What follows belongs to an exercise in optimizing a design on an open flow for small area and a short achievable clock period; a production flow would make more cautious choices. RTL that was checked went through simulation tests only; none was proved equivalent to the original. The series may have gaps, and a smaller design here may also do less where the tests do not look. Function not checked in runs 2 and 3: the RTL went through the layout flow alone.

Run 1, track usage over the die:
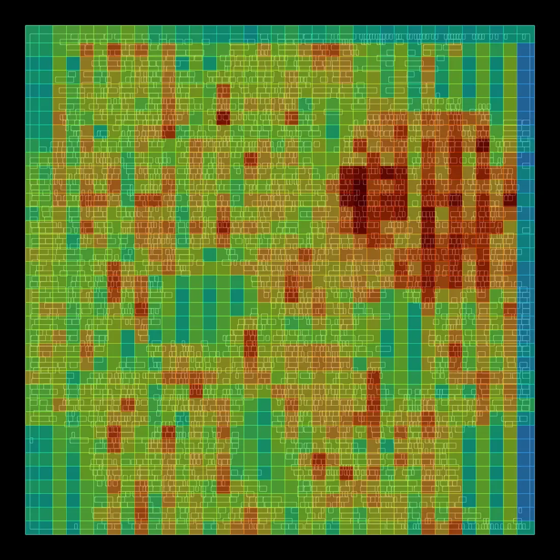
Run 1, clock distribution:
Bar = 100 um.
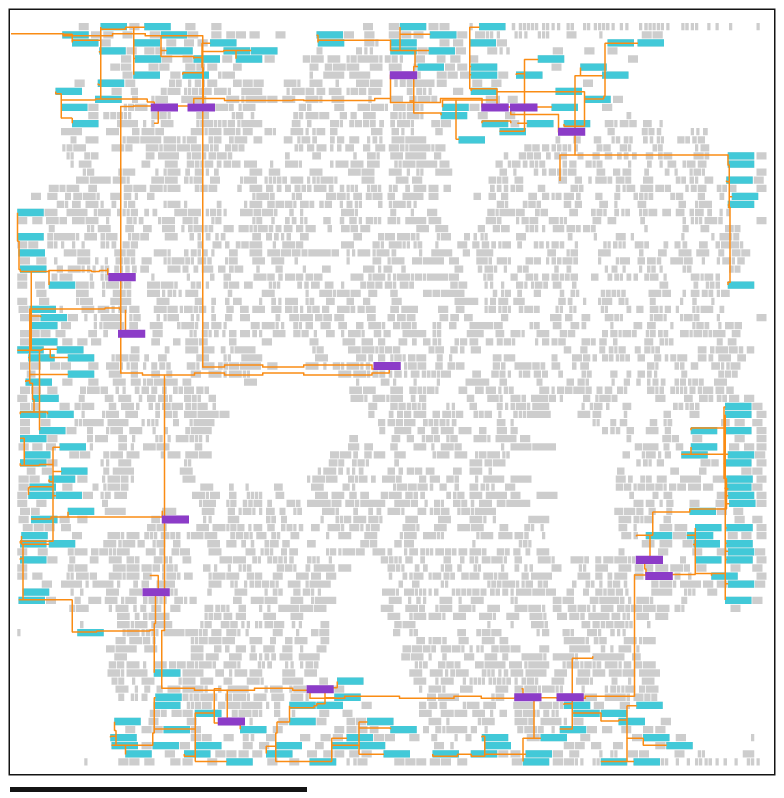
Run 1, zoomed window:
Region (183, 183) to (203, 203) um. Cells in grey, sequential cells in the stronger grey; small squares are vias.
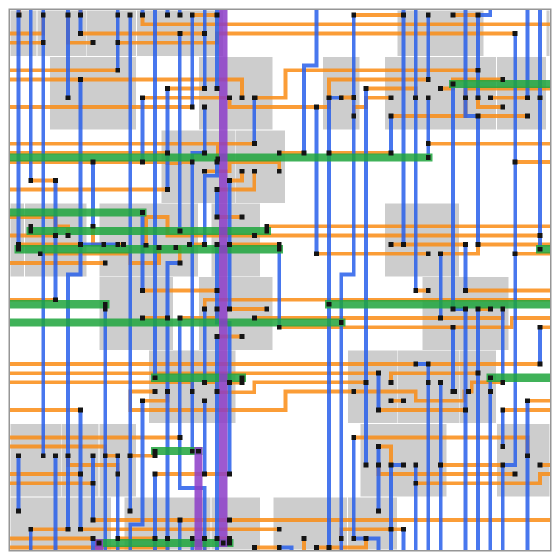
File: flow/design.v
`timescale 1ns / 1ps
module fmac #(
    parameter GRPSIZE = 16,
    parameter FPEXPSIZE = 8,
    parameter FPMANSIZE = 23+1,
    parameter BFPEXPSIZE = 8,
    parameter BFPMANSIZE = 3+1
) (
    input  i_clk, 
    input  i_reset_n,
    input  i_sel,
    input  [BFPEXPSIZE-1:0] i_Act_E,
    input  [GRPSIZE-1:0][BFPMANSIZE-1:0] i_Act_M,
    input  [BFPEXPSIZE-1:0] i_Weight_E,
    input  [GRPSIZE-1:0][BFPMANSIZE-1:0] i_Weight_M,
    input  [FPEXPSIZE-1:0]  i_ACC_E,
    input  [FPMANSIZE-1:0]  i_ACC_M,
    output logic [BFPEXPSIZE-1:0] o_Weight_E,
    output logic [GRPSIZE-1:0][BFPMANSIZE-1:0] o_Weight_M,
    output logic [BFPEXPSIZE-1:0] o_Act_E,
    output logic [GRPSIZE-1:0][BFPEXPSIZE-1:0] o_Act_M,
    output logic [FPEXPSIZE-1:0]  o_ACC_E,
    output logic [FPMANSIZE-1:0]  o_ACC_M
    );
    parameter levels = $clog2(GRPSIZE);
    parameter MULBFPMANSIZE = ((BFPMANSIZE-1)*2)+1;      
    logic [(BFPEXPSIZE+1)-1:0] exp_rslt;                 
    logic [BFPEXPSIZE-1:0] fp_exp;
    logic [MULBFPMANSIZE-1:0] mul_rslt [0:GRPSIZE-1];
    logic [(MULBFPMANSIZE+levels)-1:0] tmp_rslt [1:GRPSIZE-1];   
    logic [FPMANSIZE-1:0] tmp_fp_man;
    logic [FPMANSIZE-1:0] fp_man;
    always @ (*) begin
        exp_rslt = i_Act_E + i_Weight_E;
    end
    genvar mul;
    generate
        for(mul=0; mul<2**levels; mul=mul+1) begin
            always @ (*) begin
                mul_rslt[mul][MULBFPMANSIZE-1] = i_Act_M[mul][BFPMANSIZE-1] ^ i_Weight_M[mul][BFPMANSIZE-1];             
                mul_rslt[mul][MULBFPMANSIZE-2:0] = i_Act_M[mul][BFPMANSIZE-2:0] * i_Weight_M[mul][BFPMANSIZE-2:0];       
            end
        end
    endgenerate
    genvar lv, add;
    generate
        for(lv=levels-1; lv>=0; lv=lv-1) begin : level
            for(add=0; add<2**lv; add=add+1) begin : add_man
                always @ (*) begin
                    if(lv == levels-1) begin
                        if((mul_rslt[add*2][MULBFPMANSIZE-1] == 0) && (mul_rslt[add*2+1][MULBFPMANSIZE-1] == 1)) begin  
                            if(mul_rslt[add*2][MULBFPMANSIZE-2:0] >= mul_rslt[add*2+1][MULBFPMANSIZE-2:0]) begin
                                tmp_rslt[2**lv+add][(MULBFPMANSIZE+levels)-1] = 0;                                                                                            
                                tmp_rslt[2**lv+add][(MULBFPMANSIZE+levels)-2:0] = mul_rslt[add*2][MULBFPMANSIZE-2:0] - mul_rslt[add*2+1][MULBFPMANSIZE-2:0];
                            end
                            else begin
                                tmp_rslt[2**lv+add][(MULBFPMANSIZE+levels)-1] = 1;                                                                                           
                                tmp_rslt[2**lv+add][(MULBFPMANSIZE+levels)-2:0] = mul_rslt[add*2+1][MULBFPMANSIZE-2:0] - mul_rslt[add*2][MULBFPMANSIZE-2:0];
                            end
                        end
                        else if((mul_rslt[add*2][MULBFPMANSIZE-1] == 1) && (mul_rslt[add*2+1][MULBFPMANSIZE-1] == 0)) begin  
                            if(mul_rslt[add*2][MULBFPMANSIZE-2:0] >= mul_rslt[add*2+1][MULBFPMANSIZE-2:0]) begin      
                                tmp_rslt[2**lv+add][(MULBFPMANSIZE+levels)-1] = 1;                                                                                            
                                tmp_rslt[2**lv+add][(MULBFPMANSIZE+levels)-2:0] = mul_rslt[add*2][MULBFPMANSIZE-2:0] - mul_rslt[add*2+1][MULBFPMANSIZE-2:0];
                            end
                            else begin   
                                tmp_rslt[2**lv+add][(MULBFPMANSIZE+levels)-1] = 0;                                                                                           
                                tmp_rslt[2**lv+add][(MULBFPMANSIZE+levels)-2:0] = mul_rslt[add*2+1][MULBFPMANSIZE-2:0] - mul_rslt[add*2][MULBFPMANSIZE-2:0];
                            end
                        end
                        else begin
                            tmp_rslt[2**lv+add][(MULBFPMANSIZE+levels)-1] = mul_rslt[add*2][MULBFPMANSIZE-1];                                                             
                            tmp_rslt[2**lv+add][(MULBFPMANSIZE+levels)-2:0] = mul_rslt[add*2][MULBFPMANSIZE-2:0] + mul_rslt[add*2+1][MULBFPMANSIZE-2:0];
                        end
                    end
                    else begin
                        if(tmp_rslt[2**(lv+1)+add*2][(MULBFPMANSIZE+levels)-1] == 0 && tmp_rslt[2**(lv+1)+add*2+1][(MULBFPMANSIZE+levels)-1] == 1) begin    
                            if(tmp_rslt[2**(lv+1)+add*2][(MULBFPMANSIZE+levels)-2:0] >= tmp_rslt[2**(lv+1)+add*2+1][(MULBFPMANSIZE+levels)-2:0]) begin    
                                tmp_rslt[2**lv+add][(MULBFPMANSIZE+levels)-1] = 0;                                                                        
                                tmp_rslt[2**lv+add][(MULBFPMANSIZE+levels)-2:0] = tmp_rslt[2**(lv+1)+add*2][(MULBFPMANSIZE+levels)-2:0] - tmp_rslt[2**(lv+1)+add*2+1][(MULBFPMANSIZE+levels)-2:0];
                            end
                            else begin      
                                tmp_rslt[2**lv+add][(MULBFPMANSIZE+levels)-1] = 1;                                                                        
                                tmp_rslt[2**lv+add][(MULBFPMANSIZE+levels)-2:0] = tmp_rslt[2**(lv+1)+add*2+1][(MULBFPMANSIZE+levels)-2:0] - tmp_rslt[2**(lv+1)+add*2][(MULBFPMANSIZE+levels)-2:0];
                            end
                        end
                        else if(tmp_rslt[2**(lv+1)+add*2][(MULBFPMANSIZE+levels)-1] == 1 && tmp_rslt[2**(lv+1)+add*2+1][(MULBFPMANSIZE+levels)-1] == 0) begin 
                            if(tmp_rslt[2**(lv+1)+add*2][(MULBFPMANSIZE+levels)-2:0] >= tmp_rslt[2**(lv+1)+add*2+1][(MULBFPMANSIZE+levels)-2:0]) begin
                                tmp_rslt[2**lv+add][(MULBFPMANSIZE+levels)-1] = 1;                                                                        
                                tmp_rslt[2**lv+add][(MULBFPMANSIZE+levels)-2:0] = tmp_rslt[2**(lv+1)+add*2][(MULBFPMANSIZE+levels)-2:0] - tmp_rslt[2**(lv+1)+add*2+1][(MULBFPMANSIZE+levels)-2:0];
                            end
                            else begin     
                                tmp_rslt[2**lv+add][(MULBFPMANSIZE+levels)-1] = 0;                                                                        
                                tmp_rslt[2**lv+add][(MULBFPMANSIZE+levels)-2:0] = tmp_rslt[2**(lv+1)+add*2+1][(MULBFPMANSIZE+levels)-2:0] - tmp_rslt[2**(lv+1)+add*2][(MULBFPMANSIZE+levels)-2:0];
                            end
                        end
                        else begin
                            tmp_rslt[2**lv+add][(MULBFPMANSIZE+levels)-1] = tmp_rslt[2**(lv+1)+add*2][(MULBFPMANSIZE+levels)-1];                                          
                            tmp_rslt[2**lv+add][(MULBFPMANSIZE+levels)-2:0] = tmp_rslt[2**(lv+1)+add*2][(MULBFPMANSIZE+levels)-2:0] + tmp_rslt[2**(lv+1)+add*2+1][(MULBFPMANSIZE+levels)-2:0];
                        end
                    end
                end
            end
        end
    endgenerate
    always @ (*) begin
        if(tmp_rslt[1][(MULBFPMANSIZE+levels)-2] == 1'b1) begin
            if((exp_rslt + 3) > 9'b0_1111_1110) begin
                fp_exp = 8'b1111_1111;
                fp_man = 0;
            end
            else begin
                fp_exp = exp_rslt + 3;
                fp_man[23] = tmp_rslt[1][(MULBFPMANSIZE+levels)-1];
                fp_man[22:22-(MULBFPMANSIZE+levels-1)+1] = tmp_rslt[1][(MULBFPMANSIZE+levels)-2:0] << 1;
                fp_man[22-(MULBFPMANSIZE+levels-1):0] = 0;
            end
        end
        else if(tmp_rslt[1][(MULBFPMANSIZE+levels)-3] == 1'b1) begin
            if((exp_rslt + 2) > 9'b0_1111_1110) begin
                fp_exp = 8'b1111_1111;
                fp_man = 0;
            end
            else begin
                fp_exp = exp_rslt + 2;
                fp_man[23] = tmp_rslt[1][(MULBFPMANSIZE+levels)-1];
                fp_man[22:22-(MULBFPMANSIZE+levels-1)+1] = tmp_rslt[1][(MULBFPMANSIZE+levels)-2:0] << 2;
                fp_man[22-(MULBFPMANSIZE+levels-1):0] = 0;
            end
        end
        else if(tmp_rslt[1][(MULBFPMANSIZE+levels)-4] == 1'b1) begin
            if((exp_rslt + 1) > 9'b0_1111_1110) begin
                fp_exp = 8'b1111_1111;
                fp_man = 0;
            end
            else begin
                fp_exp = exp_rslt + 1;
                fp_man[23] = tmp_rslt[1][(MULBFPMANSIZE+levels)-1];
                fp_man[22:22-(MULBFPMANSIZE+levels-1)+1] = tmp_rslt[1][(MULBFPMANSIZE+levels)-2:0] << 3;
                fp_man[22-(MULBFPMANSIZE+levels-1):0] = 0;
            end
        end
        else if(tmp_rslt[1][(MULBFPMANSIZE+levels)-5] == 1'b1) begin
            if(exp_rslt > 9'b0_1111_1110) begin
                fp_exp = 8'b1111_1111;
                fp_man = 0;
            end
            else begin
                fp_exp = exp_rslt;
                fp_man[23] = tmp_rslt[1][(MULBFPMANSIZE+levels)-1];
                fp_man[22:22-(MULBFPMANSIZE+levels-1)+1] = tmp_rslt[1][(MULBFPMANSIZE+levels)-2:0] << 4;
                fp_man[22-(MULBFPMANSIZE+levels-1):0] = 0;
            end
        end
        else if(tmp_rslt[1][(MULBFPMANSIZE+levels)-6] == 1'b1) begin
            if(({1'b1, exp_rslt} - 1) > 10'b10_1111_1110) begin
                fp_exp = 8'b1111_1111;
                fp_man = 0;
            end
            else begin
                if(({1'b1, exp_rslt} - 1) < 10'b10_0000_0000) begin
                    fp_exp = 8'b0000_0000;
                    fp_man[23] = tmp_rslt[1][(MULBFPMANSIZE+levels)-1];
                    fp_man[22:22-(MULBFPMANSIZE+levels-1)+1] = tmp_rslt[1][(MULBFPMANSIZE+levels)-2:0] << exp_rslt;
                    fp_man[22-(MULBFPMANSIZE+levels-1):0] = 0;
                end
                else begin
                    fp_exp = exp_rslt - 1;
                    fp_man[23] = tmp_rslt[1][(MULBFPMANSIZE+levels)-1];
                    fp_man[22:22-(MULBFPMANSIZE+levels-1)+1] = tmp_rslt[1][(MULBFPMANSIZE+levels)-2:0] << 5;
                    fp_man[22-(MULBFPMANSIZE+levels-1):0] = 0;
                end
            end
        end
        else if(tmp_rslt[1][(MULBFPMANSIZE+levels)-7] == 1'b1) begin
            if(({1'b1, exp_rslt} - 2) > 10'b10_1111_1110) begin
                fp_exp = 8'b1111_1111;
                fp_man = 0;
            end
            else begin
                if(({1'b1, exp_rslt} - 2) < 10'b10_0000_0000) begin
                    fp_exp = 8'b0000_0000;
                    fp_man[23] = tmp_rslt[1][(MULBFPMANSIZE+levels)-1];
                    fp_man[22:22-(MULBFPMANSIZE+levels-1)+1] = tmp_rslt[1][(MULBFPMANSIZE+levels)-2:0] << exp_rslt;
                    fp_man[22-(MULBFPMANSIZE+levels-1):0] = 0;
                end
                else begin
                    fp_exp = exp_rslt - 2;
                    fp_man[23] = tmp_rslt[1][(MULBFPMANSIZE+levels)-1];
                    fp_man[22:22-(MULBFPMANSIZE+levels-1)+1] = tmp_rslt[1][(MULBFPMANSIZE+levels)-2:0] << 6;
                    fp_man[22-(MULBFPMANSIZE+levels-1):0] = 0;
                end
            end
        end
        else if(tmp_rslt[1][(MULBFPMANSIZE+levels)-8] == 1'b1) begin
            if(({1'b1, exp_rslt} - 3) > 10'b10_1111_1110) begin
                fp_exp = 8'b1111_1111;
                fp_man = 0;
            end
            else begin
                if(({1'b1, exp_rslt} - 3) < 10'b10_0000_0000) begin
                    fp_exp = 8'b0000_0000;
                    fp_man[23] = tmp_rslt[1][(MULBFPMANSIZE+levels)-1];
                    fp_man[22:22-(MULBFPMANSIZE+levels-1)+1] = tmp_rslt[1][(MULBFPMANSIZE+levels)-2:0] << exp_rslt;
                    fp_man[22-(MULBFPMANSIZE+levels-1):0] = 0;
                end
                else begin
                    fp_exp = exp_rslt - 3;
                    fp_man[23] = tmp_rslt[1][(MULBFPMANSIZE+levels)-1];
                    fp_man[22:22-(MULBFPMANSIZE+levels-1)+1] = tmp_rslt[1][(MULBFPMANSIZE+levels)-2:0] << 7;
                    fp_man[22-(MULBFPMANSIZE+levels-1):0] = 0;
                end
            end
        end
        else if(tmp_rslt[1][(MULBFPMANSIZE+levels)-9] == 1'b1) begin
            if(({1'b1, exp_rslt} - 4) > 10'b10_1111_1110) begin
                fp_exp = 8'b1111_1111;
                fp_man = 0;
            end
            else begin
                if(({1'b1, exp_rslt} - 4) < 10'b10_0000_0000) begin
                    fp_exp = 8'b0000_0000;
                    fp_man[23] = tmp_rslt[1][(MULBFPMANSIZE+levels)-1];
                    fp_man[22:22-(MULBFPMANSIZE+levels-1)+1] = tmp_rslt[1][(MULBFPMANSIZE+levels)-2:0] << exp_rslt;
                    fp_man[22-(MULBFPMANSIZE+levels-1):0] = 0;
                end
                else begin
                    fp_exp = exp_rslt - 4;
                    fp_man[23] = tmp_rslt[1][(MULBFPMANSIZE+levels)-1];
                    fp_man[22:22-(MULBFPMANSIZE+levels-1)+1] = tmp_rslt[1][(MULBFPMANSIZE+levels)-2:0] << 8;
                    fp_man[22-(MULBFPMANSIZE+levels-1):0] = 0;
                end
            end
        end
        else if(tmp_rslt[1][(MULBFPMANSIZE+levels)-10] == 1'b1) begin
            if(({1'b1, exp_rslt} - 5) > 10'b10_1111_1110) begin
                fp_exp = 8'b1111_1111;
                fp_man = 0;
            end
            else begin
                if(({1'b1, exp_rslt} - 5) < 10'b10_0000_0000) begin
                    fp_exp = 8'b0000_0000;
                    fp_man[23] = tmp_rslt[1][(MULBFPMANSIZE+levels)-1];
                    fp_man[22:22-(MULBFPMANSIZE+levels-1)+1] = tmp_rslt[1][(MULBFPMANSIZE+levels)-2:0] << exp_rslt;
                    fp_man[22-(MULBFPMANSIZE+levels-1):0] = 0;
                end
                else begin
                    fp_exp = exp_rslt - 5;
                    fp_man[23] = tmp_rslt[1][(MULBFPMANSIZE+levels)-1];
                    fp_man[22:22-(MULBFPMANSIZE+levels-1)+1] = tmp_rslt[1][(MULBFPMANSIZE+levels)-2:0] << 9;
                    fp_man[22-(MULBFPMANSIZE+levels-1):0] = 0;     
                end
            end
        end
        else if(tmp_rslt[1][(MULBFPMANSIZE+levels)-11] == 1'b1) begin
            if(({1'b1, exp_rslt} - 6) > 10'b10_1111_1110) begin
                fp_exp = 8'b1111_1111;
                fp_man = 0;
            end
            else begin
                if(({1'b1, exp_rslt} - 6) < 10'b10_0000_0000) begin
                    fp_exp = 8'b0000_0000;
                    fp_man[23] = tmp_rslt[1][(MULBFPMANSIZE+levels)-1];
                    fp_man[22:22-(MULBFPMANSIZE+levels-1)+1] = tmp_rslt[1][(MULBFPMANSIZE+levels)-2:0] << exp_rslt;
                    fp_man[22-(MULBFPMANSIZE+levels-1):0] = 0;
                end
                else begin
                    fp_exp = exp_rslt - 6;
                    fp_man[23] = tmp_rslt[1][(MULBFPMANSIZE+levels)-1];
                    fp_man[22:22-(MULBFPMANSIZE+levels-1)+1] = tmp_rslt[1][(MULBFPMANSIZE+levels)-2:0] << 10;
                    fp_man[22-(MULBFPMANSIZE+levels-1):0] = 0;     
                end
            end
        end
        else begin
            fp_exp = exp_rslt;
            fp_man[23] = tmp_rslt[1][(MULBFPMANSIZE+levels)-1];
            fp_man[22:22-(MULBFPMANSIZE+levels-1)+1] = tmp_rslt[1][(MULBFPMANSIZE+levels)-2:0];
            fp_man[22-(MULBFPMANSIZE+levels-1):0] = 0;
        end
    end
    always_ff @ (posedge i_clk or negedge i_reset_n) begin
        if(~i_reset_n) begin
            o_Act_E <= 0;
            o_Weight_E <= 0;
            o_ACC_E <= 0;
            o_ACC_M <= 0;
        end
        else begin
            o_Act_E <= i_Act_E;
            o_Weight_E <= i_Weight_E;
            o_ACC_E <= fp_exp;
            o_ACC_M <= fp_man;
        end
    end
    genvar out;
    generate
        for(out=0; out<GRPSIZE; out=out+1) begin
            always_ff @ (posedge i_clk or negedge i_reset_n) begin
                if(~i_reset_n) begin
                    o_Act_M[out] <= 0;
                    o_Weight_M[out] <= 0;
                end
                else begin
                    o_Act_M[out] <= i_Act_M[out];
                    o_Weight_M[out] <= i_Weight_M[out];
                end
            end
        end
    endgenerate
endmodule
module fmac_top (
    input          i_clk,
    input          i_reset_n,
    input          i_sel,
    input  [7:0]   i_Act_E,
    input  [63:0]  i_Act_M,
    input  [7:0]   i_Weight_E,
    input  [63:0]  i_Weight_M,
    input  [7:0]   i_ACC_E,
    input  [23:0]  i_ACC_M,
    output [7:0]   o_Weight_E,
    output [63:0]  o_Weight_M,
    output [7:0]   o_Act_E,
    output [127:0] o_Act_M,
    output [7:0]   o_ACC_E,
    output [23:0]  o_ACC_M
);
    fmac u_fmac (
        .i_clk      (i_clk),
        .i_reset_n  (i_reset_n),
        .i_sel      (i_sel),
        .i_Act_E    (i_Act_E),
        .i_Act_M    (i_Act_M),
        .i_Weight_E (i_Weight_E),
        .i_Weight_M (i_Weight_M),
        .i_ACC_E    (i_ACC_E),
        .i_ACC_M    (i_ACC_M),
        .o_Weight_E (o_Weight_E),
        .o_Weight_M (o_Weight_M),
        .o_Act_E    (o_Act_E),
        .o_Act_M    (o_Act_M),
        .o_ACC_E    (o_ACC_E),
        .o_ACC_M    (o_ACC_M)
    );
endmodule
File: flow/config.mk
export PLATFORM = sky130hd
export DESIGN_NAME = fmac_top
export DESIGN_NICKNAME = fmac_top
export VERILOG_FILES = /design/flow/design.v
export SDC_FILE = /design/flow/constraint.sdc
export NUM_CORES = 4
export LEC_CHECK = 0
export CAP_MARGIN = 20
export CORE_MARGIN = 2
export CORE_UTILIZATION = 40
export SLEW_MARGIN = 20
File: flow/constraint.sdc
create_clock -name core_clock -period 18.0 [get_ports {i_clk}]
set_input_delay 3.6000 -clock core_clock [delete_from_list [all_inputs] [get_ports {i_clk}]]
set_output_delay 3.6000 -clock core_clock [all_outputs]
set_load 0.01 [all_outputs]
File: flow/run.sh
#!/bin/bash
# synth_recipe.tcl (not shown) runs the flow's synth.tcl, then flattens the netlist and writes it again
# the make line also repeats each setting of config.mk as NAME=value (left out here)
make -C /OpenROAD-flow-scripts/flow DESIGN_CONFIG=/design/flow/config.mk WORK_HOME=/design/flow/orfs CLKGATE_MAP_FILE= SYNTH_SCRIPT=/design/flow/synth_recipe.tcl finish
==> flow_metrics.env, run 1 <==
export IMPL_status="no timing/DRC/antenna violations"
export IMPL_cts_tree="built"
export IMPL_ctsRootBufferMaster="clkbuf_16"
export IMPL_synth_most_common_cell="ha_1"
export IMPL_ios=419
export IMPL_yosysSeqAreaShare_pct=15.90
export IMPL_clk_pin_slew_worst_paths_ns=0.07
export IMPL_wl_met2_um=32920
export IMPL_setup_worst_path_end_class="flip-flop"
export IMPL_synthTopCellsByArea="ha_1 21%, dfrtp_1 16%, fa_1 6.1%"
export IMPL_grt_max_degree=64
export IMPL_vias=22621
export IMPL_drive_above_1_share_pct=7.511
export IMPL_dieArea_um2=66160
export IMPL_synth_edf_count=0
export IMPL_synth_cell_type_count=97
export IMPL_drtIter0Drc=1254
export IMPL_tns_ns=0
export IMPL_layout_area_overhead_vs_synth_pct=20.00
export IMPL_critPathSlowestCell="or4_4"
export IMPL_finalCriticalPeriod_ns=16.84
export IMPL_port_buffers=308
export IMPL_worst_ep_required_time_ns=18.37
export IMPL_clockBufferDepth=2
export IMPL_layout_nets=4164
export IMPL_ys_ff_latch=163
export IMPL_gp_congestion=0.9501
export IMPL_wl_met1_um=31580
export IMPL_drv_slew=0
export IMPL_layout_worst_path_cycle_share_pct=93.54
export IMPL_worstHoldPathType="in2async"
export IMPL_synth_flop_cell="dfrtp_1"
export IMPL_num_antenna_cells=0
export IMPL_htree_levels=4
export IMPL_syn_area_per_cell_um2=8.255
export IMPL_post_drt_wl_per_cell_um=16.15
export IMPL_gr_total_overflow=0
export IMPL_cts_buffers=17
export IMPL_crit_type="in2reg"
export IMPL_hpwl_um=57320
export IMPL_met3_length_um=4002
export IMPL_chipHeight_um=257.2
export IMPL_drcViolationCount=0
export IMPL_relSlewSlack_pct=32.27
export IMPL_die_width_um=257.2
export IMPL_maxCapViolations=0
export IMPL_core_area_um2=63200
export IMPL_num_rows=92
export IMPL_dp_slack_ns=0.2595
export IMPL_start_util_pct=40.59
export IMPL_final_hold_viol_count=0
export IMPL_syn_inst=3107
export IMPL_synth_top_area_cell="ha_1"
export IMPL_fmax_ghz=0.05939
export IMPL_cts_sinks=163
export IMPL_grt_usage_pct=20.90
export IMPL_post_synth_top_area_fraction_pct=21.03
export IMPL_crit_arrival_ns=17.20
export IMPL_synth_cell_area_um2=25650
export IMPL_rsz0062_at_grt="no"
export IMPL_synth_async_reset_ratio_pct=100.0
export IMPL_drt_pass1_iterations=6
export IMPL_antenna_left=0
export IMPL_startpoint_type="input pin"
export IMPL_yosys_warnings=3
export IMPL_via_per_inst=5.219
export IMPL_setup_ws_ns=1.163
export IMPL_antenna_found_initial=0
export IMPL_grt_pass1_vias=22234
export IMPL_critPathMaxFanout=11
export IMPL_tightest_slew_ns=1.013
export IMPL_totalWireLength_um=70000
export IMPL_top_layer="met4"
export IMPL_synth_commonest_cells="431 x ha_1, 351 x inv_1, 264 x nor2_1"
export IMPL_finalSetupViolations=0
export IMPL_slowest_delay_ns=0.62
export IMPL_grt_pass1_wl_um=114300
Notes on 'track usage over the die' above:
most used routing layer: met2
met3 Usage GRT: 3.605%
met1 usage: 27.41%
met2 Use GR: 35.20%

Notes on 'clock distribution' above:
- orange: clock wires (length 2810 um)
- cyan: flip-flops (count 163)
- purple: clock-net drivers (count 17)
- flops lie: widely spread

Notes on 'zoomed window' above:
- green: M3
- blue: M2
- orange: M1
- purple: M4
- cells with their middle in the window: 32
- sequential cells in the window: 0
- most frequent: nand2_1 (4), o21ai_0 (4), a21oi_1 (3)

-- run 1: critical path, delay by kind of cell --
family,cells,cell delay [ns]
muxes,5,0.90
and+or+nand+nor,11,2.68
AOI/OAI and AO/OA,22,5.13
buffers and inverters,9,1.49
xor gates and xnor gates,3,0.48
adders and majority gates,7,2.86
-- run 1: area by class of cell --
class | instances | area [um2]
fillers | 6146 | 32420
multi-input cells | 2490 | 19610
repair buffers | 447 | 4128
flip-flops and latches | 163 | 4079
inverters | 357 | 1340
well taps | 846 | 1059
clock buffers | 21 | 460.4
clock inverters | 10 | 100.1
-- run 1: per-layer routing --
layer | global-route usage, % | vias to the layer above
met1 | 27.41 | 10598
met4 | 5.895 | 0
met2 | 35.20 | 651
li1 | - | 11275
met5 | 0 | -
met3 | 3.605 | 97
-- run 1: logic make-up after synthesis --
kind of cell,share of synthesized area [%]
xor gates and xnor gates,6.635
DFF,15.90
AOI/OAI and AO/OA,20.30
buffers and inverters,8.981
adders and majority gates,27.11
other,0.01462
and+or+nand+nor,14.19
muxes,6.859
-- run 1: what timing repair did --
item	CTS	global route
gates resized for setup	0	11
setup endpoints to repair	0	19
buffers inserted	0	5
hold buffers	0	0
-- run 1: through the flow --
stage	hold slack [ns]	instance area (um2)	utilization [%]	instances
2_1_floorplan	3.304	25930	-	3183
3_3_place_gp	3.578	30120	47.67	4298
3_5_place_dp	3.576	30130	47.68	4298
4_1_cts	3.028	30690	48.57	4329
5_1_grt	3.067	30780	48.70	4334
6_report	3.064	30780	48.70	4334
-- run 1: placed cells by master (no fill, tap or decap), types with 77 or more instances in the layout --
cell type,count
ha_1,431
xnor2_1,128
nor2_1,262
conb_1,77
and2_1,96
clkdlybuf4s50_1,307
fa_1,78
nand2_1,207
o21ai_0,146
mux2i_1,126
dfrtp_1,163
a21oi_1,221
inv_1,351
buf_4,139
-- run 1: final timing paths --
kind                          startpoint  cells after the start  slack (ns)                    to
max                           i_Act_M[4]                     57        1.16    u_fmac.o_ACC_M[13]
min                            i_reset_n                      1        3.06     u_fmac.o_Act_E[2]
min in group core_clock    i_Weight_E[0]                      1        3.61  u_fmac.o_Weight_E[0]
max in group asynchronous      i_reset_n                      2       13.74    u_fmac.o_Act_M[43]
-- run 1: registers in the layout, summed over array words and instances (netlist names) --
| name | cells |
|---|---|
| u_fmac.o_Act_E | 8 |
| u_fmac.o_Act_M | 64 |
| u_fmac.o_Weight_M | 64 |
| u_fmac.o_ACC_M | 11 |
| u_fmac.o_ACC_E | 8 |
| u_fmac.o_Weight_E | 8 |
Run 1, wires at chosen ports, followed through buffers:
Bar = 100 um.
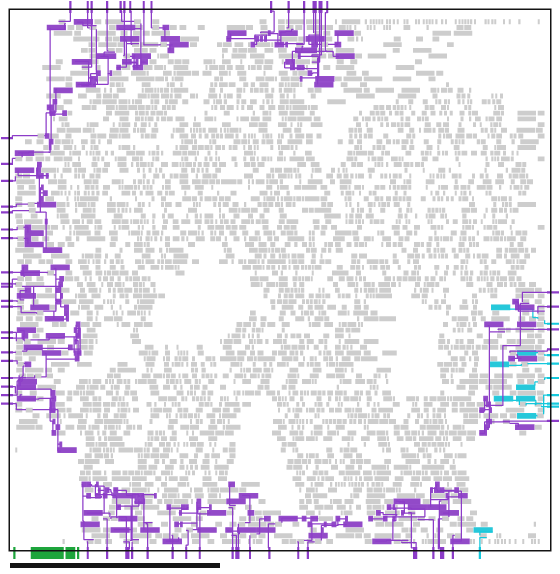

--- run 2: outline of the changes from run 1 ---
flow/design.v: 346 -> 877 lines; modules unchanged: 1
  fmac: edited, 310 -> 841 lines
==> flow/flow/run.sh (new file) <==
#!/bin/bash
# Own layout flow: the standard ORFS flow, with two changes:
#  - synthesis leaves adders to ABC (no full/half-adder cell extraction),
#  - port buffers use the smallest buffer cell.
set -euo pipefail
bash standard.sh ADDER_MAP_FILE= \
  "BUFFER_PORTS_ARGS=-buffer_cell sky130_fd_sc_hd__buf_1" \
  finish > run_flow.log 2>&1
==> flow/standard.sh (new file) <==
#!/bin/bash
# synth_recipe.tcl (not shown) runs the flow's synth.tcl, then flattens the netlist and writes it again
# the make line also repeats each setting of config.mk as NAME=value (left out here)
make -C /OpenROAD-flow-scripts/flow DESIGN_CONFIG=/design/flow/config.mk WORK_HOME=/design/flow/orfs CLKGATE_MAP_FILE= SYNTH_SCRIPT=/design/flow/synth_recipe.tcl "${@:-finish}"
--- a/flow/config.mk
+++ b/flow/config.mk
@@ -6,4 +6,5 @@
 export NUM_CORES = 4
 export LEC_CHECK = 0
+export ABC_AREA = 1
 export CAP_MARGIN = 20
 export CORE_MARGIN = 2
removed: flow/run.sh
Run 2, wires at chosen ports, followed through buffers:
Bar = 50 um.
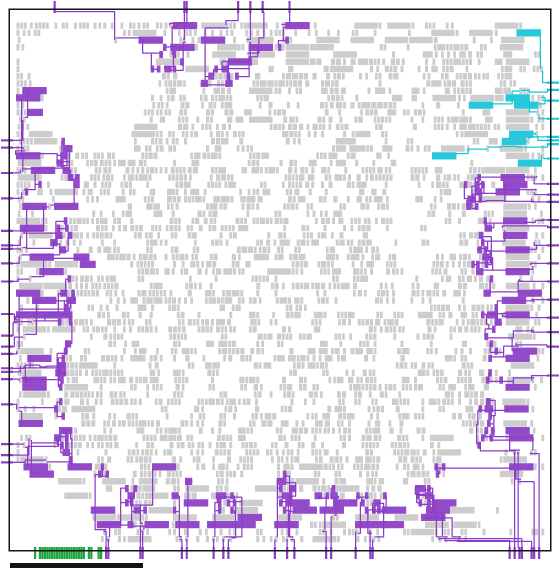
- purple: `i_Weight_M` (bits 64; direction input; edge 24 south, 20 west, 13 east, 7 north; end cells 265; buffers 64; wire 2690 um)
- green: `i_ACC_M` (bits 24; direction input; edge south; end cells 0; buffers 0)
- cyan: `o_Act_E` (bits 8; direction output; edge east; end cells 8; buffers 8; wire 126 um)
Top-Level Pins: 419
I/O Buffers: 308

==> flow_metrics.env, run 2 <==
export IMPL_chipHeight_um=203.1
export IMPL_syn_area_per_cell_um2=5.884
export IMPL_top_usage_layer="met2"
export IMPL_core_area_um2=38920
export IMPL_fill_cells=4195
export IMPL_crit_start="i_Weight_M[43]"
export IMPL_reg_top3="u_fmac.o_Act_M (64), u_fmac.o_Weight_M (64), u_fmac.o_ACC_M (11)"
export IMPL_drcViolationCount=0
export IMPL_synth_top_area_cell="nand2_1"
export IMPL_synth_edf_count=0
export IMPL_via_per_inst=4.707
export IMPL_crit_arrival_ns=10.30
export IMPL_finalCriticalPeriod_ns=9.949
export IMPL_drt_pass1_iterations=5
export IMPL_synth_cell_area_um2=15850
export IMPL_grt_max_degree=70
export IMPL_setup_worst_path_end_class="flip-flop"
export IMPL_synth_most_common_cell="nand2_1"
export IMPL_final_cell_mix="1200 x nand2_1, 330 x inv_1, 307 x buf_1, 262 x nand3_1, 163 x dfrtp_1"
export IMPL_layout_worst_path_cycle_share_pct=55.27
export IMPL_multi_input_area_um2=10120
export IMPL_crit_type="in2reg"
export IMPL_num_rows=72
export IMPL_ctsHoldBuffers=0
export IMPL_start_util_pct=40.73
export IMPL_dieArea_um2=41240
export IMPL_layout_area_overhead_vs_synth_pct=12.57
export IMPL_synthAdderAreaFrac_pct=0.3157
export IMPL_post_synth_top_area_fraction_pct=28.42
export IMPL_seq_area_um2=4079
export IMPL_grt_pass1_vias=14892
export IMPL_synth_async_reset_ratio_pct=100.0
export IMPL_tns_ns=0
export IMPL_gr_total_overflow=0
export IMPL_gp_congestion=0.8808
export IMPL_fin_hold_ws_ns=3.080
export IMPL_cts_tree="built"
export IMPL_vias=16692
export IMPL_synth_commonest_cells="1200 x nand2_1, 330 x inv_1, 262 x nand3_1"
export IMPL_cp_endpoint="u_fmac.o_ACC_M[15]"
export IMPL_startpoint_type="input pin"
export IMPL_fmax_ghz=0.1005
export IMPL_totalWireLength_um=43710
export IMPL_relSlewSlack_pct=43.38
export IMPL_status="no timing/DRC/antenna violations"
export IMPL_yosys_warnings=1
export IMPL_slowest_delay_ns=0.59
export IMPL_maxCapViolations=0
export IMPL_antenna_left=0
export IMPL_drv_slew=0
export IMPL_drtIter0Drc=696
export IMPL_finalSetupViolations=0
export IMPL_synth_mux_area_share_pct=0
export IMPL_syn_inst=2694
export IMPL_clk_pin_slew_worst_paths_ns=0.06
export IMPL_tightest_slew_ns=0.8493
export IMPL_die_width_um=203.1
export IMPL_worst_ep_required_time_ns=18.35
export IMPL_critPathMaxFanout=17
export IMPL_critPathSlowestCell="a21oi_1"
export IMPL_cts_setup_buffers=0
export IMPL_hpwl_um=37110
export IMPL_ys_ff_latch=163
export IMPL_clockBufferDepth=2
export IMPL_ctsRootBufferMaster="clkbuf_16"
export IMPL_use_met2_pct=36.28
export IMPL_synth_top_family_by_area="simple AND/OR/NAND/NOR gates"
export IMPL_antenna_found_initial=0
Run 2, track usage over the die:
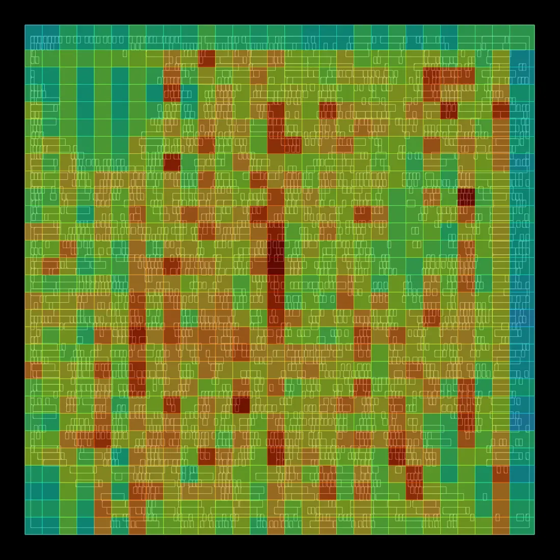
fin util: 45.85%
WL/cell: 12.33 um
met1 usage: 27.53%
All-Layer GR Usage: 21.07%
met3 Usage GRT: 3.467%

run 2: metrics by stage:
stage	cells	setup WS [ns]	cell area, um2
floorplan	2770	9.467	16140
global placement	3515	7.825	17330
detailed placement	3515	7.703	17330
CTS	3546	8.187	17840
global route	3546	7.265	17840
finish	3546	8.051	17840
run 2: worst max-delay path: cells and delay by family:
kind | cells | cell delay (ns)
and+or+nand+nor | 42 | 4.41
buffers and inverters | 6 | 0.64
AOI/OAI and AO/OA | 7 | 1.64
run 2: layout make-up:
type	count	share of cell area, %
Multi-Input combinational cell	2177	56.72
Tap cell	518	3.632
Inverter	347	7.328
Timing Repair Buffer	310	6.584
Clock inverter	10	0.3506
Sequential cell	163	22.86
Clock buffer	21	2.524
run 2: routing by layer:
layer / share of wire, % / wire, um
met2: 46 / 20180
met5: 0 / 0
met4: 1.5 / 637
met1: 47 / 20610
met3: 5.2 / 2281
run 2: logic make-up (layout without fill, tap and decap cells):
family / after synthesis / in the layout
other cells: 1 / 77
simple gates: 1795 / 1795
compound gates: 223 / 223
buf+inv: 430 / 688
fa+ha+maj: 5 / 5
flops: 163 / 163
xor+xnor: 77 / 77
run 2: how the worst min path moves through the flow:
stage | startpoint | end | cells after the start
finish | i_reset_n | u_fmac.o_Act_M[57] | 1
CTS | i_reset_n | u_fmac.o_Act_M[58] | 1
global placement | i_reset_n | u_fmac.o_Act_M[58] | 1
floorplan | i_reset_n | u_fmac.o_ACC_E[0] | 0
global route | i_reset_n | u_fmac.o_Act_M[59] | 1
detailed placement | i_reset_n | u_fmac.o_Act_M[58] | 1
Run 2, M4 wires:
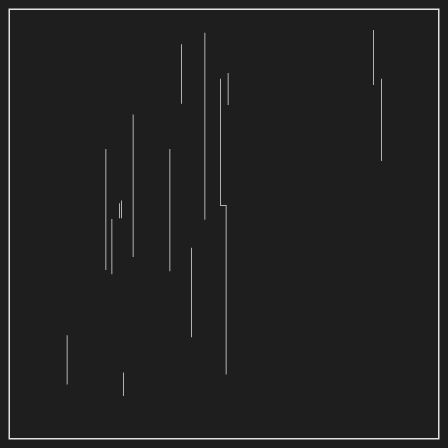

==> run 3: changes to the inputs <==
--- a/flow/config.mk
+++ b/flow/config.mk
@@ -9,4 +9,5 @@
 export CAP_MARGIN = 20
 export CORE_MARGIN = 2
 export CORE_UTILIZATION = 40
+export CTS_BUF_LIST = sky130_fd_sc_hd__clkbuf_8
 export SLEW_MARGIN = 20
Run 3, M4 wires:
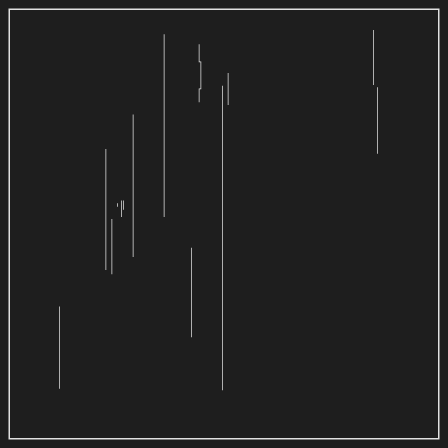
- nets with wire on the layer: 11
- wire length on this layer: 576 um
- longest straight run: 144 um
- share of all routed wire: 1.3%
final wirelength: 43630 um
via count: 16676

Run 3, wires at chosen ports, followed through buffers:
Bar = 50 um.
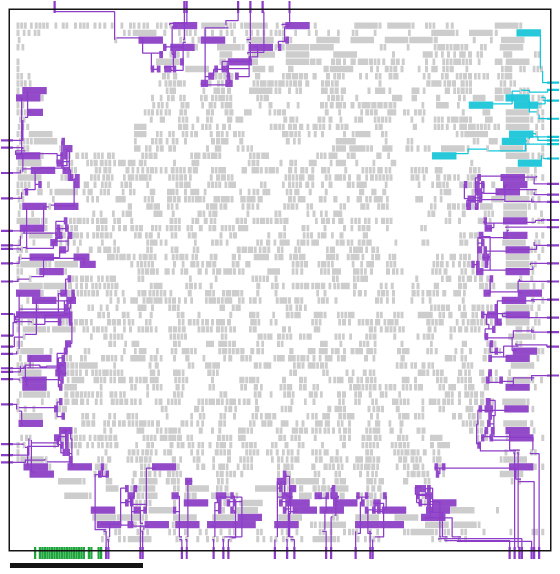
- purple: `i_Weight_M` (bits 64; direction input; edge 24 south, 20 west, 13 east, 7 north; end cells 265; buffers 64; wire 2660 um)
- green: `i_ACC_M` (bits 24; direction input; edge south; end cells 0; buffers 0)
- cyan: `o_Act_E` (bits 8; direction output; edge east; end cells 8; buffers 8; wire 127 um)

==> flow_metrics.env, run 3 <==
export IMPL_finalSetupViolations=0
export IMPL_drive_above_1_share_pct=6.143
export IMPL_synth_top_area_cell="nand2_1"
export IMPL_chipHeight_um=203.1
export IMPL_clockBufferDepth=2
export IMPL_crit_type="in2reg"
export IMPL_port_buffers=308
export IMPL_finalCriticalPeriod_ns=9.850
export IMPL_post_synth_top_area_fraction_pct=28.42
export IMPL_synth_most_common_cell="nand2_1"
export IMPL_fill_cells=4235
export IMPL_tns_ns=0
export IMPL_rsz0062_at_grt="no"
export IMPL_core_area_um2=38920
export IMPL_cts_buffers=17
export IMPL_post_drt_wl_per_cell_um=12.30
export IMPL_syn_inst=2694
export IMPL_final_cell_mix="1200 x nand2_1, 333 x inv_1, 307 x buf_1, 262 x nand3_1, 163 x dfrtp_1"
export IMPL_grt_max_degree=70
export IMPL_drcViolationCount=0
export IMPL_worst_ep_required_time_ns=18.41
export IMPL_reg_top3="u_fmac.o_Act_M (64), u_fmac.o_Weight_M (64), u_fmac.o_ACC_M (11)"
export IMPL_worstHoldPathType="in2async"
export IMPL_drv_slew=0
export IMPL_crit_arrival_ns=10.26
export IMPL_synth_commonest_cells="1200 x nand2_1, 330 x inv_1, 262 x nand3_1"
export IMPL_num_rows=72
export IMPL_cts_resized=0
export IMPL_layout_area_overhead_vs_synth_pct=11.36
export IMPL_drtIter0Drc=652
export IMPL_dieArea_um2=41240
export IMPL_synth_flop_cell="dfrtp_1"
export IMPL_ys_ff_latch=163
export IMPL_final_hold_viol_count=0
export IMPL_ctsHoldBuffers=0
export IMPL_final_common_cell="nand2_1"
export IMPL_tightest_slew_ns=0.8518
export IMPL_critPathSlowestCell="a21oi_1"
export IMPL_die_width_um=203.1
export IMPL_fmax_ghz=0.1015
export IMPL_startpoint_type="input pin"
export IMPL_setup_worst_path_end_class="flip-flop"
export IMPL_slowest_delay_ns=0.56
export IMPL_synthTopCellsByArea="nand2_1 28%, dfrtp_1 26%, nand3_1 8.3%"
export IMPL_antenna_found_initial=0
export IMPL_clk_pin_slew_worst_paths_ns=0.08
export IMPL_status="no timing/DRC/antenna violations"
export IMPL_cts_sinks=163
export IMPL_ctsRootBufferMaster="clkbuf_8"
export IMPL_ios=419
export IMPL_yosysSeqAreaShare_pct=25.73
export IMPL_yosys_warnings=1
export IMPL_grt_pass1_vias=14878
export IMPL_htree_levels=4
export IMPL_layout_nets=3195
export IMPL_hpwl_um=37110
export IMPL_crit_path_frequent_cell="nand2_1"
export IMPL_via_per_inst=4.703
export IMPL_gr_total_overflow=0
export IMPL_synth_cell_area_um2=15850
export IMPL_cts_tree="built"
export IMPL_start_util_pct=40.73
export IMPL_drt_pass1_iterations=5
export IMPL_maxCapViolations=0
export IMPL_layout_worst_path_cycle_share_pct=54.72
export IMPL_synth_cell_type_count=52
export IMPL_num_antenna_cells=0
export IMPL_synth_edf_count=0
export IMPL_relSlewSlack_pct=43.21
export IMPL_gp_congestion=0.8808
export IMPL_cts_setup_buffers=0
export IMPL_synth_async_reset_ratio_pct=100.0
export IMPL_syn_area_per_cell_um2=5.884
export IMPL_grt_usage_pct=21.10
export IMPL_critPathMaxFanout=17
export IMPL_grt_pass1_wl_um=70180
export IMPL_antenna_left=0
[run 3: cell counts after synthesis]
No cell type changed its count.
[run 3: stage by stage]
| stage | util [%] | setup WS (ns) | instances | cell area, um2 | hold slack [ns] |
|---|---|---|---|---|---|
| floorplan | - | 9.467 | 2770 | 16140 | 3.304 |
| finish | 45.36 | 8.150 | 3546 | 17650 | 3.016 |
| CTS | 45.36 | 8.275 | 3546 | 17650 | 2.971 |
| global route | 45.36 | 7.354 | 3546 | 17650 | 2.994 |
| global placement | 44.53 | 7.825 | 3515 | 17330 | 3.562 |
| detailed placement | 44.53 | 7.703 | 3515 | 17330 | 3.567 |
[run 3: worst max-delay path, delay by kind of cell]
family,cells,cell delay [ns]
buf+inv,6,0.64
compound gates,7,1.60
simple gates,42,4.40
[run 3: cells by family after synthesis]
group / count (synthesis) / synth area share [%]
buffers and inverters: 430 / 12.22
adders and majority gates: 5 / 0.3157
AOI/OAI and AO/OA: 223 / 8.256
other: 1 / 0.02366
DFF: 163 / 25.73
and+or+nand+nor: 1795 / 48.96
xor gates and xnor gates: 77 / 4.491
[run 3: worst max path at each step]
stage	from	slack [ns]	cells after the start	endpoint
floorplan	i_Act_M[43]	9.47	54	u_fmac.o_ACC_M[15]
global placement	i_Act_M[53]	7.83	49	u_fmac.o_ACC_M[15]
detailed placement	i_Weight_M[43]	7.70	55	u_fmac.o_ACC_M[15]
CTS	i_Act_M[43]	8.28	53	u_fmac.o_ACC_M[15]
global route	i_Weight_M[44]	7.35	55	u_fmac.o_ACC_M[15]
finish	i_Weight_M[43]	8.15	55	u_fmac.o_ACC_M[15]
[run 3: area by class of cell]
class / instances / area (um2) / share of cell area (%)
Sequential cell: 163 / 4079 / 23.11
Clock inverter: 13 / 73.82 / 0.4182
Tap cell: 518 / 648.1 / 3.672
Timing Repair Buffer: 310 / 1175 / 6.656
Clock buffer: 18 / 247.7 / 1.403
Inverter: 347 / 1308 / 7.407
Multi-Input combinational cell: 2177 / 10120 / 57.34
[run 3: routing by layer]
layer	track usage (%)	share of wire, %	up-vias	routed length (um)
li1	-	-	8885	-
met1	27.48	48	7394	20750
met2	36.14	46	366	20130
met3	3.676	5.0	31	2169
met4	5.396	1.3	0	575
met5	0	0	-	0
Run 3, zoomed window:
Region (142, 142) to (162, 162) um. Cells in grey, sequential cells in the stronger grey; small squares are vias.
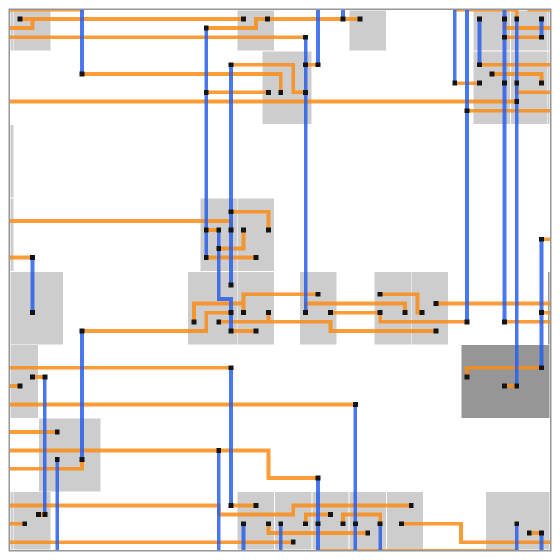

==> run 4: changes to the inputs <==
--- a/flow/design.v
+++ b/flow/design.v
@@ -781,15 +781,15 @@
     wire       sgn  = U[10];
     wire [9:0] mag  = sgn ? ~T[9:0] : U[9:0];
     wire       zero = &(X ^ Y);                 
-    wire       z8 = sgn ? (&T[9:2]) : ~|U[9:2];
-    wire [9:0] m1 = z8 ? {mag[1:0], 8'd0} : mag;
-    wire       z4 = ~|m1[9:6];
-    wire [9:0] m2 = z4 ? {m1[5:0], 4'd0} : m1;
-    wire       z2 = ~|m2[9:8];
-    wire [9:0] m3 = z2 ? {m2[7:0], 2'd0} : m2;
-    wire       z1 = ~m3[9];
-    wire [9:0] m4 = z1 ? {m3[8:0], 1'b0} : m3;
-    wire [3:0] lz = {z8, z4, z2, z1};
+    function automatic [3:0] lzc10(input [9:0] v);
+        lzc10 = 4'd9;
+        for (int k = 0; k < 10; k = k + 1)
+            if (v[k]) lzc10 = 4'(9 - k);
+    endfunction
+    wire [3:0] lz_p = lzc10(U[9:0]);
+    wire [3:0] lz_n = lzc10(~T[9:0]);
+    wire [3:0] lz   = sgn ? lz_n : lz_p;
+    wire [9:0] m4 = mag << lz;
     wire [8:0] e   = {1'b0, i_Act_E} + {1'b0, i_Weight_E};
     wire [9:0] e3  = {1'b0, e} + 10'd3;
     wire [5:0] eh  = e3[9:4];
--- a/flow/config.mk
+++ b/flow/config.mk
@@ -8,6 +8,6 @@
 export ABC_AREA = 1
 export CAP_MARGIN = 20
 export CORE_MARGIN = 2
-export CORE_UTILIZATION = 40
+export CORE_UTILIZATION = 60
 export CTS_BUF_LIST = sky130_fd_sc_hd__clkbuf_8
 export SLEW_MARGIN = 20
Run 4, zoomed window:
Region (114, 114) to (134, 134) um. Cells in grey, sequential cells in the stronger grey; small squares are vias.
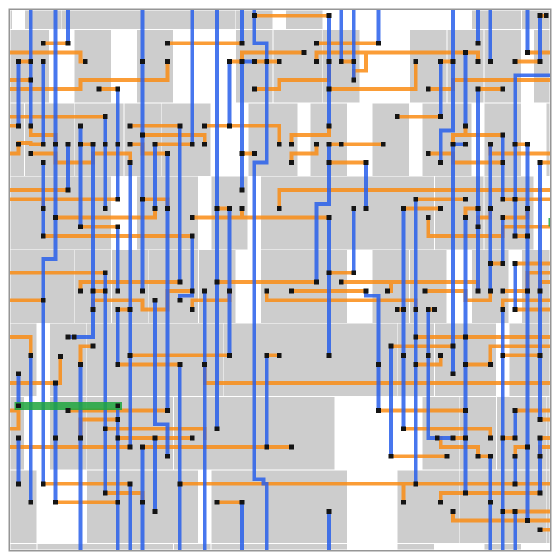
- orange: M1
- green: M3
- blue: M2
- cells with their middle in the window: 50
- most frequent: nand2_1 (14), nand3_1 (10), inv_1 (6)
- sequential cells in the window: 0

==> flow_metrics.env, run 4 <==
export IMPL_critPathSlowestCell="nand3b_1"
export IMPL_synthTopCellsByArea="nand2_1 29%, dfrtp_1 26%, nand3_1 8.5%"
export IMPL_synth_most_common_cell="nand2_1"
export IMPL_layout_area_overhead_vs_synth_pct=10.56
export IMPL_core_area_um2=25910
export IMPL_setup_worst_path_end_class="flip-flop"
export IMPL_synth_mux_area_share_pct=0
export IMPL_fmax_ghz=0.1042
export IMPL_tightest_slew_ns=0.9337
export IMPL_htree_levels=4
export IMPL_ctsRootBufferMaster="clkbuf_8"
export IMPL_post_synth_top_area_fraction_pct=29.03
export IMPL_critPathMaxFanout=20
export IMPL_antenna_found_initial=0
export IMPL_finalSetupViolations=0
export IMPL_finalCriticalPeriod_ns=9.600
export IMPL_layout_worst_path_cycle_share_pct=53.33
export IMPL_final_hold_viol_count=0
export IMPL_instances_no_fill=3352
export IMPL_synth_commonest_cells="1215 x nand2_1, 308 x inv_1, 268 x nand3_1"
export IMPL_antenna_left=0
export IMPL_clockBufferDepth=2
export IMPL_chipHeight_um=165.8
export IMPL_grt_pass1_wl_um=67920
export IMPL_synth_async_reset_ratio_pct=100.0
export IMPL_cts_setup_buffers=0
export IMPL_yosysSeqAreaShare_pct=25.96
export IMPL_synth_xor_area_share_pct=4.531
export IMPL_clk_pin_slew_worst_paths_ns=0.11
export IMPL_yosys_area_share_simple_pct=49.22
export IMPL_reg_top3="u_fmac.o_Act_M (64), u_fmac.o_Weight_M (64), u_fmac.o_ACC_M (11)"
export IMPL_hpwl_um=34140
export IMPL_synth_cell_type_count=53
export IMPL_post_drt_wl_per_cell_um=12.31
export IMPL_drt_pass1_iterations=5
export IMPL_startpoint_type="input pin"
export IMPL_vias=17081
export IMPL_ios=419
export IMPL_synthAdderAreaFrac_pct=0.3265
export IMPL_drive_above_1_share_pct=5.767
export IMPL_port_buffers=308
export IMPL_start_util_pct=60.64
export IMPL_grt_max_degree=79
export IMPL_syn_inst=2684
export IMPL_tns_ns=0
export IMPL_syn_area_per_cell_um2=5.854
export IMPL_relSlewSlack_pct=37.75
export IMPL_ys_ff_latch=163
export IMPL_rsz0062_at_grt="no"
export IMPL_gp_congestion=0.9210
export IMPL_status="no timing/DRC/antenna violations"
export IMPL_fin_hold_ws_ns=2.953
export IMPL_slowest_delay_ns=0.50
export IMPL_synth_compound_area_share_pct=8.059
export IMPL_drcViolationCount=0
export IMPL_cts_sinks=163
export IMPL_placed_cells=3320
export IMPL_via_per_inst=5.096
export IMPL_maxCapViolations=0
export IMPL_crit_arrival_ns=9.97
export IMPL_drtIter0Drc=1225
export IMPL_synth_top_area_cell="nand2_1"
export IMPL_ctsHoldBuffers=0
export IMPL_totalWireLength_um=41280
export IMPL_crit_type="in2reg"
export IMPL_final_common_cell="nand2_1"
export IMPL_worstHoldPathType="in2async"
export IMPL_dieArea_um2=27500
export IMPL_cts_buffers=17
export IMPL_layout_nets=3183
export IMPL_grt_usage_pct=29.36
export IMPL_grt_pass1_vias=15086
export IMPL_synth_cell_area_um2=15710
export IMPL_num_antenna_cells=0
export IMPL_crit_path_frequent_cell="nand2_1"
export IMPL_synth_top_family_by_area="simple AND/OR/NAND/NOR gates"
export IMPL_drv_slew=0
export IMPL_yosys_warnings=1
export IMPL_num_rows=59
export IMPL_cts_resized=0
export IMPL_worst_ep_required_time_ns=18.37
export IMPL_gr_total_overflow=0
export IMPL_cts_tree="built"
export IMPL_die_width_um=165.8
Run 4, clock distribution:
Bar = 50 um.
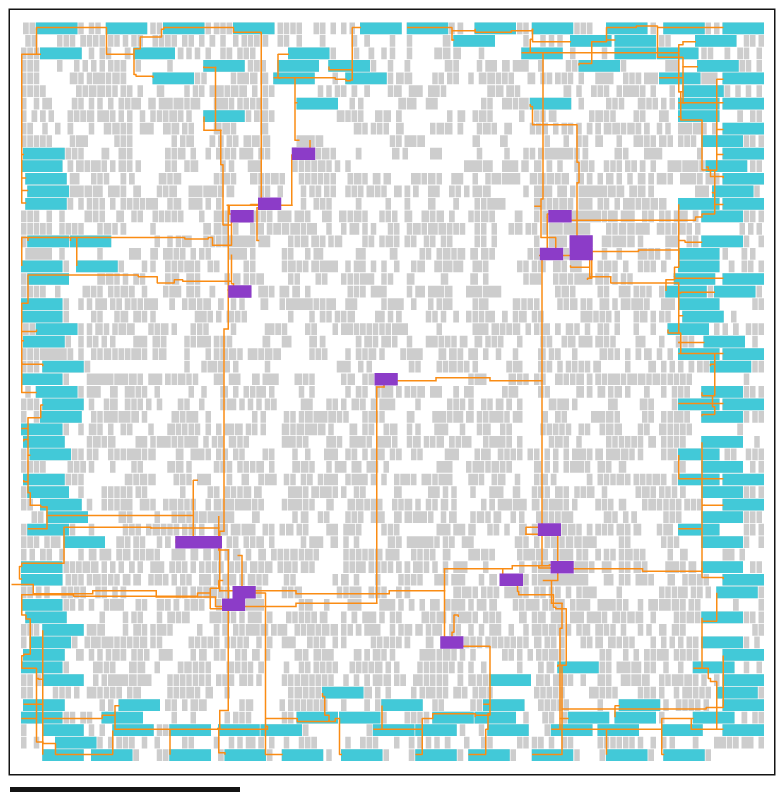
- cyan: flip-flops (count 163)
- orange: clock wires (length 2430 um)
- purple: clock-net drivers (count 17)
- flops lie: widely spread

## run 4: cell types whose count changed after synthesis, sizes merged, moves of 3 or more
cell and change:
a21o -3, nor3 +4, nand4 -5, inv -16
nand3 +3, o211ai -3, nand3b +7, nand2 +3
## run 4: logic make-up (layout without fill, tap and decap cells)
kind of cell,after synthesis,count (layout)
AOI/OAI and AO/OA,215,215
xor gates and xnor gates,77,77
adders and majority gates,5,5
buffers and inverters,415,672
DFF,163,163
other,1,77
and+or+nand+nor,1808,1808
## run 4: per-layer routing
| layer | up-vias | wire length [um] | track usage, % |
|---|---|---|---|
| met3 | 50 | 2403 | 3.337 |
| met1 | 7637 | 18930 | 39.24 |
| li1 | 8893 | - | - |
| met5 | - | 0 | 0 |
| met2 | 501 | 19200 | 50.84 |
| met4 | 0 | 751 | 7.524 |
## run 4: worst max path at each step
stage / to / start / depth (start not counted) / slack (ns)
4_1_cts: u_fmac.o_ACC_M[15] / i_Act_M[40] / 44 / 8.57
5_1_grt: u_fmac.o_ACC_E[7] / i_Act_M[41] / 46 / 7.77
3_5_place_dp: u_fmac.o_ACC_M[15] / i_Act_M[40] / 44 / 8.08
2_1_floorplan: u_fmac.o_ACC_M[19] / i_Weight_M[55] / 44 / 10.03
3_3_place_gp: u_fmac.o_ACC_M[15] / i_Act_M[40] / 44 / 8.21
6_report: u_fmac.o_ACC_M[15] / i_Act_M[40] / 44 / 8.40
## run 4: cell type report
type	instances	area (um2)
multi-input combinational	2182	10050
timing repair buffer	310	1175
sequential	163	4079
fill	2504	8539
clock buffer	17	234.0
clock inverter	15	168.9
tap	335	419.2
inverter	330	1244
## run 4: worst max-delay path: cells and delay by family
family / cells / cell delay, ns
buffers and inverters: 3 / 0.31
AND/OR/NAND/NOR: 35 / 4.29
AO/OA/AOI/OAI: 6 / 1.73
## run 4: through the flow
stage / util [%] / cell area, um2 / setup slack, ns
6_report: 67.04 / 17370 / 8.400
5_1_grt: 67.04 / 17370 / 7.766
4_1_cts: 67.04 / 17370 / 8.572
3_5_place_dp: 65.49 / 16970 / 8.080
3_3_place_gp: 65.49 / 16970 / 8.208
2_1_floorplan: - / 16000 / 10.03
Run 4, track usage over the die:
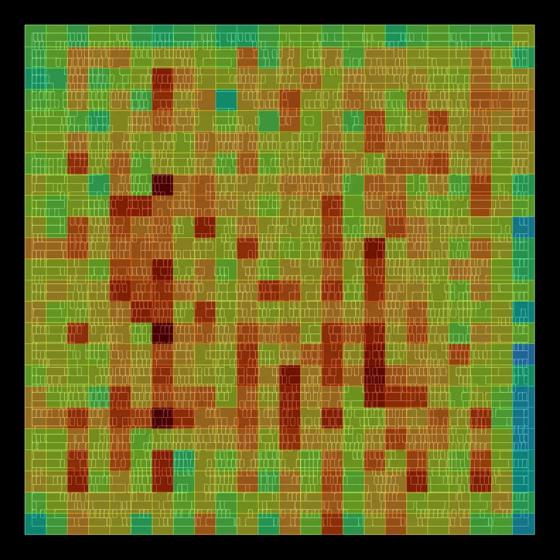

==> run 5: changes to the inputs <==
--- a/flow/config.mk
+++ b/flow/config.mk
@@ -8,6 +8,6 @@
 export ABC_AREA = 1
 export CAP_MARGIN = 20
 export CORE_MARGIN = 2
-export CORE_UTILIZATION = 60
+export CORE_UTILIZATION = 75
 export CTS_BUF_LIST = sky130_fd_sc_hd__clkbuf_8
 export SLEW_MARGIN = 20
Run 5, track usage over the die:
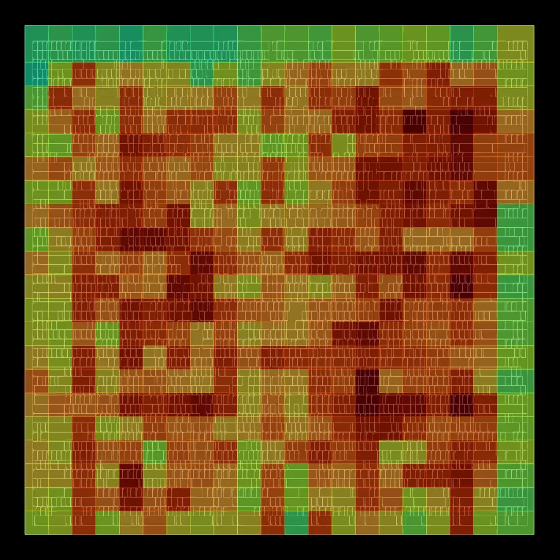
All-Layer GR Usage: 41.48%
met3 Usage GRT: 7.920%
met2 Use GR: 71.34%
fin util: 84.89%
met1 usage: 49.52%

==> flow_metrics.env, run 5 <==
export IMPL_reg_top3="u_fmac.o_Act_M (64), u_fmac.o_Weight_M (64), u_fmac.o_ACC_M (11)"
export IMPL_dp_slack_ns=8.207
export IMPL_gp_congestion=0.9534
export IMPL_synth_cell_type_count=53
export IMPL_worstHoldPathType="in2async"
export IMPL_cts_resized=0
export IMPL_setup_worst_path_end_class="flip-flop"
export IMPL_core_area_um2=20430
export IMPL_drv_slew=0
export IMPL_drtIter0Drc=1897
export IMPL_start_util_pct=76.91
export IMPL_finalSetupViolations=0
export IMPL_totalWireLength_um=47070
export IMPL_crit_type="in2reg"
export IMPL_post_drt_wl_per_cell_um=14.32
export IMPL_drcViolationCount=0
export IMPL_vias=18487
export IMPL_drt_pass1_iterations=8
export IMPL_cts_tree="built"
export IMPL_ctsRootBufferMaster="clkbuf_8"
export IMPL_gr_total_overflow=0
export IMPL_layout_area_overhead_vs_synth_pct=10.38
export IMPL_dieArea_um2=22120
export IMPL_final_cell_mix="1215 x nand2_1, 308 x inv_1, 307 x buf_1, 268 x nand3_1, 163 x dfrtp_1"
export IMPL_hpwl_um=37050
export IMPL_final_hold_viol_count=0
export IMPL_synth_flop_cell="dfrtp_1"
export IMPL_num_rows=52
export IMPL_chipHeight_um=148.7
export IMPL_layout_nets=3184
export IMPL_critPathMaxFanout=20
export IMPL_synthTopCellsByArea="nand2_1 29%, dfrtp_1 26%, nand3_1 8.5%"
export IMPL_synth_commonest_cells="1215 x nand2_1, 308 x inv_1, 268 x nand3_1"
export IMPL_place_area_um2=16890
export IMPL_clk_pin_slew_worst_paths_ns=0.10
export IMPL_finalCriticalPeriod_ns=9.965
export IMPL_ys_ff_latch=163
export IMPL_crit_path_frequent_cell="nand2_1"
export IMPL_final_common_cell="nand2_1"
export IMPL_die_width_um=148.7
export IMPL_fill_cells=1365
export IMPL_maxCapViolations=0
export IMPL_worst_ep_required_time_ns=18.37
export IMPL_antenna_found_initial=0
export IMPL_fmax_ghz=0.1004
export IMPL_num_antenna_cells=0
export IMPL_slowest_delay_ns=0.65
export IMPL_syn_inst=2684
export IMPL_synth_edf_count=0
export IMPL_grt_pass1_vias=16943
export IMPL_htree_levels=4
export IMPL_setup_ws_ns=8.035
export IMPL_design_area_um2=17340
export IMPL_post_synth_top_area_fraction_pct=29.03
export IMPL_antenna_left=0
export IMPL_critPathSlowestCell="nand3b_1"
export IMPL_clockBufferDepth=2
export IMPL_status="no timing/DRC/antenna violations"
export IMPL_yosysSeqAreaShare_pct=25.96
export IMPL_placed_cells=3255
export IMPL_synth_most_common_cell="nand2_1"
export IMPL_syn_area_per_cell_um2=5.854
export IMPL_rsz0062_at_grt="no"
Run 5, zoomed window:
Region (102, 102) to (122, 122) um. Cells in grey, sequential cells in the stronger grey; small squares are vias.
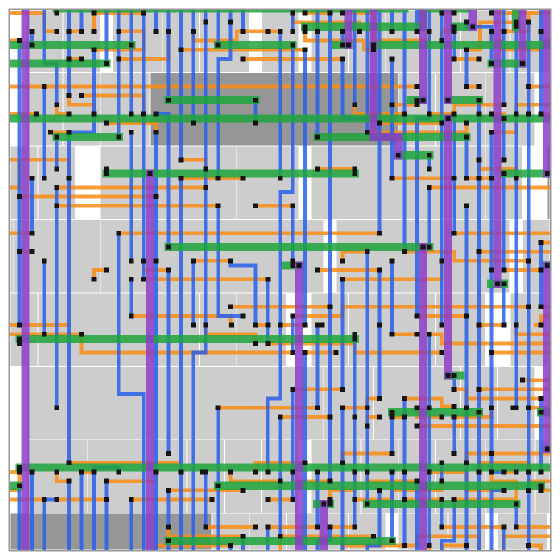
- blue: M2
- purple: M4
- green: M3
- orange: M1
- cells with their middle in the window: 63
- most frequent: nand2_1 (18), nand3_1 (15), nor2_1 (7)
- sequential cells in the window: 2
- netlist names of flops here include: `u_fmac.o_ACC_M` (1), `u_fmac.o_Act_M` (1)

[run 5: cell counts after synthesis]
No cell type changed its count.
[run 5: worst paths after layout]
| check | from | to | cells past startpoint |
|---|---|---|---|
| setup / recovery | i_Weight_M[41] | u_fmac.o_ACC_M[16] | 47 |
| hold / removal | i_reset_n | u_fmac.o_Weight_M[29] | 1 |
| max in group asynchronous | i_reset_n | u_fmac.o_Act_M[123] | 2 |
| min in group core_clock | i_Act_M[7] | u_fmac.o_Act_M[11] | 1 |
[run 5: logic make-up after synthesis]
| kind of cell | count (synthesis) | share of synthesized area [%] |
|---|---|---|
| simple gates | 1808 | 49.22 |
| buf+inv | 415 | 11.88 |
| compound gates | 215 | 8.059 |
| flops | 163 | 25.96 |
| xor+xnor | 77 | 4.531 |
| fa+ha+maj | 5 | 0.3265 |
| other cells | 1 | 0.02387 |
[run 5: metrics by stage]
| stage | utilization, % |
|---|---|
| after floorplan | - |
| after global placement | 82.66 |
| after detailed placement | 82.66 |
| after CTS | 84.76 |
| after global routing | 84.89 |
| final | 84.89 |
[run 5: layout make-up]
class	count	area (um2)	area share [%]
clock inverters	14	193.9	1.118
repair buffers	311	1202	6.933
inverters	330	1244	7.171
multi-input cells	2182	10050	57.96
clock buffers	17	234.0	1.349
well taps	270	337.8	1.948
flip-flops and latches	163	4079	23.52
[run 5: worst max-delay path: cells and delay by family]
kind	cells	cell delay [ns]
buffers and inverters	3	0.44
and+or+nand+nor	39	5.00
AOI/OAI and AO/OA	5	1.26
[run 5: per-layer routing]
| layer | share of wire (%) | vias to the layer above |
|---|---|---|
| met5 | 0 | - |
| met4 | 4.8 | 0 |
| met3 | 11 | 229 |
| met2 | 47 | 1172 |
| met1 | 37 | 8200 |
| li1 | - | 8886 |
Run 5, wires at chosen ports, followed through buffers:
Bar = 50 um.
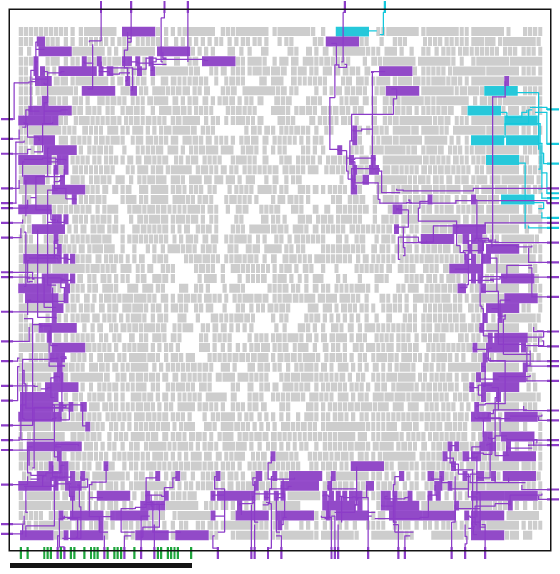

==> run 6: changes to the inputs <==
--- a/flow/flow/run.sh
+++ b/flow/flow/run.sh
@@ -5,4 +5,4 @@
 set -euo pipefail
 bash standard.sh ADDER_MAP_FILE= \
   "BUFFER_PORTS_ARGS=-buffer_cell sky130_fd_sc_hd__buf_1" \
-  finish > run_flow.log 2>&1
+  SETUP_SLACK_MARGIN=9.4 finish > run_flow.log 2>&1
--- a/flow/config.mk
+++ b/flow/config.mk
@@ -8,6 +8,5 @@
 export ABC_AREA = 1
 export CAP_MARGIN = 20
 export CORE_MARGIN = 2
-export CORE_UTILIZATION = 75
-export CTS_BUF_LIST = sky130_fd_sc_hd__clkbuf_8
+export CORE_UTILIZATION = 40
 export SLEW_MARGIN = 20
Run 6, wires at chosen ports, followed through buffers:
Bar = 50 um.
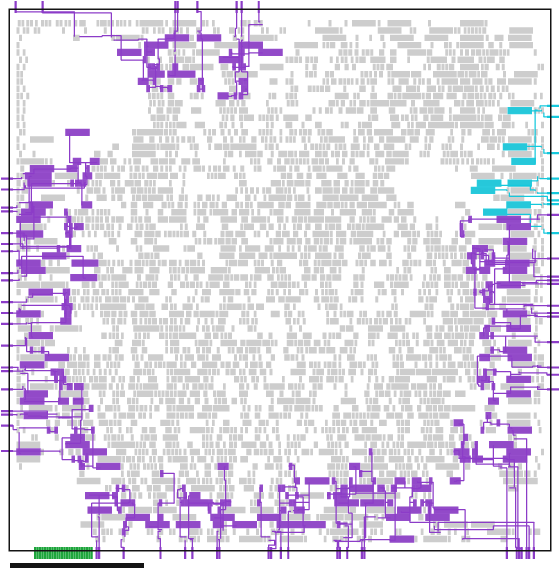
- cyan: `o_Act_E` (bits 8; direction output; edge east; end cells 8; buffers 8; wire 120 um)
- green: `i_ACC_M` (bits 24; direction input; edge south; end cells 0; buffers 0)
- purple: `i_Weight_M` (bits 64; direction input; edge 24 south, 20 west, 12 east, 8 north; end cells 264; buffers 64; wire 2890 um)

==> flow_metrics.env, run 6 <==
export IMPL_die_width_um=202.2
export IMPL_grt_pass1_wl_um=69730
export IMPL_drcViolationCount=0
export IMPL_syn_inst=2684
export IMPL_vias=17780
export IMPL_core_area_um2=38740
export IMPL_antenna_found_initial=0
export IMPL_layout_nets=3300
export IMPL_multi_input_area_um2=13210
export IMPL_critPathMaxFanout=7
export IMPL_ctsRootBufferMaster="clkbuf_16"
export IMPL_dieArea_um2=40880
export IMPL_synth_commonest_cells="1215 x nand2_1, 308 x inv_1, 268 x nand3_1"
export IMPL_totalWireLength_um=47900
export IMPL_via_per_inst=4.869
export IMPL_port_buffers=308
export IMPL_synth_compound_area_share_pct=8.059
export IMPL_antenna_left=0
export IMPL_crit_family="simple AND/OR/NAND/NOR gates"
export IMPL_synthAdderAreaFrac_pct=0.3265
export IMPL_num_antenna_cells=0
export IMPL_drt_pass1_iterations=7
export IMPL_gr_total_overflow=0
export IMPL_synth_cell_type_count=53
export IMPL_final_hold_viol_count=0
export IMPL_drive_above_1_share_pct=31.27
export IMPL_final_common_cell="nand2_1"
export IMPL_setup_worst_path_end_class="flip-flop"
export IMPL_hpwl_um=36230
export IMPL_synth_top_family_by_area="simple AND/OR/NAND/NOR gates"
export IMPL_slowest_delay_ns=0.28
export IMPL_place_area_um2=17200
export IMPL_grt_max_degree=77
export IMPL_yosys_area_share_simple_pct=49.22
export IMPL_cts_tree="built"
export IMPL_crit_path_frequent_cell="nand2_2"
export IMPL_gp_congestion=0.8798
export IMPL_tns_ns=0
export IMPL_num_rows=72
export IMPL_rsz0062_at_grt="yes"
export IMPL_chipHeight_um=202.2
export IMPL_synth_mux_area_share_pct=0
export IMPL_synth_async_reset_ratio_pct=100.0
export IMPL_worst_ep_required_time_ns=18.41
export IMPL_synth_top_area_cell="nand2_1"
export IMPL_ios=419
export IMPL_fill_cells=3733
export IMPL_start_util_pct=40.56
export IMPL_synthTopCellsByArea="nand2_1 29%, dfrtp_1 26%, nand3_1 8.5%"
export IMPL_relSlewSlack_pct=37.32
export IMPL_cts_buffers=17
export IMPL_ctsHoldBuffers=0
export IMPL_startpoint_type="input pin"
export IMPL_crit_type="in2reg"
export IMPL_cp_buffers_inverters=5
export IMPL_yosysSeqAreaShare_pct=25.96
export IMPL_ys_ff_latch=163
export IMPL_dp_slack_ns=8.251
export IMPL_fmax_ghz=0.1173
export IMPL_finalSetupViolations=0
export IMPL_layout_worst_path_cycle_share_pct=47.37
export IMPL_synth_flop_cell="dfrtp_1"
export IMPL_final_cell_mix="941 x nand2_1, 265 x inv_1, 221 x nand2_2, 194 x buf_1, 172 x nand3_1"
export IMPL_worstHoldPathType="in2async"
export IMPL_setup_ws_ns=9.473
export IMPL_seq_area_um2=4079
export IMPL_reg_top3="u_fmac.o_Act_M (64), u_fmac.o_Weight_M (64), u_fmac.o_ACC_M (11)"
export IMPL_cts_sinks=163
export IMPL_syn_area_per_cell_um2=5.854
export IMPL_critPathSlowestCell="or2_4"
export IMPL_fin_hold_ws_ns=3.043
export IMPL_finalCriticalPeriod_ns=8.527
export IMPL_clockBufferDepth=2
export IMPL_design_area_um2=22140
export IMPL_drv_slew=0
export IMPL_drtIter0Drc=778
export IMPL_maxCapViolations=0
export IMPL_post_synth_top_area_fraction_pct=29.03
export IMPL_crit_arrival_ns=8.94
export IMPL_status="no timing/DRC/antenna violations"
export IMPL_synth_xor_area_share_pct=4.531
export IMPL_clk_pin_slew_worst_paths_ns=0.07
export IMPL_yosys_warnings=1
export IMPL_synth_edf_count=0
export IMPL_layout_area_overhead_vs_synth_pct=40.88
export IMPL_grt_pass1_vias=14943
export IMPL_tightest_slew_ns=0.9401
export IMPL_synth_most_common_cell="nand2_1"
export IMPL_synth_cell_area_um2=15710
export IMPL_htree_levels=4
export IMPL_grt_usage_pct=21.01
Run 6, track usage over the die:
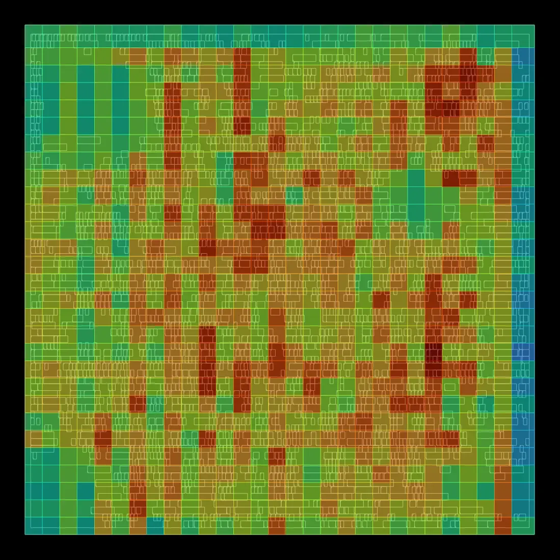
met3 Usage GRT: 4.208%
met1 usage: 27.61%
WL/cell: 13.12 um

[run 6: changes by cell type in the layout (fill, tap and decap cells not counted), sizes merged, moves of 2 or more]
cell | previous run | this run
nand2 | 1269 | 1271
clkinv | 3 | 1
buf | 310 | 334
inv | 337 | 340
clkbuf | 18 | 106
[run 6: metrics by stage]
step / instances / util, %
2_1_floorplan: 2760 / -
3_3_place_gp: 3503 / 44.40
3_5_place_dp: 3503 / 44.40
4_1_cts: 3544 / 46.45
5_1_grt: 3652 / 57.14
6_report: 3652 / 57.14
[run 6: worst paths after layout]
kind	from	depth (start not counted)	slack, ns	endpoint
max	i_Act_M[49]	45	9.47	u_fmac.o_ACC_E[2]
min	i_reset_n	1	3.04	u_fmac.o_Act_M[48]
max in group asynchronous	i_reset_n	2	13.70	u_fmac.o_Act_M[104]
min in group core_clock	i_Weight_M[13]	1	3.25	u_fmac.o_Weight_M[13]
[run 6: routing by layer]
layer  global-route usage, %  routed length (um)  part of all wire [%]
met1                   27.61               21500                    45
met4                   5.761                 574                   1.2
met5                       0                   0                     0
met3                   4.208                2471                   5.2
met2                   35.11               23350                    49
[run 6: cell families (layout without fill, tap and decap cells)]
| family | after synthesis | in the layout |
|---|---|---|
| AOI/OAI and AO/OA | 215 | 215 |
| xor gates and xnor gates | 77 | 77 |
| adders and majority gates | 5 | 5 |
| buffers and inverters | 415 | 785 |
| DFF | 163 | 163 |
| other | 1 | 77 |
| and+or+nand+nor | 1808 | 1812 |
[run 6: layout make-up]
class                      instances  area share, %
multi-input combinational       2186          59.65
sequential                       163          18.43
timing repair buffer             423          10.43
inverter                         330          5.822
tap                              518          2.928
clock buffer                      17          1.922
clock inverter                    15         0.8196
[run 6: repair_timing]
item,CTS,global route
pin swaps,7,205
hold endpoints to repair,0,0
cloned,1,4
endpoints found under the setup margin,19,19
resized for setup,38,1002
setup buffers,8,104
Run 6, M4 wires:
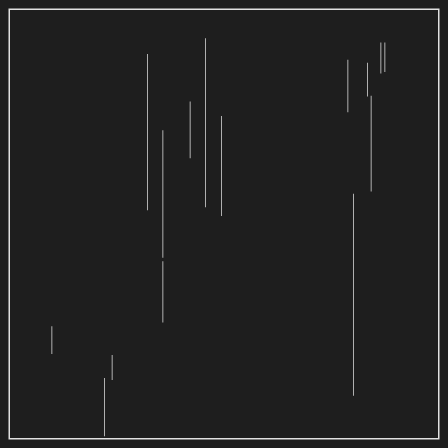

==> run 7: changes to the inputs <==
--- a/flow/flow/run.sh
+++ b/flow/flow/run.sh
@@ -5,4 +5,4 @@
 set -euo pipefail
 bash standard.sh ADDER_MAP_FILE= \
   "BUFFER_PORTS_ARGS=-buffer_cell sky130_fd_sc_hd__buf_1" \
-  SETUP_SLACK_MARGIN=9.4 finish > run_flow.log 2>&1
+  SETUP_SLACK_MARGIN=8.9 finish > run_flow.log 2>&1
Run 7, M4 wires:
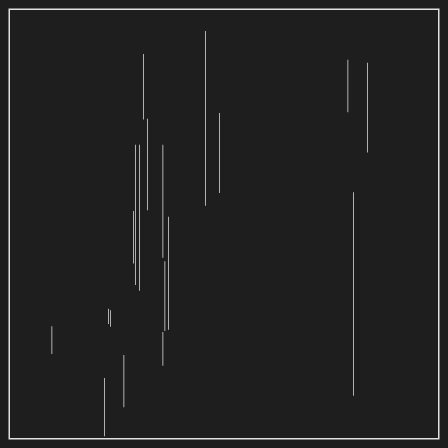
- main direction: vertical
- nets with wire on the layer: 14
- longest straight run: 95.9 um

Run 7, zoomed window:
Region (142, 142) to (162, 162) um. Cells in grey, sequential cells in the stronger grey; small squares are vias.
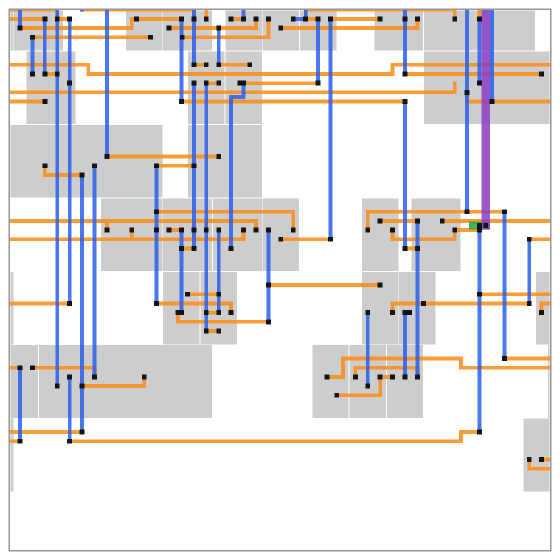
- purple: M4
- blue: M2
- green: M3
- orange: M1
- sequential cells in the window: 0
- cells with their middle in the window: 29
- most frequent: nand2_1 (7), inv_1 (5), nand3_1 (5)

==> flow_metrics.env, run 7 <==
export IMPL_grt_usage_pct=20.90
export IMPL_syn_area_per_cell_um2=5.854
export IMPL_via_per_inst=4.768
export IMPL_status="no timing/DRC/antenna violations"
export IMPL_ctsHoldBuffers=0
export IMPL_fin_util_pct=48.00
export IMPL_cts_sinks=163
export IMPL_drive_above_1_share_pct=11.16
export IMPL_port_buffers=308
export IMPL_setup_worst_path_end_class="flip-flop"
export IMPL_critPathSlowestCell="maj3_2"
export IMPL_gp_congestion=0.8798
export IMPL_crit_type="in2reg"
export IMPL_instances_no_fill=3556
export IMPL_fmax_ghz=0.1147
export IMPL_final_hold_viol_count=0
export IMPL_grt_max_degree=77
export IMPL_layout_area_overhead_vs_synth_pct=18.35
export IMPL_num_antenna_cells=0
export IMPL_cts_tree="built"
export IMPL_maxCapViolations=0
export IMPL_drtIter0Drc=835
export IMPL_start_util_pct=40.56
export IMPL_syn_inst=2684
export IMPL_synth_async_reset_ratio_pct=100.0
export IMPL_post_synth_top_area_fraction_pct=29.03
export IMPL_clk_pin_slew_worst_paths_ns=0.07
export IMPL_final_cell_mix="1171 x nand2_1, 306 x inv_1, 269 x buf_1, 256 x nand3_1, 163 x dfrtp_1"
export IMPL_htree_levels=4
export IMPL_chipHeight_um=202.2
export IMPL_crit_family="simple AND/OR/NAND/NOR gates"
export IMPL_startpoint_type="input pin"
export IMPL_synthTopCellsByArea="nand2_1 29%, dfrtp_1 26%, nand3_1 8.5%"
export IMPL_design_area_um2=18600
export IMPL_cp_buffers_inverters=5
export IMPL_drv_slew=0
export IMPL_antenna_left=0
export IMPL_place_area_um2=17200
export IMPL_yosysSeqAreaShare_pct=25.96
export IMPL_num_rows=72
export IMPL_synth_flop_cell="dfrtp_1"
export IMPL_worstHoldPathType="in2async"
export IMPL_tns_ns=0
export IMPL_cts_buffers=17
export IMPL_drt_pass1_iterations=6
export IMPL_grt_pass1_vias=14841
export IMPL_slowest_delay_ns=0.43
export IMPL_totalWireLength_um=43830
export IMPL_relSlewSlack_pct=37.25
export IMPL_yosys_warnings=1
export IMPL_critPathMaxFanout=9
export IMPL_synth_commonest_cells="1215 x nand2_1, 308 x inv_1, 268 x nand3_1"
export IMPL_antenna_found_initial=0
export IMPL_worst_ep_required_time_ns=18.35
export IMPL_clockBufferDepth=2
export IMPL_synth_edf_count=0
export IMPL_layout_nets=3204
export IMPL_synth_cell_area_um2=15710
export IMPL_dieArea_um2=40880
export IMPL_hpwl_um=36230
export IMPL_vias=16954
export IMPL_grt_pass1_wl_um=69330
export IMPL_ctsRootBufferMaster="clkbuf_16"
export IMPL_final_common_cell="nand2_1"
export IMPL_layout_worst_path_cycle_share_pct=48.44
export IMPL_crit_arrival_ns=9.07
export IMPL_post_drt_wl_per_cell_um=12.33
export IMPL_ys_ff_latch=163
export IMPL_synth_cell_type_count=53
export IMPL_placed_cells=3503
export IMPL_gr_total_overflow=0
export IMPL_rsz0062_at_grt="no"
export IMPL_finalSetupViolations=0
export IMPL_core_area_um2=38740
export IMPL_finalCriticalPeriod_ns=8.719
export IMPL_ios=419
export IMPL_synth_most_common_cell="nand2_1"
export IMPL_drcViolationCount=0
export IMPL_die_width_um=202.2
export IMPL_reg_top3="u_fmac.o_Act_M (64), u_fmac.o_Weight_M (64), u_fmac.o_ACC_M (11)"
export IMPL_crit_path_frequent_cell="nand2_2"
export IMPL_synth_top_area_cell="nand2_1"
export IMPL_tightest_slew_ns=0.9412
## run 7: cell counts after synthesis
Identical to the previous run, type by type.
## run 7: worst max-delay path by stage
stage / cells past startpoint / from / endpoint / slack (ns)
finish: 39 / i_Act_M[49] / u_fmac.o_ACC_M[15] / 9.28
global route: 42 / i_Weight_M[45] / u_fmac.o_ACC_E[0] / 8.86
CTS: 43 / i_Weight_M[37] / u_fmac.o_ACC_M[15] / 8.99
detailed placement: 43 / i_Weight_M[37] / u_fmac.o_ACC_M[15] / 8.25
global placement: 46 / i_Weight_M[36] / u_fmac.o_ACC_M[14] / 8.34
floorplan: 44 / i_Weight_M[55] / u_fmac.o_ACC_M[19] / 10.03
## run 7: kinds of logic after synthesis
family                     share of synthesized area [%]
and+or+nand+nor                                    49.22
xor gates and xnor gates                           4.531
buffers and inverters                              11.88
adders and majority gates                         0.3265
other                                            0.02387
DFF                                                25.96
AOI/OAI and AO/OA                                  8.059
## run 7: cell type report
cell class	instances	area [um2]
inverters	330	1249
clock inverters	15	181.4
well taps	518	648.1
clock buffers	17	425.4
repair buffers	328	1370
multi-input cells	2185	10640
fillers	4110	20140
flip-flops and latches	163	4079
## run 7: timing repair
action                                  CTS  global route
buffers inserted                          0            18
cloned                                    1             2
pin swaps                                 1            28
resized for setup                         0           191
endpoints found under the setup margin   15            19
## run 7: routing by layer
layer	vias to the layer above	wire [um]	track usage (%)
li1	8929	-	-
met1	7557	20760	27.47
met2	425	19760	35.01
met3	43	2565	4.208
met4	0	748	5.527
met5	-	0	0
## run 7: through the flow
stage	setup WS [ns]	hold slack, ns
floorplan	10.03	3.304
global placement	8.342	3.545
detailed placement	8.251	3.544
CTS	8.993	3.017
global route	8.859	3.044
finish	9.281	3.048
Run 7, track usage over the die:
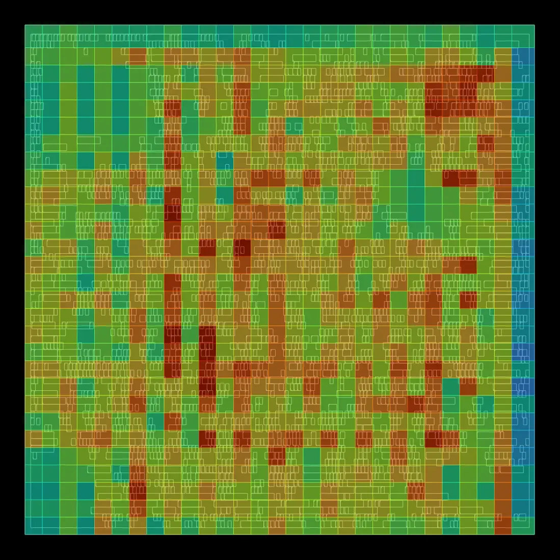

==> run 8: changes to the inputs <==
--- a/flow/config.mk
+++ b/flow/config.mk
@@ -9,4 +9,5 @@
 export CAP_MARGIN = 20
 export CORE_MARGIN = 2
 export CORE_UTILIZATION = 40
+export CTS_BUF_LIST = sky130_fd_sc_hd__clkbuf_8
 export SLEW_MARGIN = 20
Run 8, track usage over the die:
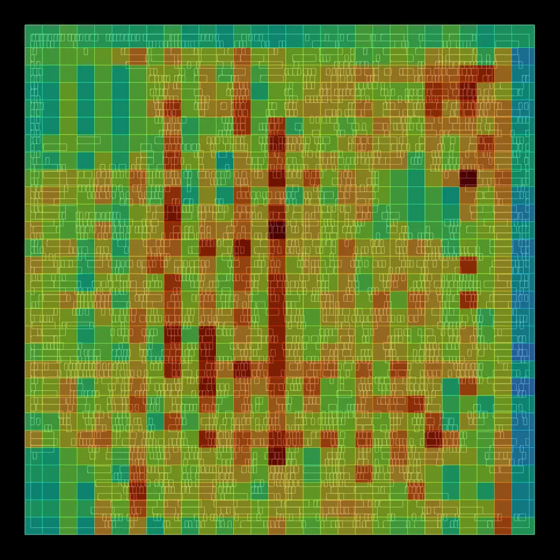
met1 usage: 27.46%
fin util: 47.15%
met3 Usage GRT: 4.160%
WL/cell: 12.29 um

Run 8, zoomed window:
Region (142, 142) to (162, 162) um. Cells in grey, sequential cells in the stronger grey; small squares are vias.
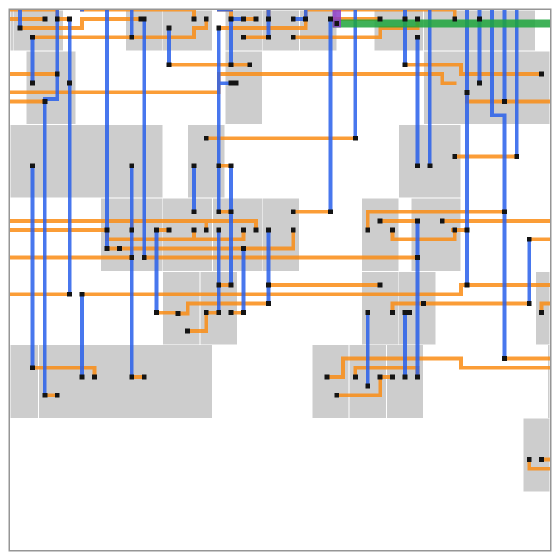
- blue: M2
- orange: M1
- purple: M4
- green: M3
- most frequent: nand2_1 (7), inv_1 (5), nand3_1 (5)
- sequential cells in the window: 0
- cells with their middle in the window: 29

==> flow_metrics.env, run 8 <==
export IMPL_status="no timing/DRC/antenna violations"
export IMPL_ctsHoldBuffers=0
export IMPL_cts_buffers=17
export IMPL_synth_top_area_cell="nand2_1"
export IMPL_ios=419
export IMPL_htree_levels=4
export IMPL_synth_most_common_cell="nand2_1"
export IMPL_crit_arrival_ns=9.08
export IMPL_worst_ep_required_time_ns=18.42
export IMPL_worstHoldPathType="in2async"
export IMPL_cts_tree="built"
export IMPL_relSlewSlack_pct=37.47
export IMPL_cts_sinks=163
export IMPL_port_buffers=308
export IMPL_startpoint_type="input pin"
export IMPL_ctsRootBufferMaster="clkbuf_8"
export IMPL_finalCriticalPeriod_ns=8.661
export IMPL_critPathSlowestCell="nand3b_1"
export IMPL_grt_pass1_vias=14858
export IMPL_synth_cell_area_um2=15710
export IMPL_antenna_left=0
export IMPL_synth_edf_count=0
export IMPL_syn_inst=2684
export IMPL_syn_area_per_cell_um2=5.854
export IMPL_wl_met1_um=20360
export IMPL_critPathMaxFanout=9
export IMPL_drtIter0Drc=814
export IMPL_synth_flop_cell="dfrtp_1"
export IMPL_hpwl_um=36230
export IMPL_num_rows=72
export IMPL_top_layer="met4"
export IMPL_rsz0062_at_grt="yes"
export IMPL_synth_cell_type_count=53
export IMPL_tightest_slew_ns=0.9380
export IMPL_drcViolationCount=0
export IMPL_instances_no_fill=3552
export IMPL_ys_ff_latch=163
export IMPL_num_antenna_cells=0
export IMPL_tns_ns=0
export IMPL_reg_top3="u_fmac.o_Act_M (64), u_fmac.o_Weight_M (64), u_fmac.o_ACC_M (11)"
export IMPL_layout_worst_path_cycle_share_pct=48.12
export IMPL_crit_path_frequent_cell="nand2_1"
export IMPL_synth_commonest_cells="1215 x nand2_1, 308 x inv_1, 268 x nand3_1"
export IMPL_fmax_ghz=0.1155
export IMPL_grt_pass1_wl_um=69260
export IMPL_setup_worst_path_end_class="flip-flop"
export IMPL_grt_max_degree=77
export IMPL_dieArea_um2=40880
export IMPL_gr_total_overflow=0
export IMPL_layout_area_overhead_vs_synth_pct=16.25
export IMPL_yosys_warnings=1
export IMPL_core_area_um2=38740
export IMPL_crit_type="in2reg"
export IMPL_met3_length_um=2881
export IMPL_antenna_found_initial=0
export IMPL_clk_pin_slew_worst_paths_ns=0.09
export IMPL_post_synth_top_area_fraction_pct=29.03
export IMPL_clockBufferDepth=2
export IMPL_via_per_inst=4.771
export IMPL_placed_cells=3503
export IMPL_synth_async_reset_ratio_pct=100.0
export IMPL_die_width_um=202.2
export IMPL_final_cell_mix="1180 x nand2_1, 307 x inv_1, 275 x buf_1, 258 x nand3_1, 163 x dfrtp_1"
export IMPL_synthTopCellsByArea="nand2_1 29%, dfrtp_1 26%, nand3_1 8.5%"
export IMPL_crit_family="simple AND/OR/NAND/NOR gates"
export IMPL_cp_buffers_inverters=5
export IMPL_gp_congestion=0.8798
export IMPL_vias=16945
export IMPL_final_hold_viol_count=0
export IMPL_layout_nets=3200
export IMPL_drive_above_1_share_pct=10.32
export IMPL_final_common_cell="nand2_1"
export IMPL_start_util_pct=40.56
export IMPL_grt_usage_pct=20.91
export IMPL_yosysSeqAreaShare_pct=25.96
export IMPL_drv_slew=0
export IMPL_maxCapViolations=0
export IMPL_chipHeight_um=202.2
export IMPL_drt_pass1_iterations=5
export IMPL_slowest_delay_ns=0.30
export IMPL_wl_met2_um=19590
export IMPL_totalWireLength_um=43640
export IMPL_finalSetupViolations=0
==> run 8: changes by cell type in the layout (fill, tap and decap cells not counted), sizes merged <==
cell    previous run  this run
buf              289       291
clkbuf            56        50
==> run 8: final cells by class <==
class / instances / area [um2]
sequential: 163 / 4079
tap: 518 / 648.1
multi-input combinational: 2185 / 10550
clock inverter: 15 / 181.4
inverter: 330 / 1246
fill: 4144 / 20470
timing repair buffer: 324 / 1333
clock buffer: 17 / 234.0
==> run 8: metal layers <==
| metal | up-vias | global-route usage [%] |
|---|---|---|
| met1 | 7533 | 27.46 |
| met4 | 0 | 6.361 |
| li1 | 8918 | - |
| met3 | 42 | 4.160 |
| met5 | - | 0 |
| met2 | 452 | 34.68 |
==> run 8: stage by stage <==
stage | worst slack (ns) | hold slack, ns | util, % | cell area [um2]
final | 9.339 | 2.972 | 47.15 | 18270
after global routing | 8.834 | 2.959 | 47.15 | 18270
after CTS | 9.070 | 2.929 | 45.49 | 17620
after detailed placement | 8.251 | 3.544 | 44.40 | 17200
after global placement | 8.342 | 3.545 | 44.40 | 17200
after floorplan | 10.03 | 3.304 | - | 16000
==> run 8: kinds of logic after synthesis <==
| logic type | after synthesis | synth area share (%) |
|---|---|---|
| other | 1 | 0.02387 |
| AND/OR/NAND/NOR | 1808 | 49.22 |
| flip-flops | 163 | 25.96 |
| adder cells (fa/ha/maj) | 5 | 0.3265 |
| XOR/XNOR | 77 | 4.531 |
| AO/OA/AOI/OAI | 215 | 8.059 |
| buffers and inverters | 415 | 11.88 |
==> run 8: final timing paths <==
| check | from | to | cells after the start |
|---|---|---|---|
| max | i_Weight_M[49] | u_fmac.o_ACC_E[0] | 42 |
| min | i_reset_n | u_fmac.o_Act_M[48] | 1 |
| max in group asynchronous | i_reset_n | u_fmac.o_Act_M[104] | 2 |
| min in group core_clock | i_Act_M[19] | u_fmac.o_Act_M[35] | 1 |
==> run 8: repair_timing <==
action | 4_1_cts | 5_1_grt
cloned | 1 | 2
gates resized for setup | 0 | 159
pin swaps | 1 | 25
endpoints found under the setup margin | 10 | 19
buffers inserted | 0 | 14
Run 8, wires at chosen ports, followed through buffers:
Bar = 50 um.
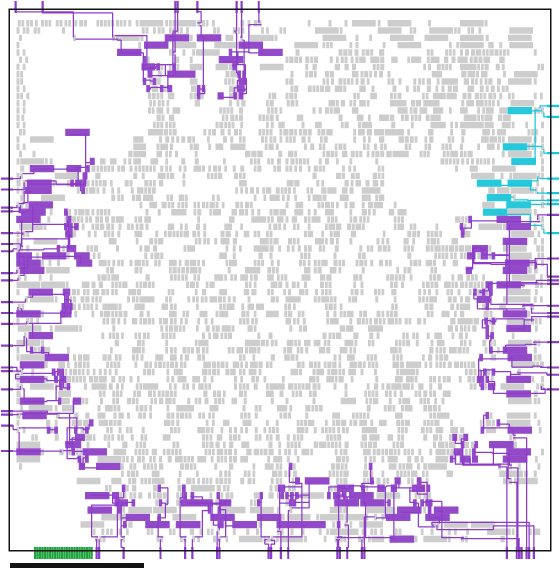

==> run 9: changes to the inputs <==
--- a/flow/flow/run.sh
+++ b/flow/flow/run.sh
@@ -5,4 +5,4 @@
 set -euo pipefail
 bash standard.sh ADDER_MAP_FILE= \
   "BUFFER_PORTS_ARGS=-buffer_cell sky130_fd_sc_hd__buf_1" \
-  SETUP_SLACK_MARGIN=8.9 finish > run_flow.log 2>&1
+  SETUP_SLACK_MARGIN=8.9 RECOVER_POWER=100 finish > run_flow.log 2>&1
--- a/flow/config.mk
+++ b/flow/config.mk
@@ -9,5 +9,4 @@
 export CAP_MARGIN = 20
 export CORE_MARGIN = 2
 export CORE_UTILIZATION = 40
-export CTS_BUF_LIST = sky130_fd_sc_hd__clkbuf_8
 export SLEW_MARGIN = 20
Run 9, wires at chosen ports, followed through buffers:
Bar = 50 um.
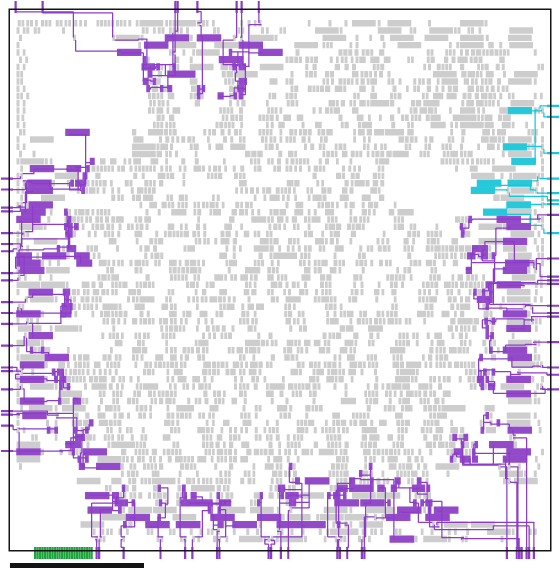
- cyan: `o_Act_E` (bits 8; direction output; edge east; end cells 8; buffers 8; wire 120 um)
- purple: `i_Weight_M` (bits 64; direction input; edge 24 south, 20 west, 12 east, 8 north; end cells 264; buffers 64; wire 2760 um)
- green: `i_ACC_M` (bits 24; direction input; edge south; end cells 0; buffers 0)

Run 9, zoomed window:
Region (142, 142) to (162, 162) um. Cells in grey, sequential cells in the stronger grey; small squares are vias.
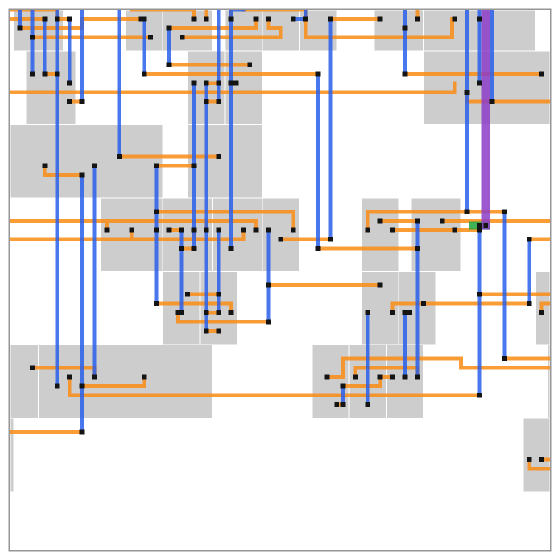
- green: M3
- orange: M1
- blue: M2
- purple: M4
- most frequent: nand2_1 (7), inv_1 (5), nand3_1 (5)
- sequential cells in the window: 0
- cells with their middle in the window: 29

==> flow_metrics.env, run 9 <==
export IMPL_design_area_um2=18440
export IMPL_layout_area_overhead_vs_synth_pct=17.33
export IMPL_cts_sinks=163
export IMPL_grt_pass1_wl_um=69330
export IMPL_critPathMaxFanout=8
export IMPL_syn_inst=2684
export IMPL_synth_flop_cell="dfrtp_1"
export IMPL_num_antenna_cells=0
export IMPL_worstHoldPathType="in2reg"
export IMPL_drv_slew=142
export IMPL_chipHeight_um=202.2
export IMPL_startpoint_type="input pin"
export IMPL_final_cell_mix="1177 x nand2_1, 306 x inv_1, 263 x nand3_1, 262 x buf_1, 163 x dfrtp_1"
export IMPL_fill_cells=4153
export IMPL_num_rows=72
export IMPL_fmax_ghz=0.1032
export IMPL_layout_nets=3204
export IMPL_synth_commonest_cells="1215 x nand2_1, 308 x inv_1, 268 x nand3_1"
export IMPL_synth_top_area_cell="nand2_1"
export IMPL_synth_most_common_cell="nand2_1"
export IMPL_violations="capacitance limit, slew limit"
export IMPL_crit_family="simple AND/OR/NAND/NOR gates"
export IMPL_final_common_cell="nand2_1"
export IMPL_drive_above_1_share_pct=9.348
export IMPL_synth_async_reset_ratio_pct=100.0
export IMPL_setup_worst_path_end_class="flip-flop"
export IMPL_ctsRootBufferMaster="clkbuf_16"
export IMPL_vias=16993
export IMPL_post_synth_top_area_fraction_pct=29.03
export IMPL_cts_buffers=17
export IMPL_crit_arrival_ns=10.03
export IMPL_ys_ff_latch=163
export IMPL_grt_usage_pct=20.90
export IMPL_ios=419
export IMPL_crit_path_frequent_cell="nand2_1"
export IMPL_antenna_left=0
export IMPL_via_per_inst=4.779
export IMPL_crit_type="in2reg"
export IMPL_tightest_slew_ns=3.873
export IMPL_synth_edf_count=0
export IMPL_drt_pass1_iterations=6
export IMPL_final_hold_viol_count=0
export IMPL_relSlewSlack_pct=-158.2
export IMPL_synth_cell_type_count=53
export IMPL_layout_worst_path_cycle_share_pct=53.81
export IMPL_start_util_pct=40.56
export IMPL_multi_input_area_um2=10540
export IMPL_syn_area_per_cell_um2=5.854
export IMPL_slowest_delay_ns=0.35
export IMPL_cts_tree="built"
export IMPL_clockBufferDepth=2
export IMPL_die_width_um=202.2
export IMPL_dieArea_um2=40880
export IMPL_seq_area_um2=4079
export IMPL_htree_levels=4
export IMPL_rsz0062_at_grt="no"
export IMPL_gp_congestion=0.8798
export IMPL_worst_ep_required_time_ns=18.34
export IMPL_yosys_warnings=1
export IMPL_gr_total_overflow=0
export IMPL_critPathSlowestCell="nand2_1"
export IMPL_synthTopCellsByArea="nand2_1 29%, dfrtp_1 26%, nand3_1 8.5%"
export IMPL_post_drt_wl_per_cell_um=12.31
export IMPL_grt_pass1_vias=14841
export IMPL_drcViolationCount=0
export IMPL_tns_ns=0
export IMPL_grt_max_degree=77
export IMPL_antenna_found_initial=0
export IMPL_cp_buffers_inverters=2
export IMPL_place_area_um2=17200
export IMPL_status="failed layout checks"
export IMPL_synth_cell_area_um2=15710
export IMPL_totalWireLength_um=43760
export IMPL_yosysSeqAreaShare_pct=25.96
export IMPL_drtIter0Drc=844
export IMPL_core_area_um2=38740
export IMPL_clk_pin_slew_worst_paths_ns=0.07
export IMPL_hpwl_um=36230
export IMPL_finalSetupViolations=0
export IMPL_maxCapViolations=2
export IMPL_reg_top3="u_fmac.o_Act_M (64), u_fmac.o_Weight_M (64), u_fmac.o_ACC_M (11)"
export IMPL_port_buffers=308
export IMPL_finalCriticalPeriod_ns=9.686
## run 9: cell type report
cell class | instances | area share (%)
Multi-Input combinational cell | 2185 | 57.18
Sequential cell | 163 | 22.13
Timing Repair Buffer | 328 | 7.113
Inverter | 330 | 6.773
Tap cell | 518 | 3.516
Clock buffer | 17 | 2.308
Clock inverter | 15 | 0.9841
## run 9: layer usage
| layer | global-route usage, % | up-vias | wire, um |
|---|---|---|---|
| met5 | 0 | - | 0 |
| met4 | 5.527 | 0 | 729 |
| met3 | 4.208 | 39 | 2698 |
| met2 | 35.01 | 448 | 19710 |
| met1 | 27.47 | 7577 | 20620 |
| li1 | - | 8929 | - |
## run 9: kinds of logic after synthesis
logic type	share of synthesized area, %
AO/OA/AOI/OAI	8.059
XOR/XNOR	4.531
adder cells (fa/ha/maj)	0.3265
buffers and inverters	11.88
flip-flops	25.96
other	0.02387
AND/OR/NAND/NOR	49.22
## run 9: final timing paths
kind	start	to	slack, ns	cells past startpoint
setup / recovery	i_Act_M[4]	u_fmac.o_ACC_M[23]	8.31	41
min in group asynchronous	i_reset_n	u_fmac.o_Act_M[48]	3.37	1
max in group asynchronous	i_reset_n	u_fmac.o_Act_M[104]	10.32	2
hold / removal	i_Act_M[3]	u_fmac.o_Act_M[3]	3.27	1
## run 9: repair_timing
item,4_1_cts,5_1_grt
setup buffers,0,18
hold buffers,0,0
cloned,1,2
setup endpoints to repair,15,19
pin swaps,1,28
resized for setup,0,191
## run 9: per-stage QoR
stage / worst slack [ns] / hold slack [ns] / utilization [%] / cells
after floorplan: 10.03 / 3.304 / - / 2760
after global placement: 8.342 / 3.545 / 44.40 / 3503
after detailed placement: 8.251 / 3.544 / 44.40 / 3503
after CTS: 8.993 / 3.017 / 45.98 / 3536
after global routing: 7.468 / 3.244 / 47.59 / 3556
final: 8.314 / 3.266 / 47.59 / 3556
Run 9, track usage over the die:
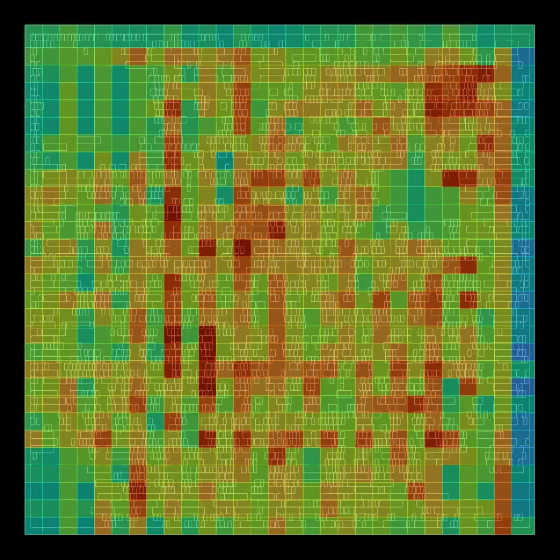

==> run 10: changes to the inputs <==
--- a/flow/flow/run.sh
+++ b/flow/flow/run.sh
@@ -5,4 +5,4 @@
 set -euo pipefail
 bash standard.sh ADDER_MAP_FILE= \
   "BUFFER_PORTS_ARGS=-buffer_cell sky130_fd_sc_hd__buf_1" \
-  SETUP_SLACK_MARGIN=8.9 RECOVER_POWER=100 finish > run_flow.log 2>&1
+  finish > run_flow.log 2>&1
Run 10, track usage over the die:
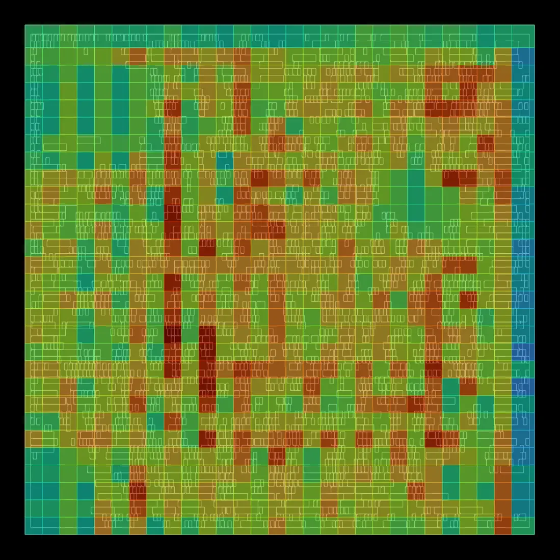
WL/cell: 12.14 um
met2 Use GR: 34.94%

Run 10, zoomed window:
Region (142, 142) to (162, 162) um. Cells in grey, sequential cells in the stronger grey; small squares are vias.
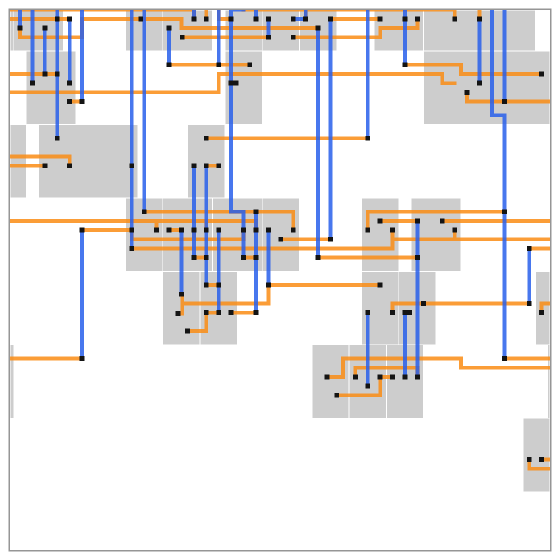
- blue: M2
- orange: M1
- cells with their middle in the window: 27
- most frequent: nand2_1 (8), inv_1 (5), nand3_1 (5)
- sequential cells in the window: 0

==> flow_metrics.env, run 10 <==
export IMPL_grt_pass1_vias=14804
export IMPL_cts_buffers=17
export IMPL_post_synth_top_area_fraction_pct=29.03
export IMPL_cts_setup_buffers=0
export IMPL_cts_sinks=163
export IMPL_startpoint_type="input pin"
export IMPL_syn_inst=2684
export IMPL_ios=419
export IMPL_dieArea_um2=40880
export IMPL_ctsRootBufferMaster="clkbuf_16"
export IMPL_dp_slack_ns=8.251
export IMPL_synth_most_common_cell="nand2_1"
export IMPL_gp_congestion=0.8798
export IMPL_yosys_warnings=1
export IMPL_finalSetupViolations=0
export IMPL_synth_edf_count=0
export IMPL_crit_type="in2reg"
export IMPL_final_cell_mix="1215 x nand2_1, 308 x inv_1, 307 x buf_1, 268 x nand3_1, 163 x dfrtp_1"
export IMPL_status="no timing/DRC/antenna violations"
export IMPL_tns_ns=0
export IMPL_clk_pin_slew_worst_paths_ns=0.07
export IMPL_crit_path_frequent_cell="nand2_1"
export IMPL_htree_levels=4
export IMPL_totalWireLength_um=42910
export IMPL_cts_resized=0
export IMPL_final_hold_viol_count=0
export IMPL_ctsHoldBuffers=0
export IMPL_critPathMaxFanout=20
export IMPL_ys_ff_latch=163
export IMPL_maxCapViolations=0
export IMPL_port_buffers=308
export IMPL_drv_slew=0
export IMPL_setup_worst_path_end_class="flip-flop"
export IMPL_rsz0062_at_grt="no"
export IMPL_synth_flop_cell="dfrtp_1"
export IMPL_hpwl_um=36230
export IMPL_fmax_ghz=0.1063
export IMPL_num_rows=72
export IMPL_fin_util_pct=45.96
export IMPL_antenna_found_initial=0
export IMPL_yosysSeqAreaShare_pct=25.96
export IMPL_drtIter0Drc=800
export IMPL_worstHoldPathType="in2async"
export IMPL_chipHeight_um=202.2
export IMPL_vias=16812
export IMPL_setup_ws_ns=8.595
export IMPL_num_antenna_cells=0
export IMPL_antenna_left=0
export IMPL_grt_usage_pct=20.82
export IMPL_layout_worst_path_cycle_share_pct=52.25
export IMPL_drcViolationCount=0
export IMPL_synthTopCellsByArea="nand2_1 29%, dfrtp_1 26%, nand3_1 8.5%"
export IMPL_critPathSlowestCell="nand3b_1"
export IMPL_synth_cell_type_count=53
export IMPL_cts_tree="built"
export IMPL_clockBufferDepth=2
export IMPL_grt_max_degree=77
export IMPL_synth_async_reset_ratio_pct=100.0
export IMPL_synth_cell_area_um2=15710
export IMPL_synth_commonest_cells="1215 x nand2_1, 308 x inv_1, 268 x nand3_1"
export IMPL_finalCriticalPeriod_ns=9.405
export IMPL_worst_ep_required_time_ns=18.35
export IMPL_cp_buffers_inverters=4
export IMPL_grt_pass1_wl_um=69090
export IMPL_final_common_cell="nand2_1"
export IMPL_via_per_inst=4.756
export IMPL_start_util_pct=40.56
export IMPL_layout_area_overhead_vs_synth_pct=13.31
export IMPL_core_area_um2=38740
export IMPL_crit_cells=43
export IMPL_drive_above_1_share_pct=5.767
export IMPL_layout_nets=3183
export IMPL_crit_arrival_ns=9.75
export IMPL_die_width_um=202.2
export IMPL_crit_family="simple AND/OR/NAND/NOR gates"
export IMPL_slowest_delay_ns=0.50
export IMPL_synth_top_area_cell="nand2_1"
export IMPL_reg_top3="u_fmac.o_Act_M (64), u_fmac.o_Weight_M (64), u_fmac.o_ACC_M (11)"
export IMPL_relSlewSlack_pct=37.37
export IMPL_gr_total_overflow=0
export IMPL_drt_pass1_iterations=6
export IMPL_syn_area_per_cell_um2=5.854
export IMPL_tightest_slew_ns=0.9395
-- run 10: cell counts after synthesis --
Identical to the previous run, type by type.
-- run 10: through the flow --
stage                     cells  hold slack (ns)  area (um2)
after floorplan            2760            3.304       16000
after global placement     3503            3.545       17200
after detailed placement   3503            3.544       17200
after CTS                  3535            3.017       17800
after global routing       3535            3.044       17800
final                      3535            3.050       17800
-- run 10: final timing paths --
path                                        to            from  slack (ns)
max                         u_fmac.o_ACC_M[15]  i_Weight_M[37]        8.59
min                         u_fmac.o_Act_M[48]       i_reset_n        3.05
max in group asynchronous  u_fmac.o_Act_M[104]       i_reset_n       13.69
min in group core_clock      u_fmac.o_Act_M[3]      i_Act_M[3]        3.27
-- run 10: cells by family after synthesis --
group	Yosys count	share of synthesized area [%]
other cells	1	0.02387
xor+xnor	77	4.531
fa+ha+maj	5	0.3265
flops	163	25.96
buf+inv	415	11.88
compound gates	215	8.059
simple gates	1808	49.22
-- run 10: area by class of cell --
cell class | instances | area (um2)
Multi-Input combinational cell | 2182 | 10050
Sequential cell | 163 | 4079
Timing Repair Buffer | 310 | 1175
Tap cell | 518 | 648.1
Inverter | 330 | 1244
Fill cell | 4144 | 20930
Clock buffer | 17 | 425.4
Clock inverter | 15 | 181.4
-- run 10: layer usage --
layer,vias to the layer above,part of all wire [%],track usage (%)
met5,-,0,0
met4,0,1.6,5.448
met3,35,6.4,4.208
met2,412,45,34.94
met1,7474,47,27.33
li1,8891,-,-
Run 10, M4 wires:
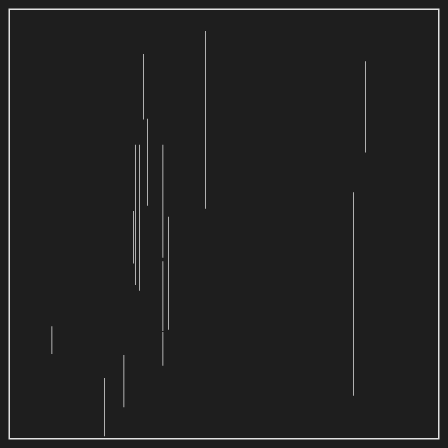

==> run 11: changes to the inputs <==
==> flow/flow/run.sh (replaced) <==
#!/bin/bash
# Own layout flow: the standard ORFS flow (standard.sh) with three changes:
#  - synthesis leaves adders to ABC (no full/half-adder cell extraction),
#  - port buffers use the smallest buffer cell,
#  - timing repair aims at a setup slack margin of 9.5 ns.
# Each tool's full output stays in orfs/logs/; make's output in run_flow.log.
set -euo pipefail
bash standard.sh ADDER_MAP_FILE= \
  "BUFFER_PORTS_ARGS=-buffer_cell sky130_fd_sc_hd__buf_1" \
  SETUP_SLACK_MARGIN=9.5 finish > run_flow.log 2>&1
--- a/flow/config.mk
+++ b/flow/config.mk
@@ -9,4 +9,5 @@
 export CAP_MARGIN = 20
 export CORE_MARGIN = 2
 export CORE_UTILIZATION = 40
+export CTS_BUF_LIST = sky130_fd_sc_hd__clkbuf_8
 export SLEW_MARGIN = 20
Run 11, M4 wires:
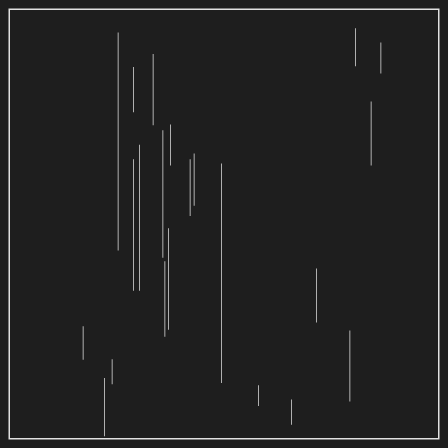
- main direction: vertical
- longest straight run: 103 um
final wirelength: 47700 um
via count: 17712

==> flow_metrics.env, run 11 <==
export IMPL_port_buffers=308
export IMPL_tns_ns=0
export IMPL_cp_endpoint="u_fmac.o_ACC_E[0]"
export IMPL_ctsHoldBuffers=0
export IMPL_syn_area_per_cell_um2=5.854
export IMPL_ys_ff_latch=163
export IMPL_cp_buffers_inverters=5
export IMPL_slowest_delay_ns=0.42
export IMPL_synth_top_area_cell="nand2_1"
export IMPL_synth_cell_area_um2=15710
export IMPL_crit_family="simple AND/OR/NAND/NOR gates"
export IMPL_start_util_pct=40.56
export IMPL_startpoint_type="input pin"
export IMPL_antenna_found_initial=1
export IMPL_antenna_left=0
export IMPL_crit_start="i_Act_M[40]"
export IMPL_worstHoldPathType="in2async"
export IMPL_hpwl_um=36230
export IMPL_grt_pass1_wl_um=69720
export IMPL_crit_type="in2reg"
export IMPL_maxCapViolations=0
export IMPL_critPathMaxFanout=7
export IMPL_drive_above_1_share_pct=29.04
export IMPL_num_rows=72
export IMPL_synth_async_reset_ratio_pct=100.0
export IMPL_relSlewSlack_pct=37.24
export IMPL_yosysSeqAreaShare_pct=25.96
export IMPL_layout_worst_path_cycle_share_pct=46.80
export IMPL_gr_total_overflow=0
export IMPL_drcViolationCount=0
export IMPL_htree_levels=4
export IMPL_dieArea_um2=40880
export IMPL_synth_cell_type_count=53
export IMPL_via_per_inst=4.857
export IMPL_drv_slew=0
export IMPL_synth_most_common_cell="nand2_1"
export IMPL_status="no timing/DRC/antenna violations"
export IMPL_gp_congestion=0.8798
export IMPL_reg_top3="u_fmac.o_Act_M (64), u_fmac.o_Weight_M (64), u_fmac.o_ACC_M (11)"
export IMPL_post_synth_top_area_fraction_pct=29.03
export IMPL_critPathSlowestCell="maj3_4"
export IMPL_synth_flop_cell="dfrtp_1"
export IMPL_post_drt_wl_per_cell_um=13.08
export IMPL_crit_arrival_ns=8.89
export IMPL_final_hold_viol_count=0
export IMPL_ctsRootBufferMaster="clkbuf_8"
export IMPL_ios=419
export IMPL_finalSetupViolations=0
export IMPL_synthTopCellsByArea="nand2_1 29%, dfrtp_1 26%, nand3_1 8.5%"
export IMPL_syn_inst=2684
export IMPL_chipHeight_um=202.2
export IMPL_final_cell_mix="967 x nand2_1, 276 x inv_1, 217 x nand2_2, 199 x buf_1, 175 x nand3_1"
export IMPL_grt_pass1_vias=14981
export IMPL_clk_pin_slew_worst_paths_ns=0.09
export IMPL_cts_tree="built"
export IMPL_final_common_cell="nand2_1"
export IMPL_finalCriticalPeriod_ns=8.424
export IMPL_cts_sinks=163
export IMPL_core_area_um2=38740
export IMPL_layout_nets=3293
export IMPL_fmax_ghz=0.1187
export IMPL_die_width_um=202.2
export IMPL_synth_edf_count=0
export IMPL_synth_commonest_cells="1215 x nand2_1, 308 x inv_1, 268 x nand3_1"
export IMPL_grt_usage_pct=21.03
export IMPL_grt_max_degree=77
export IMPL_drt_pass1_iterations=7
export IMPL_setup_worst_path_end_class="flip-flop"
export IMPL_yosys_warnings=1
export IMPL_crit_path_frequent_cell="nand2_4"
export IMPL_fill_cells=3858
export IMPL_rsz0062_at_grt="yes"
export IMPL_cts_buffers=17
export IMPL_tightest_slew_ns=0.9414
export IMPL_drtIter0Drc=755
export IMPL_crit_cells=47
export IMPL_layout_area_overhead_vs_synth_pct=36.46
export IMPL_clockBufferDepth=2
export IMPL_worst_ep_required_time_ns=18.47
Run 11, zoomed window:
Region (142, 142) to (162, 162) um. Cells in grey, sequential cells in the stronger grey; small squares are vias.
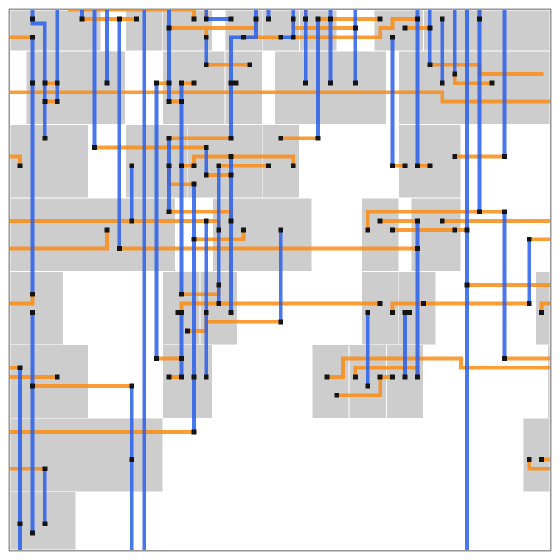
- orange: M1
- blue: M2
- sequential cells in the window: 0
- most frequent: nand2_1 (6), inv_1 (5)
- cells with their middle in the window: 32

run 11: changes by cell type in the layout (fill, tap and decap cells not counted), moves of 54 or more:
cell | before | now
buf_1 | 307 | 199
nor2_1 | 153 | 99
nand3_1 | 268 | 175
buf_4 | 2 | 108
nand2_2 | 47 | 217
nand2_1 | 1215 | 967
nand2_4 | 7 | 78
nand3_2 | 18 | 88
clkbuf_2 | 0 | 79
run 11: per-stage QoR:
step / std cells / util, % / setup WS, ns / area (um2) / hold WS (ns)
final: 3647 / 55.35 / 9.576 / 21440 / 2.972
after global routing: 3647 / 55.35 / 9.258 / 21440 / 2.949
after CTS: 3543 / 45.98 / 9.501 / 17810 / 2.929
after detailed placement: 3503 / 44.40 / 8.251 / 17200 / 3.544
after global placement: 3503 / 44.40 / 8.342 / 17200 / 3.545
after floorplan: 2760 / - / 10.03 / 16000 / 3.304
run 11: repair_timing:
item,4_1_cts,5_1_grt
cloned,1,4
setup endpoints to repair,19,19
buffers inserted,7,98
endpoints found under the hold margin,0,0
pin swaps,7,190
gates resized for setup,42,860
run 11: worst min-delay path by stage:
stage,start,end,slack [ns],cells after the start
CTS,i_reset_n,u_fmac.o_Act_M[48],2.93,1
finish,i_reset_n,u_fmac.o_Act_M[48],2.97,1
global route,i_reset_n,u_fmac.o_Act_M[48],2.95,1
floorplan,i_reset_n,u_fmac.o_ACC_E[0],3.30,0
global placement,i_reset_n,u_fmac.o_Act_M[40],3.55,1
detailed placement,i_reset_n,u_fmac.o_Act_M[48],3.54,1
run 11: kinds of logic (layout without fill, tap and decap cells):
group,Yosys count,count (layout),share of synthesized area (%)
simple gates,1808,1812,49.22
buf+inv,415,778,11.88
compound gates,215,215,8.059
flops,163,163,25.96
xor+xnor,77,77,4.531
fa+ha+maj,5,5,0.3265
other cells,1,79,0.02387
run 11: layout make-up:
cell class	instances	area, um2	area share (%)
Clock buffer	17	234.0	1.091
Clock inverter	15	181.4	0.8461
Multi-Input combinational cell	2186	12830	59.85
Sequential cell	163	4079	19.02
Tap cell	518	648.1	3.023
Timing Repair Buffer	416	2191	10.22
Antenna cell	2	5.005	0.02334
Inverter	330	1271	5.929
run 11: metal layers:
layer  vias to the layer above  global-route usage, %  wire (um)
li1                       9109                      -          -
met1                      8099                  27.54      21240
met2                       457                  34.81      22950
met3                        47                  4.418       2708
met4                         0                  6.439        799
met5                         -                      0          0

==> gallery <==
Clock distribution.
Bar = 50 um.
Plate I
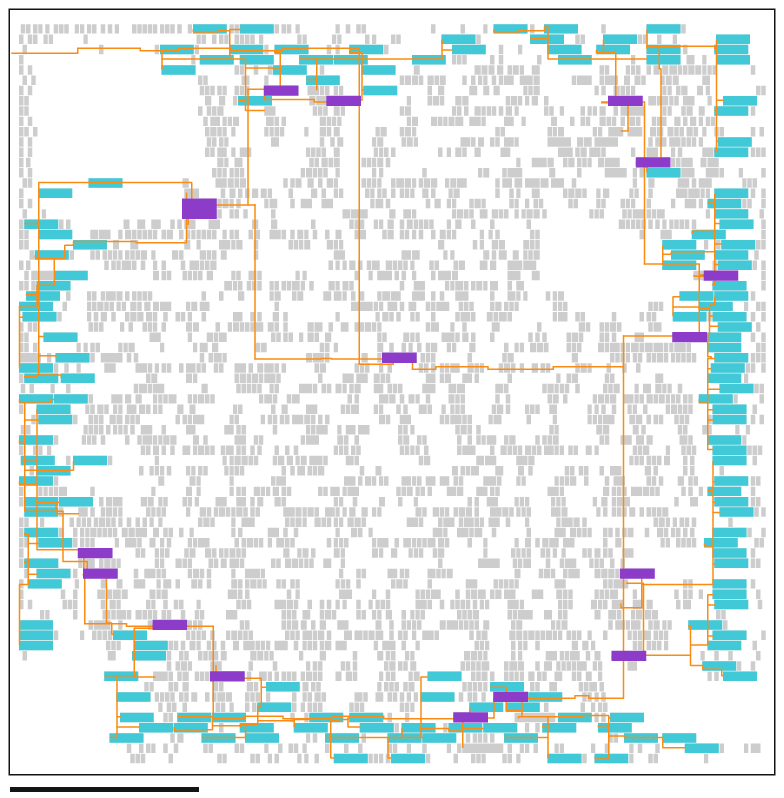
Plate II
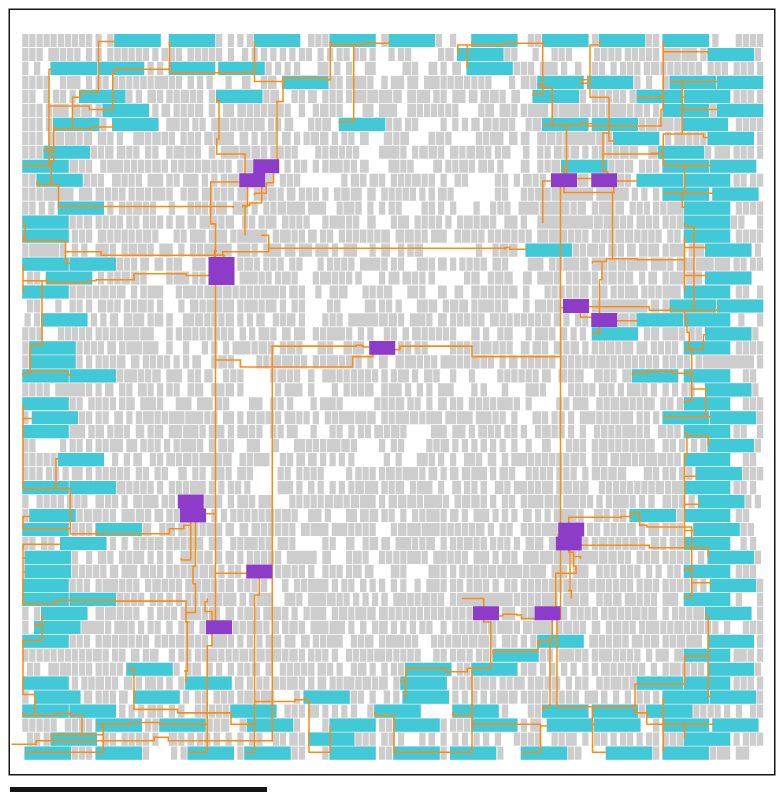
- run 5 = Plate II
- run 10 = Plate I
Of these, largest die: Plate I


## Gallery

Wires at chosen ports, followed through buffers.
Bar = 50 um.
shot_01.png
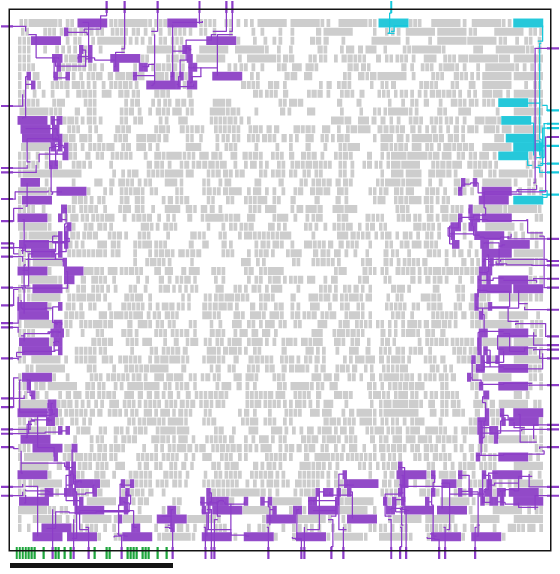
shot_02.png
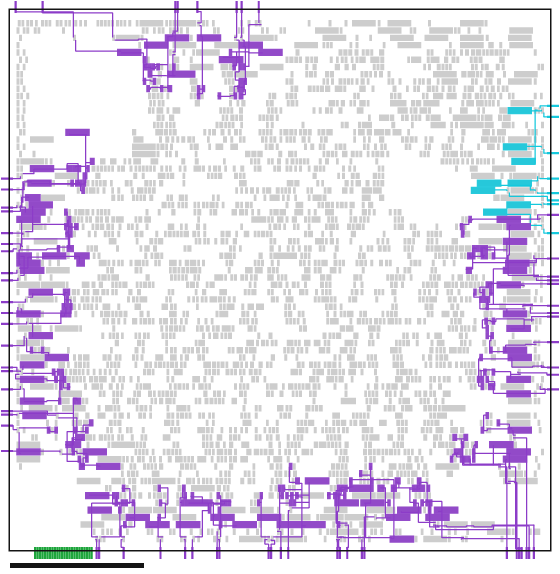
The one with the largest die is shot_02.png.
run 4: shot_01.png
run 10: shot_02.png

Key to shot_01.png:
- cyan: `o_Act_E` (bits 8; direction output; edge 7 east, 1 north; end cells 8; buffers 8; wire 130 um)
- purple: `i_Weight_M` (bits 64; direction input; edge 21 west, 19 south, 18 east, 6 north; end cells 264; buffers 64; wire 2320 um)
- green: `i_ACC_M` (bits 24; direction input; edge south; end cells 0; buffers 0)

what the ideal ports hide:
In the flow no input, the clock included, has a driving cell. The finished layouts below were timed again as built, in two steps. Step 1: set_driving_cell puts a clkbuf_16 on i_clk and a buf_2 on each other input, an assumption about the parent block. Step 2 moves the port delays by t, midway between the first and last clock arrival at a register: inputs arrive t later, outputs are due t later. That takes back most of the time a late clock gives input paths. a / b / c = ideal ports / drivers / drivers and shift; a / b = the first two.
run	shift t [ns]	setup slack, ns	hold slack, ns	worst setup path at the end	worst register clock-pin slew, ns
run 1	0.537	1.163 / 1.184 / 0.647	3.064 / 3.041 / 3.578	input to register	0.07 / 0.07
run 2	0.512	8.051 / 8.073 / 7.561	3.080 / 3.050 / 3.562	input to register	0.07 / 0.07
run 3	0.562	8.150 / 8.172 / 7.610	3.016 / 2.988 / 3.550	input to register	0.09 / 0.09
run 4	0.520	8.400 / 8.407 / 7.888	2.953 / 2.931 / 3.450	input to register	0.11 / 0.11
run 5	0.524	8.035 / 8.053 / 7.528	2.937 / 2.915 / 3.439	input to register	0.11 / 0.11
run 6	0.522	9.473 / 9.488 / 8.965	3.043 / 3.014 / 3.536	input to register	0.07 / 0.07
run 7	0.517	9.281 / 9.287 / 8.770	3.048 / 3.019 / 3.536	input to register	0.07 / 0.07
run 8	0.585	9.339 / 9.348 / 8.763	2.972 / 2.941 / 3.527	input to register	0.10 / 0.10
run 9	0.517	8.314 / 8.344 / 7.827	3.266 / 3.233 / 3.750	input to register	0.07 / 0.07
run 10	0.517	8.595 / 8.622 / 8.105	3.050 / 3.019 / 3.536	input to register	0.07 / 0.07
run 11	0.586	9.576 / 9.595 / 9.009	2.972 / 2.940 / 3.526	input to register	0.10 / 0.10
For run 8, which loses most, drivers alone change the setup slack by +0.009 ns; drivers and shift together by -0.576 ns.
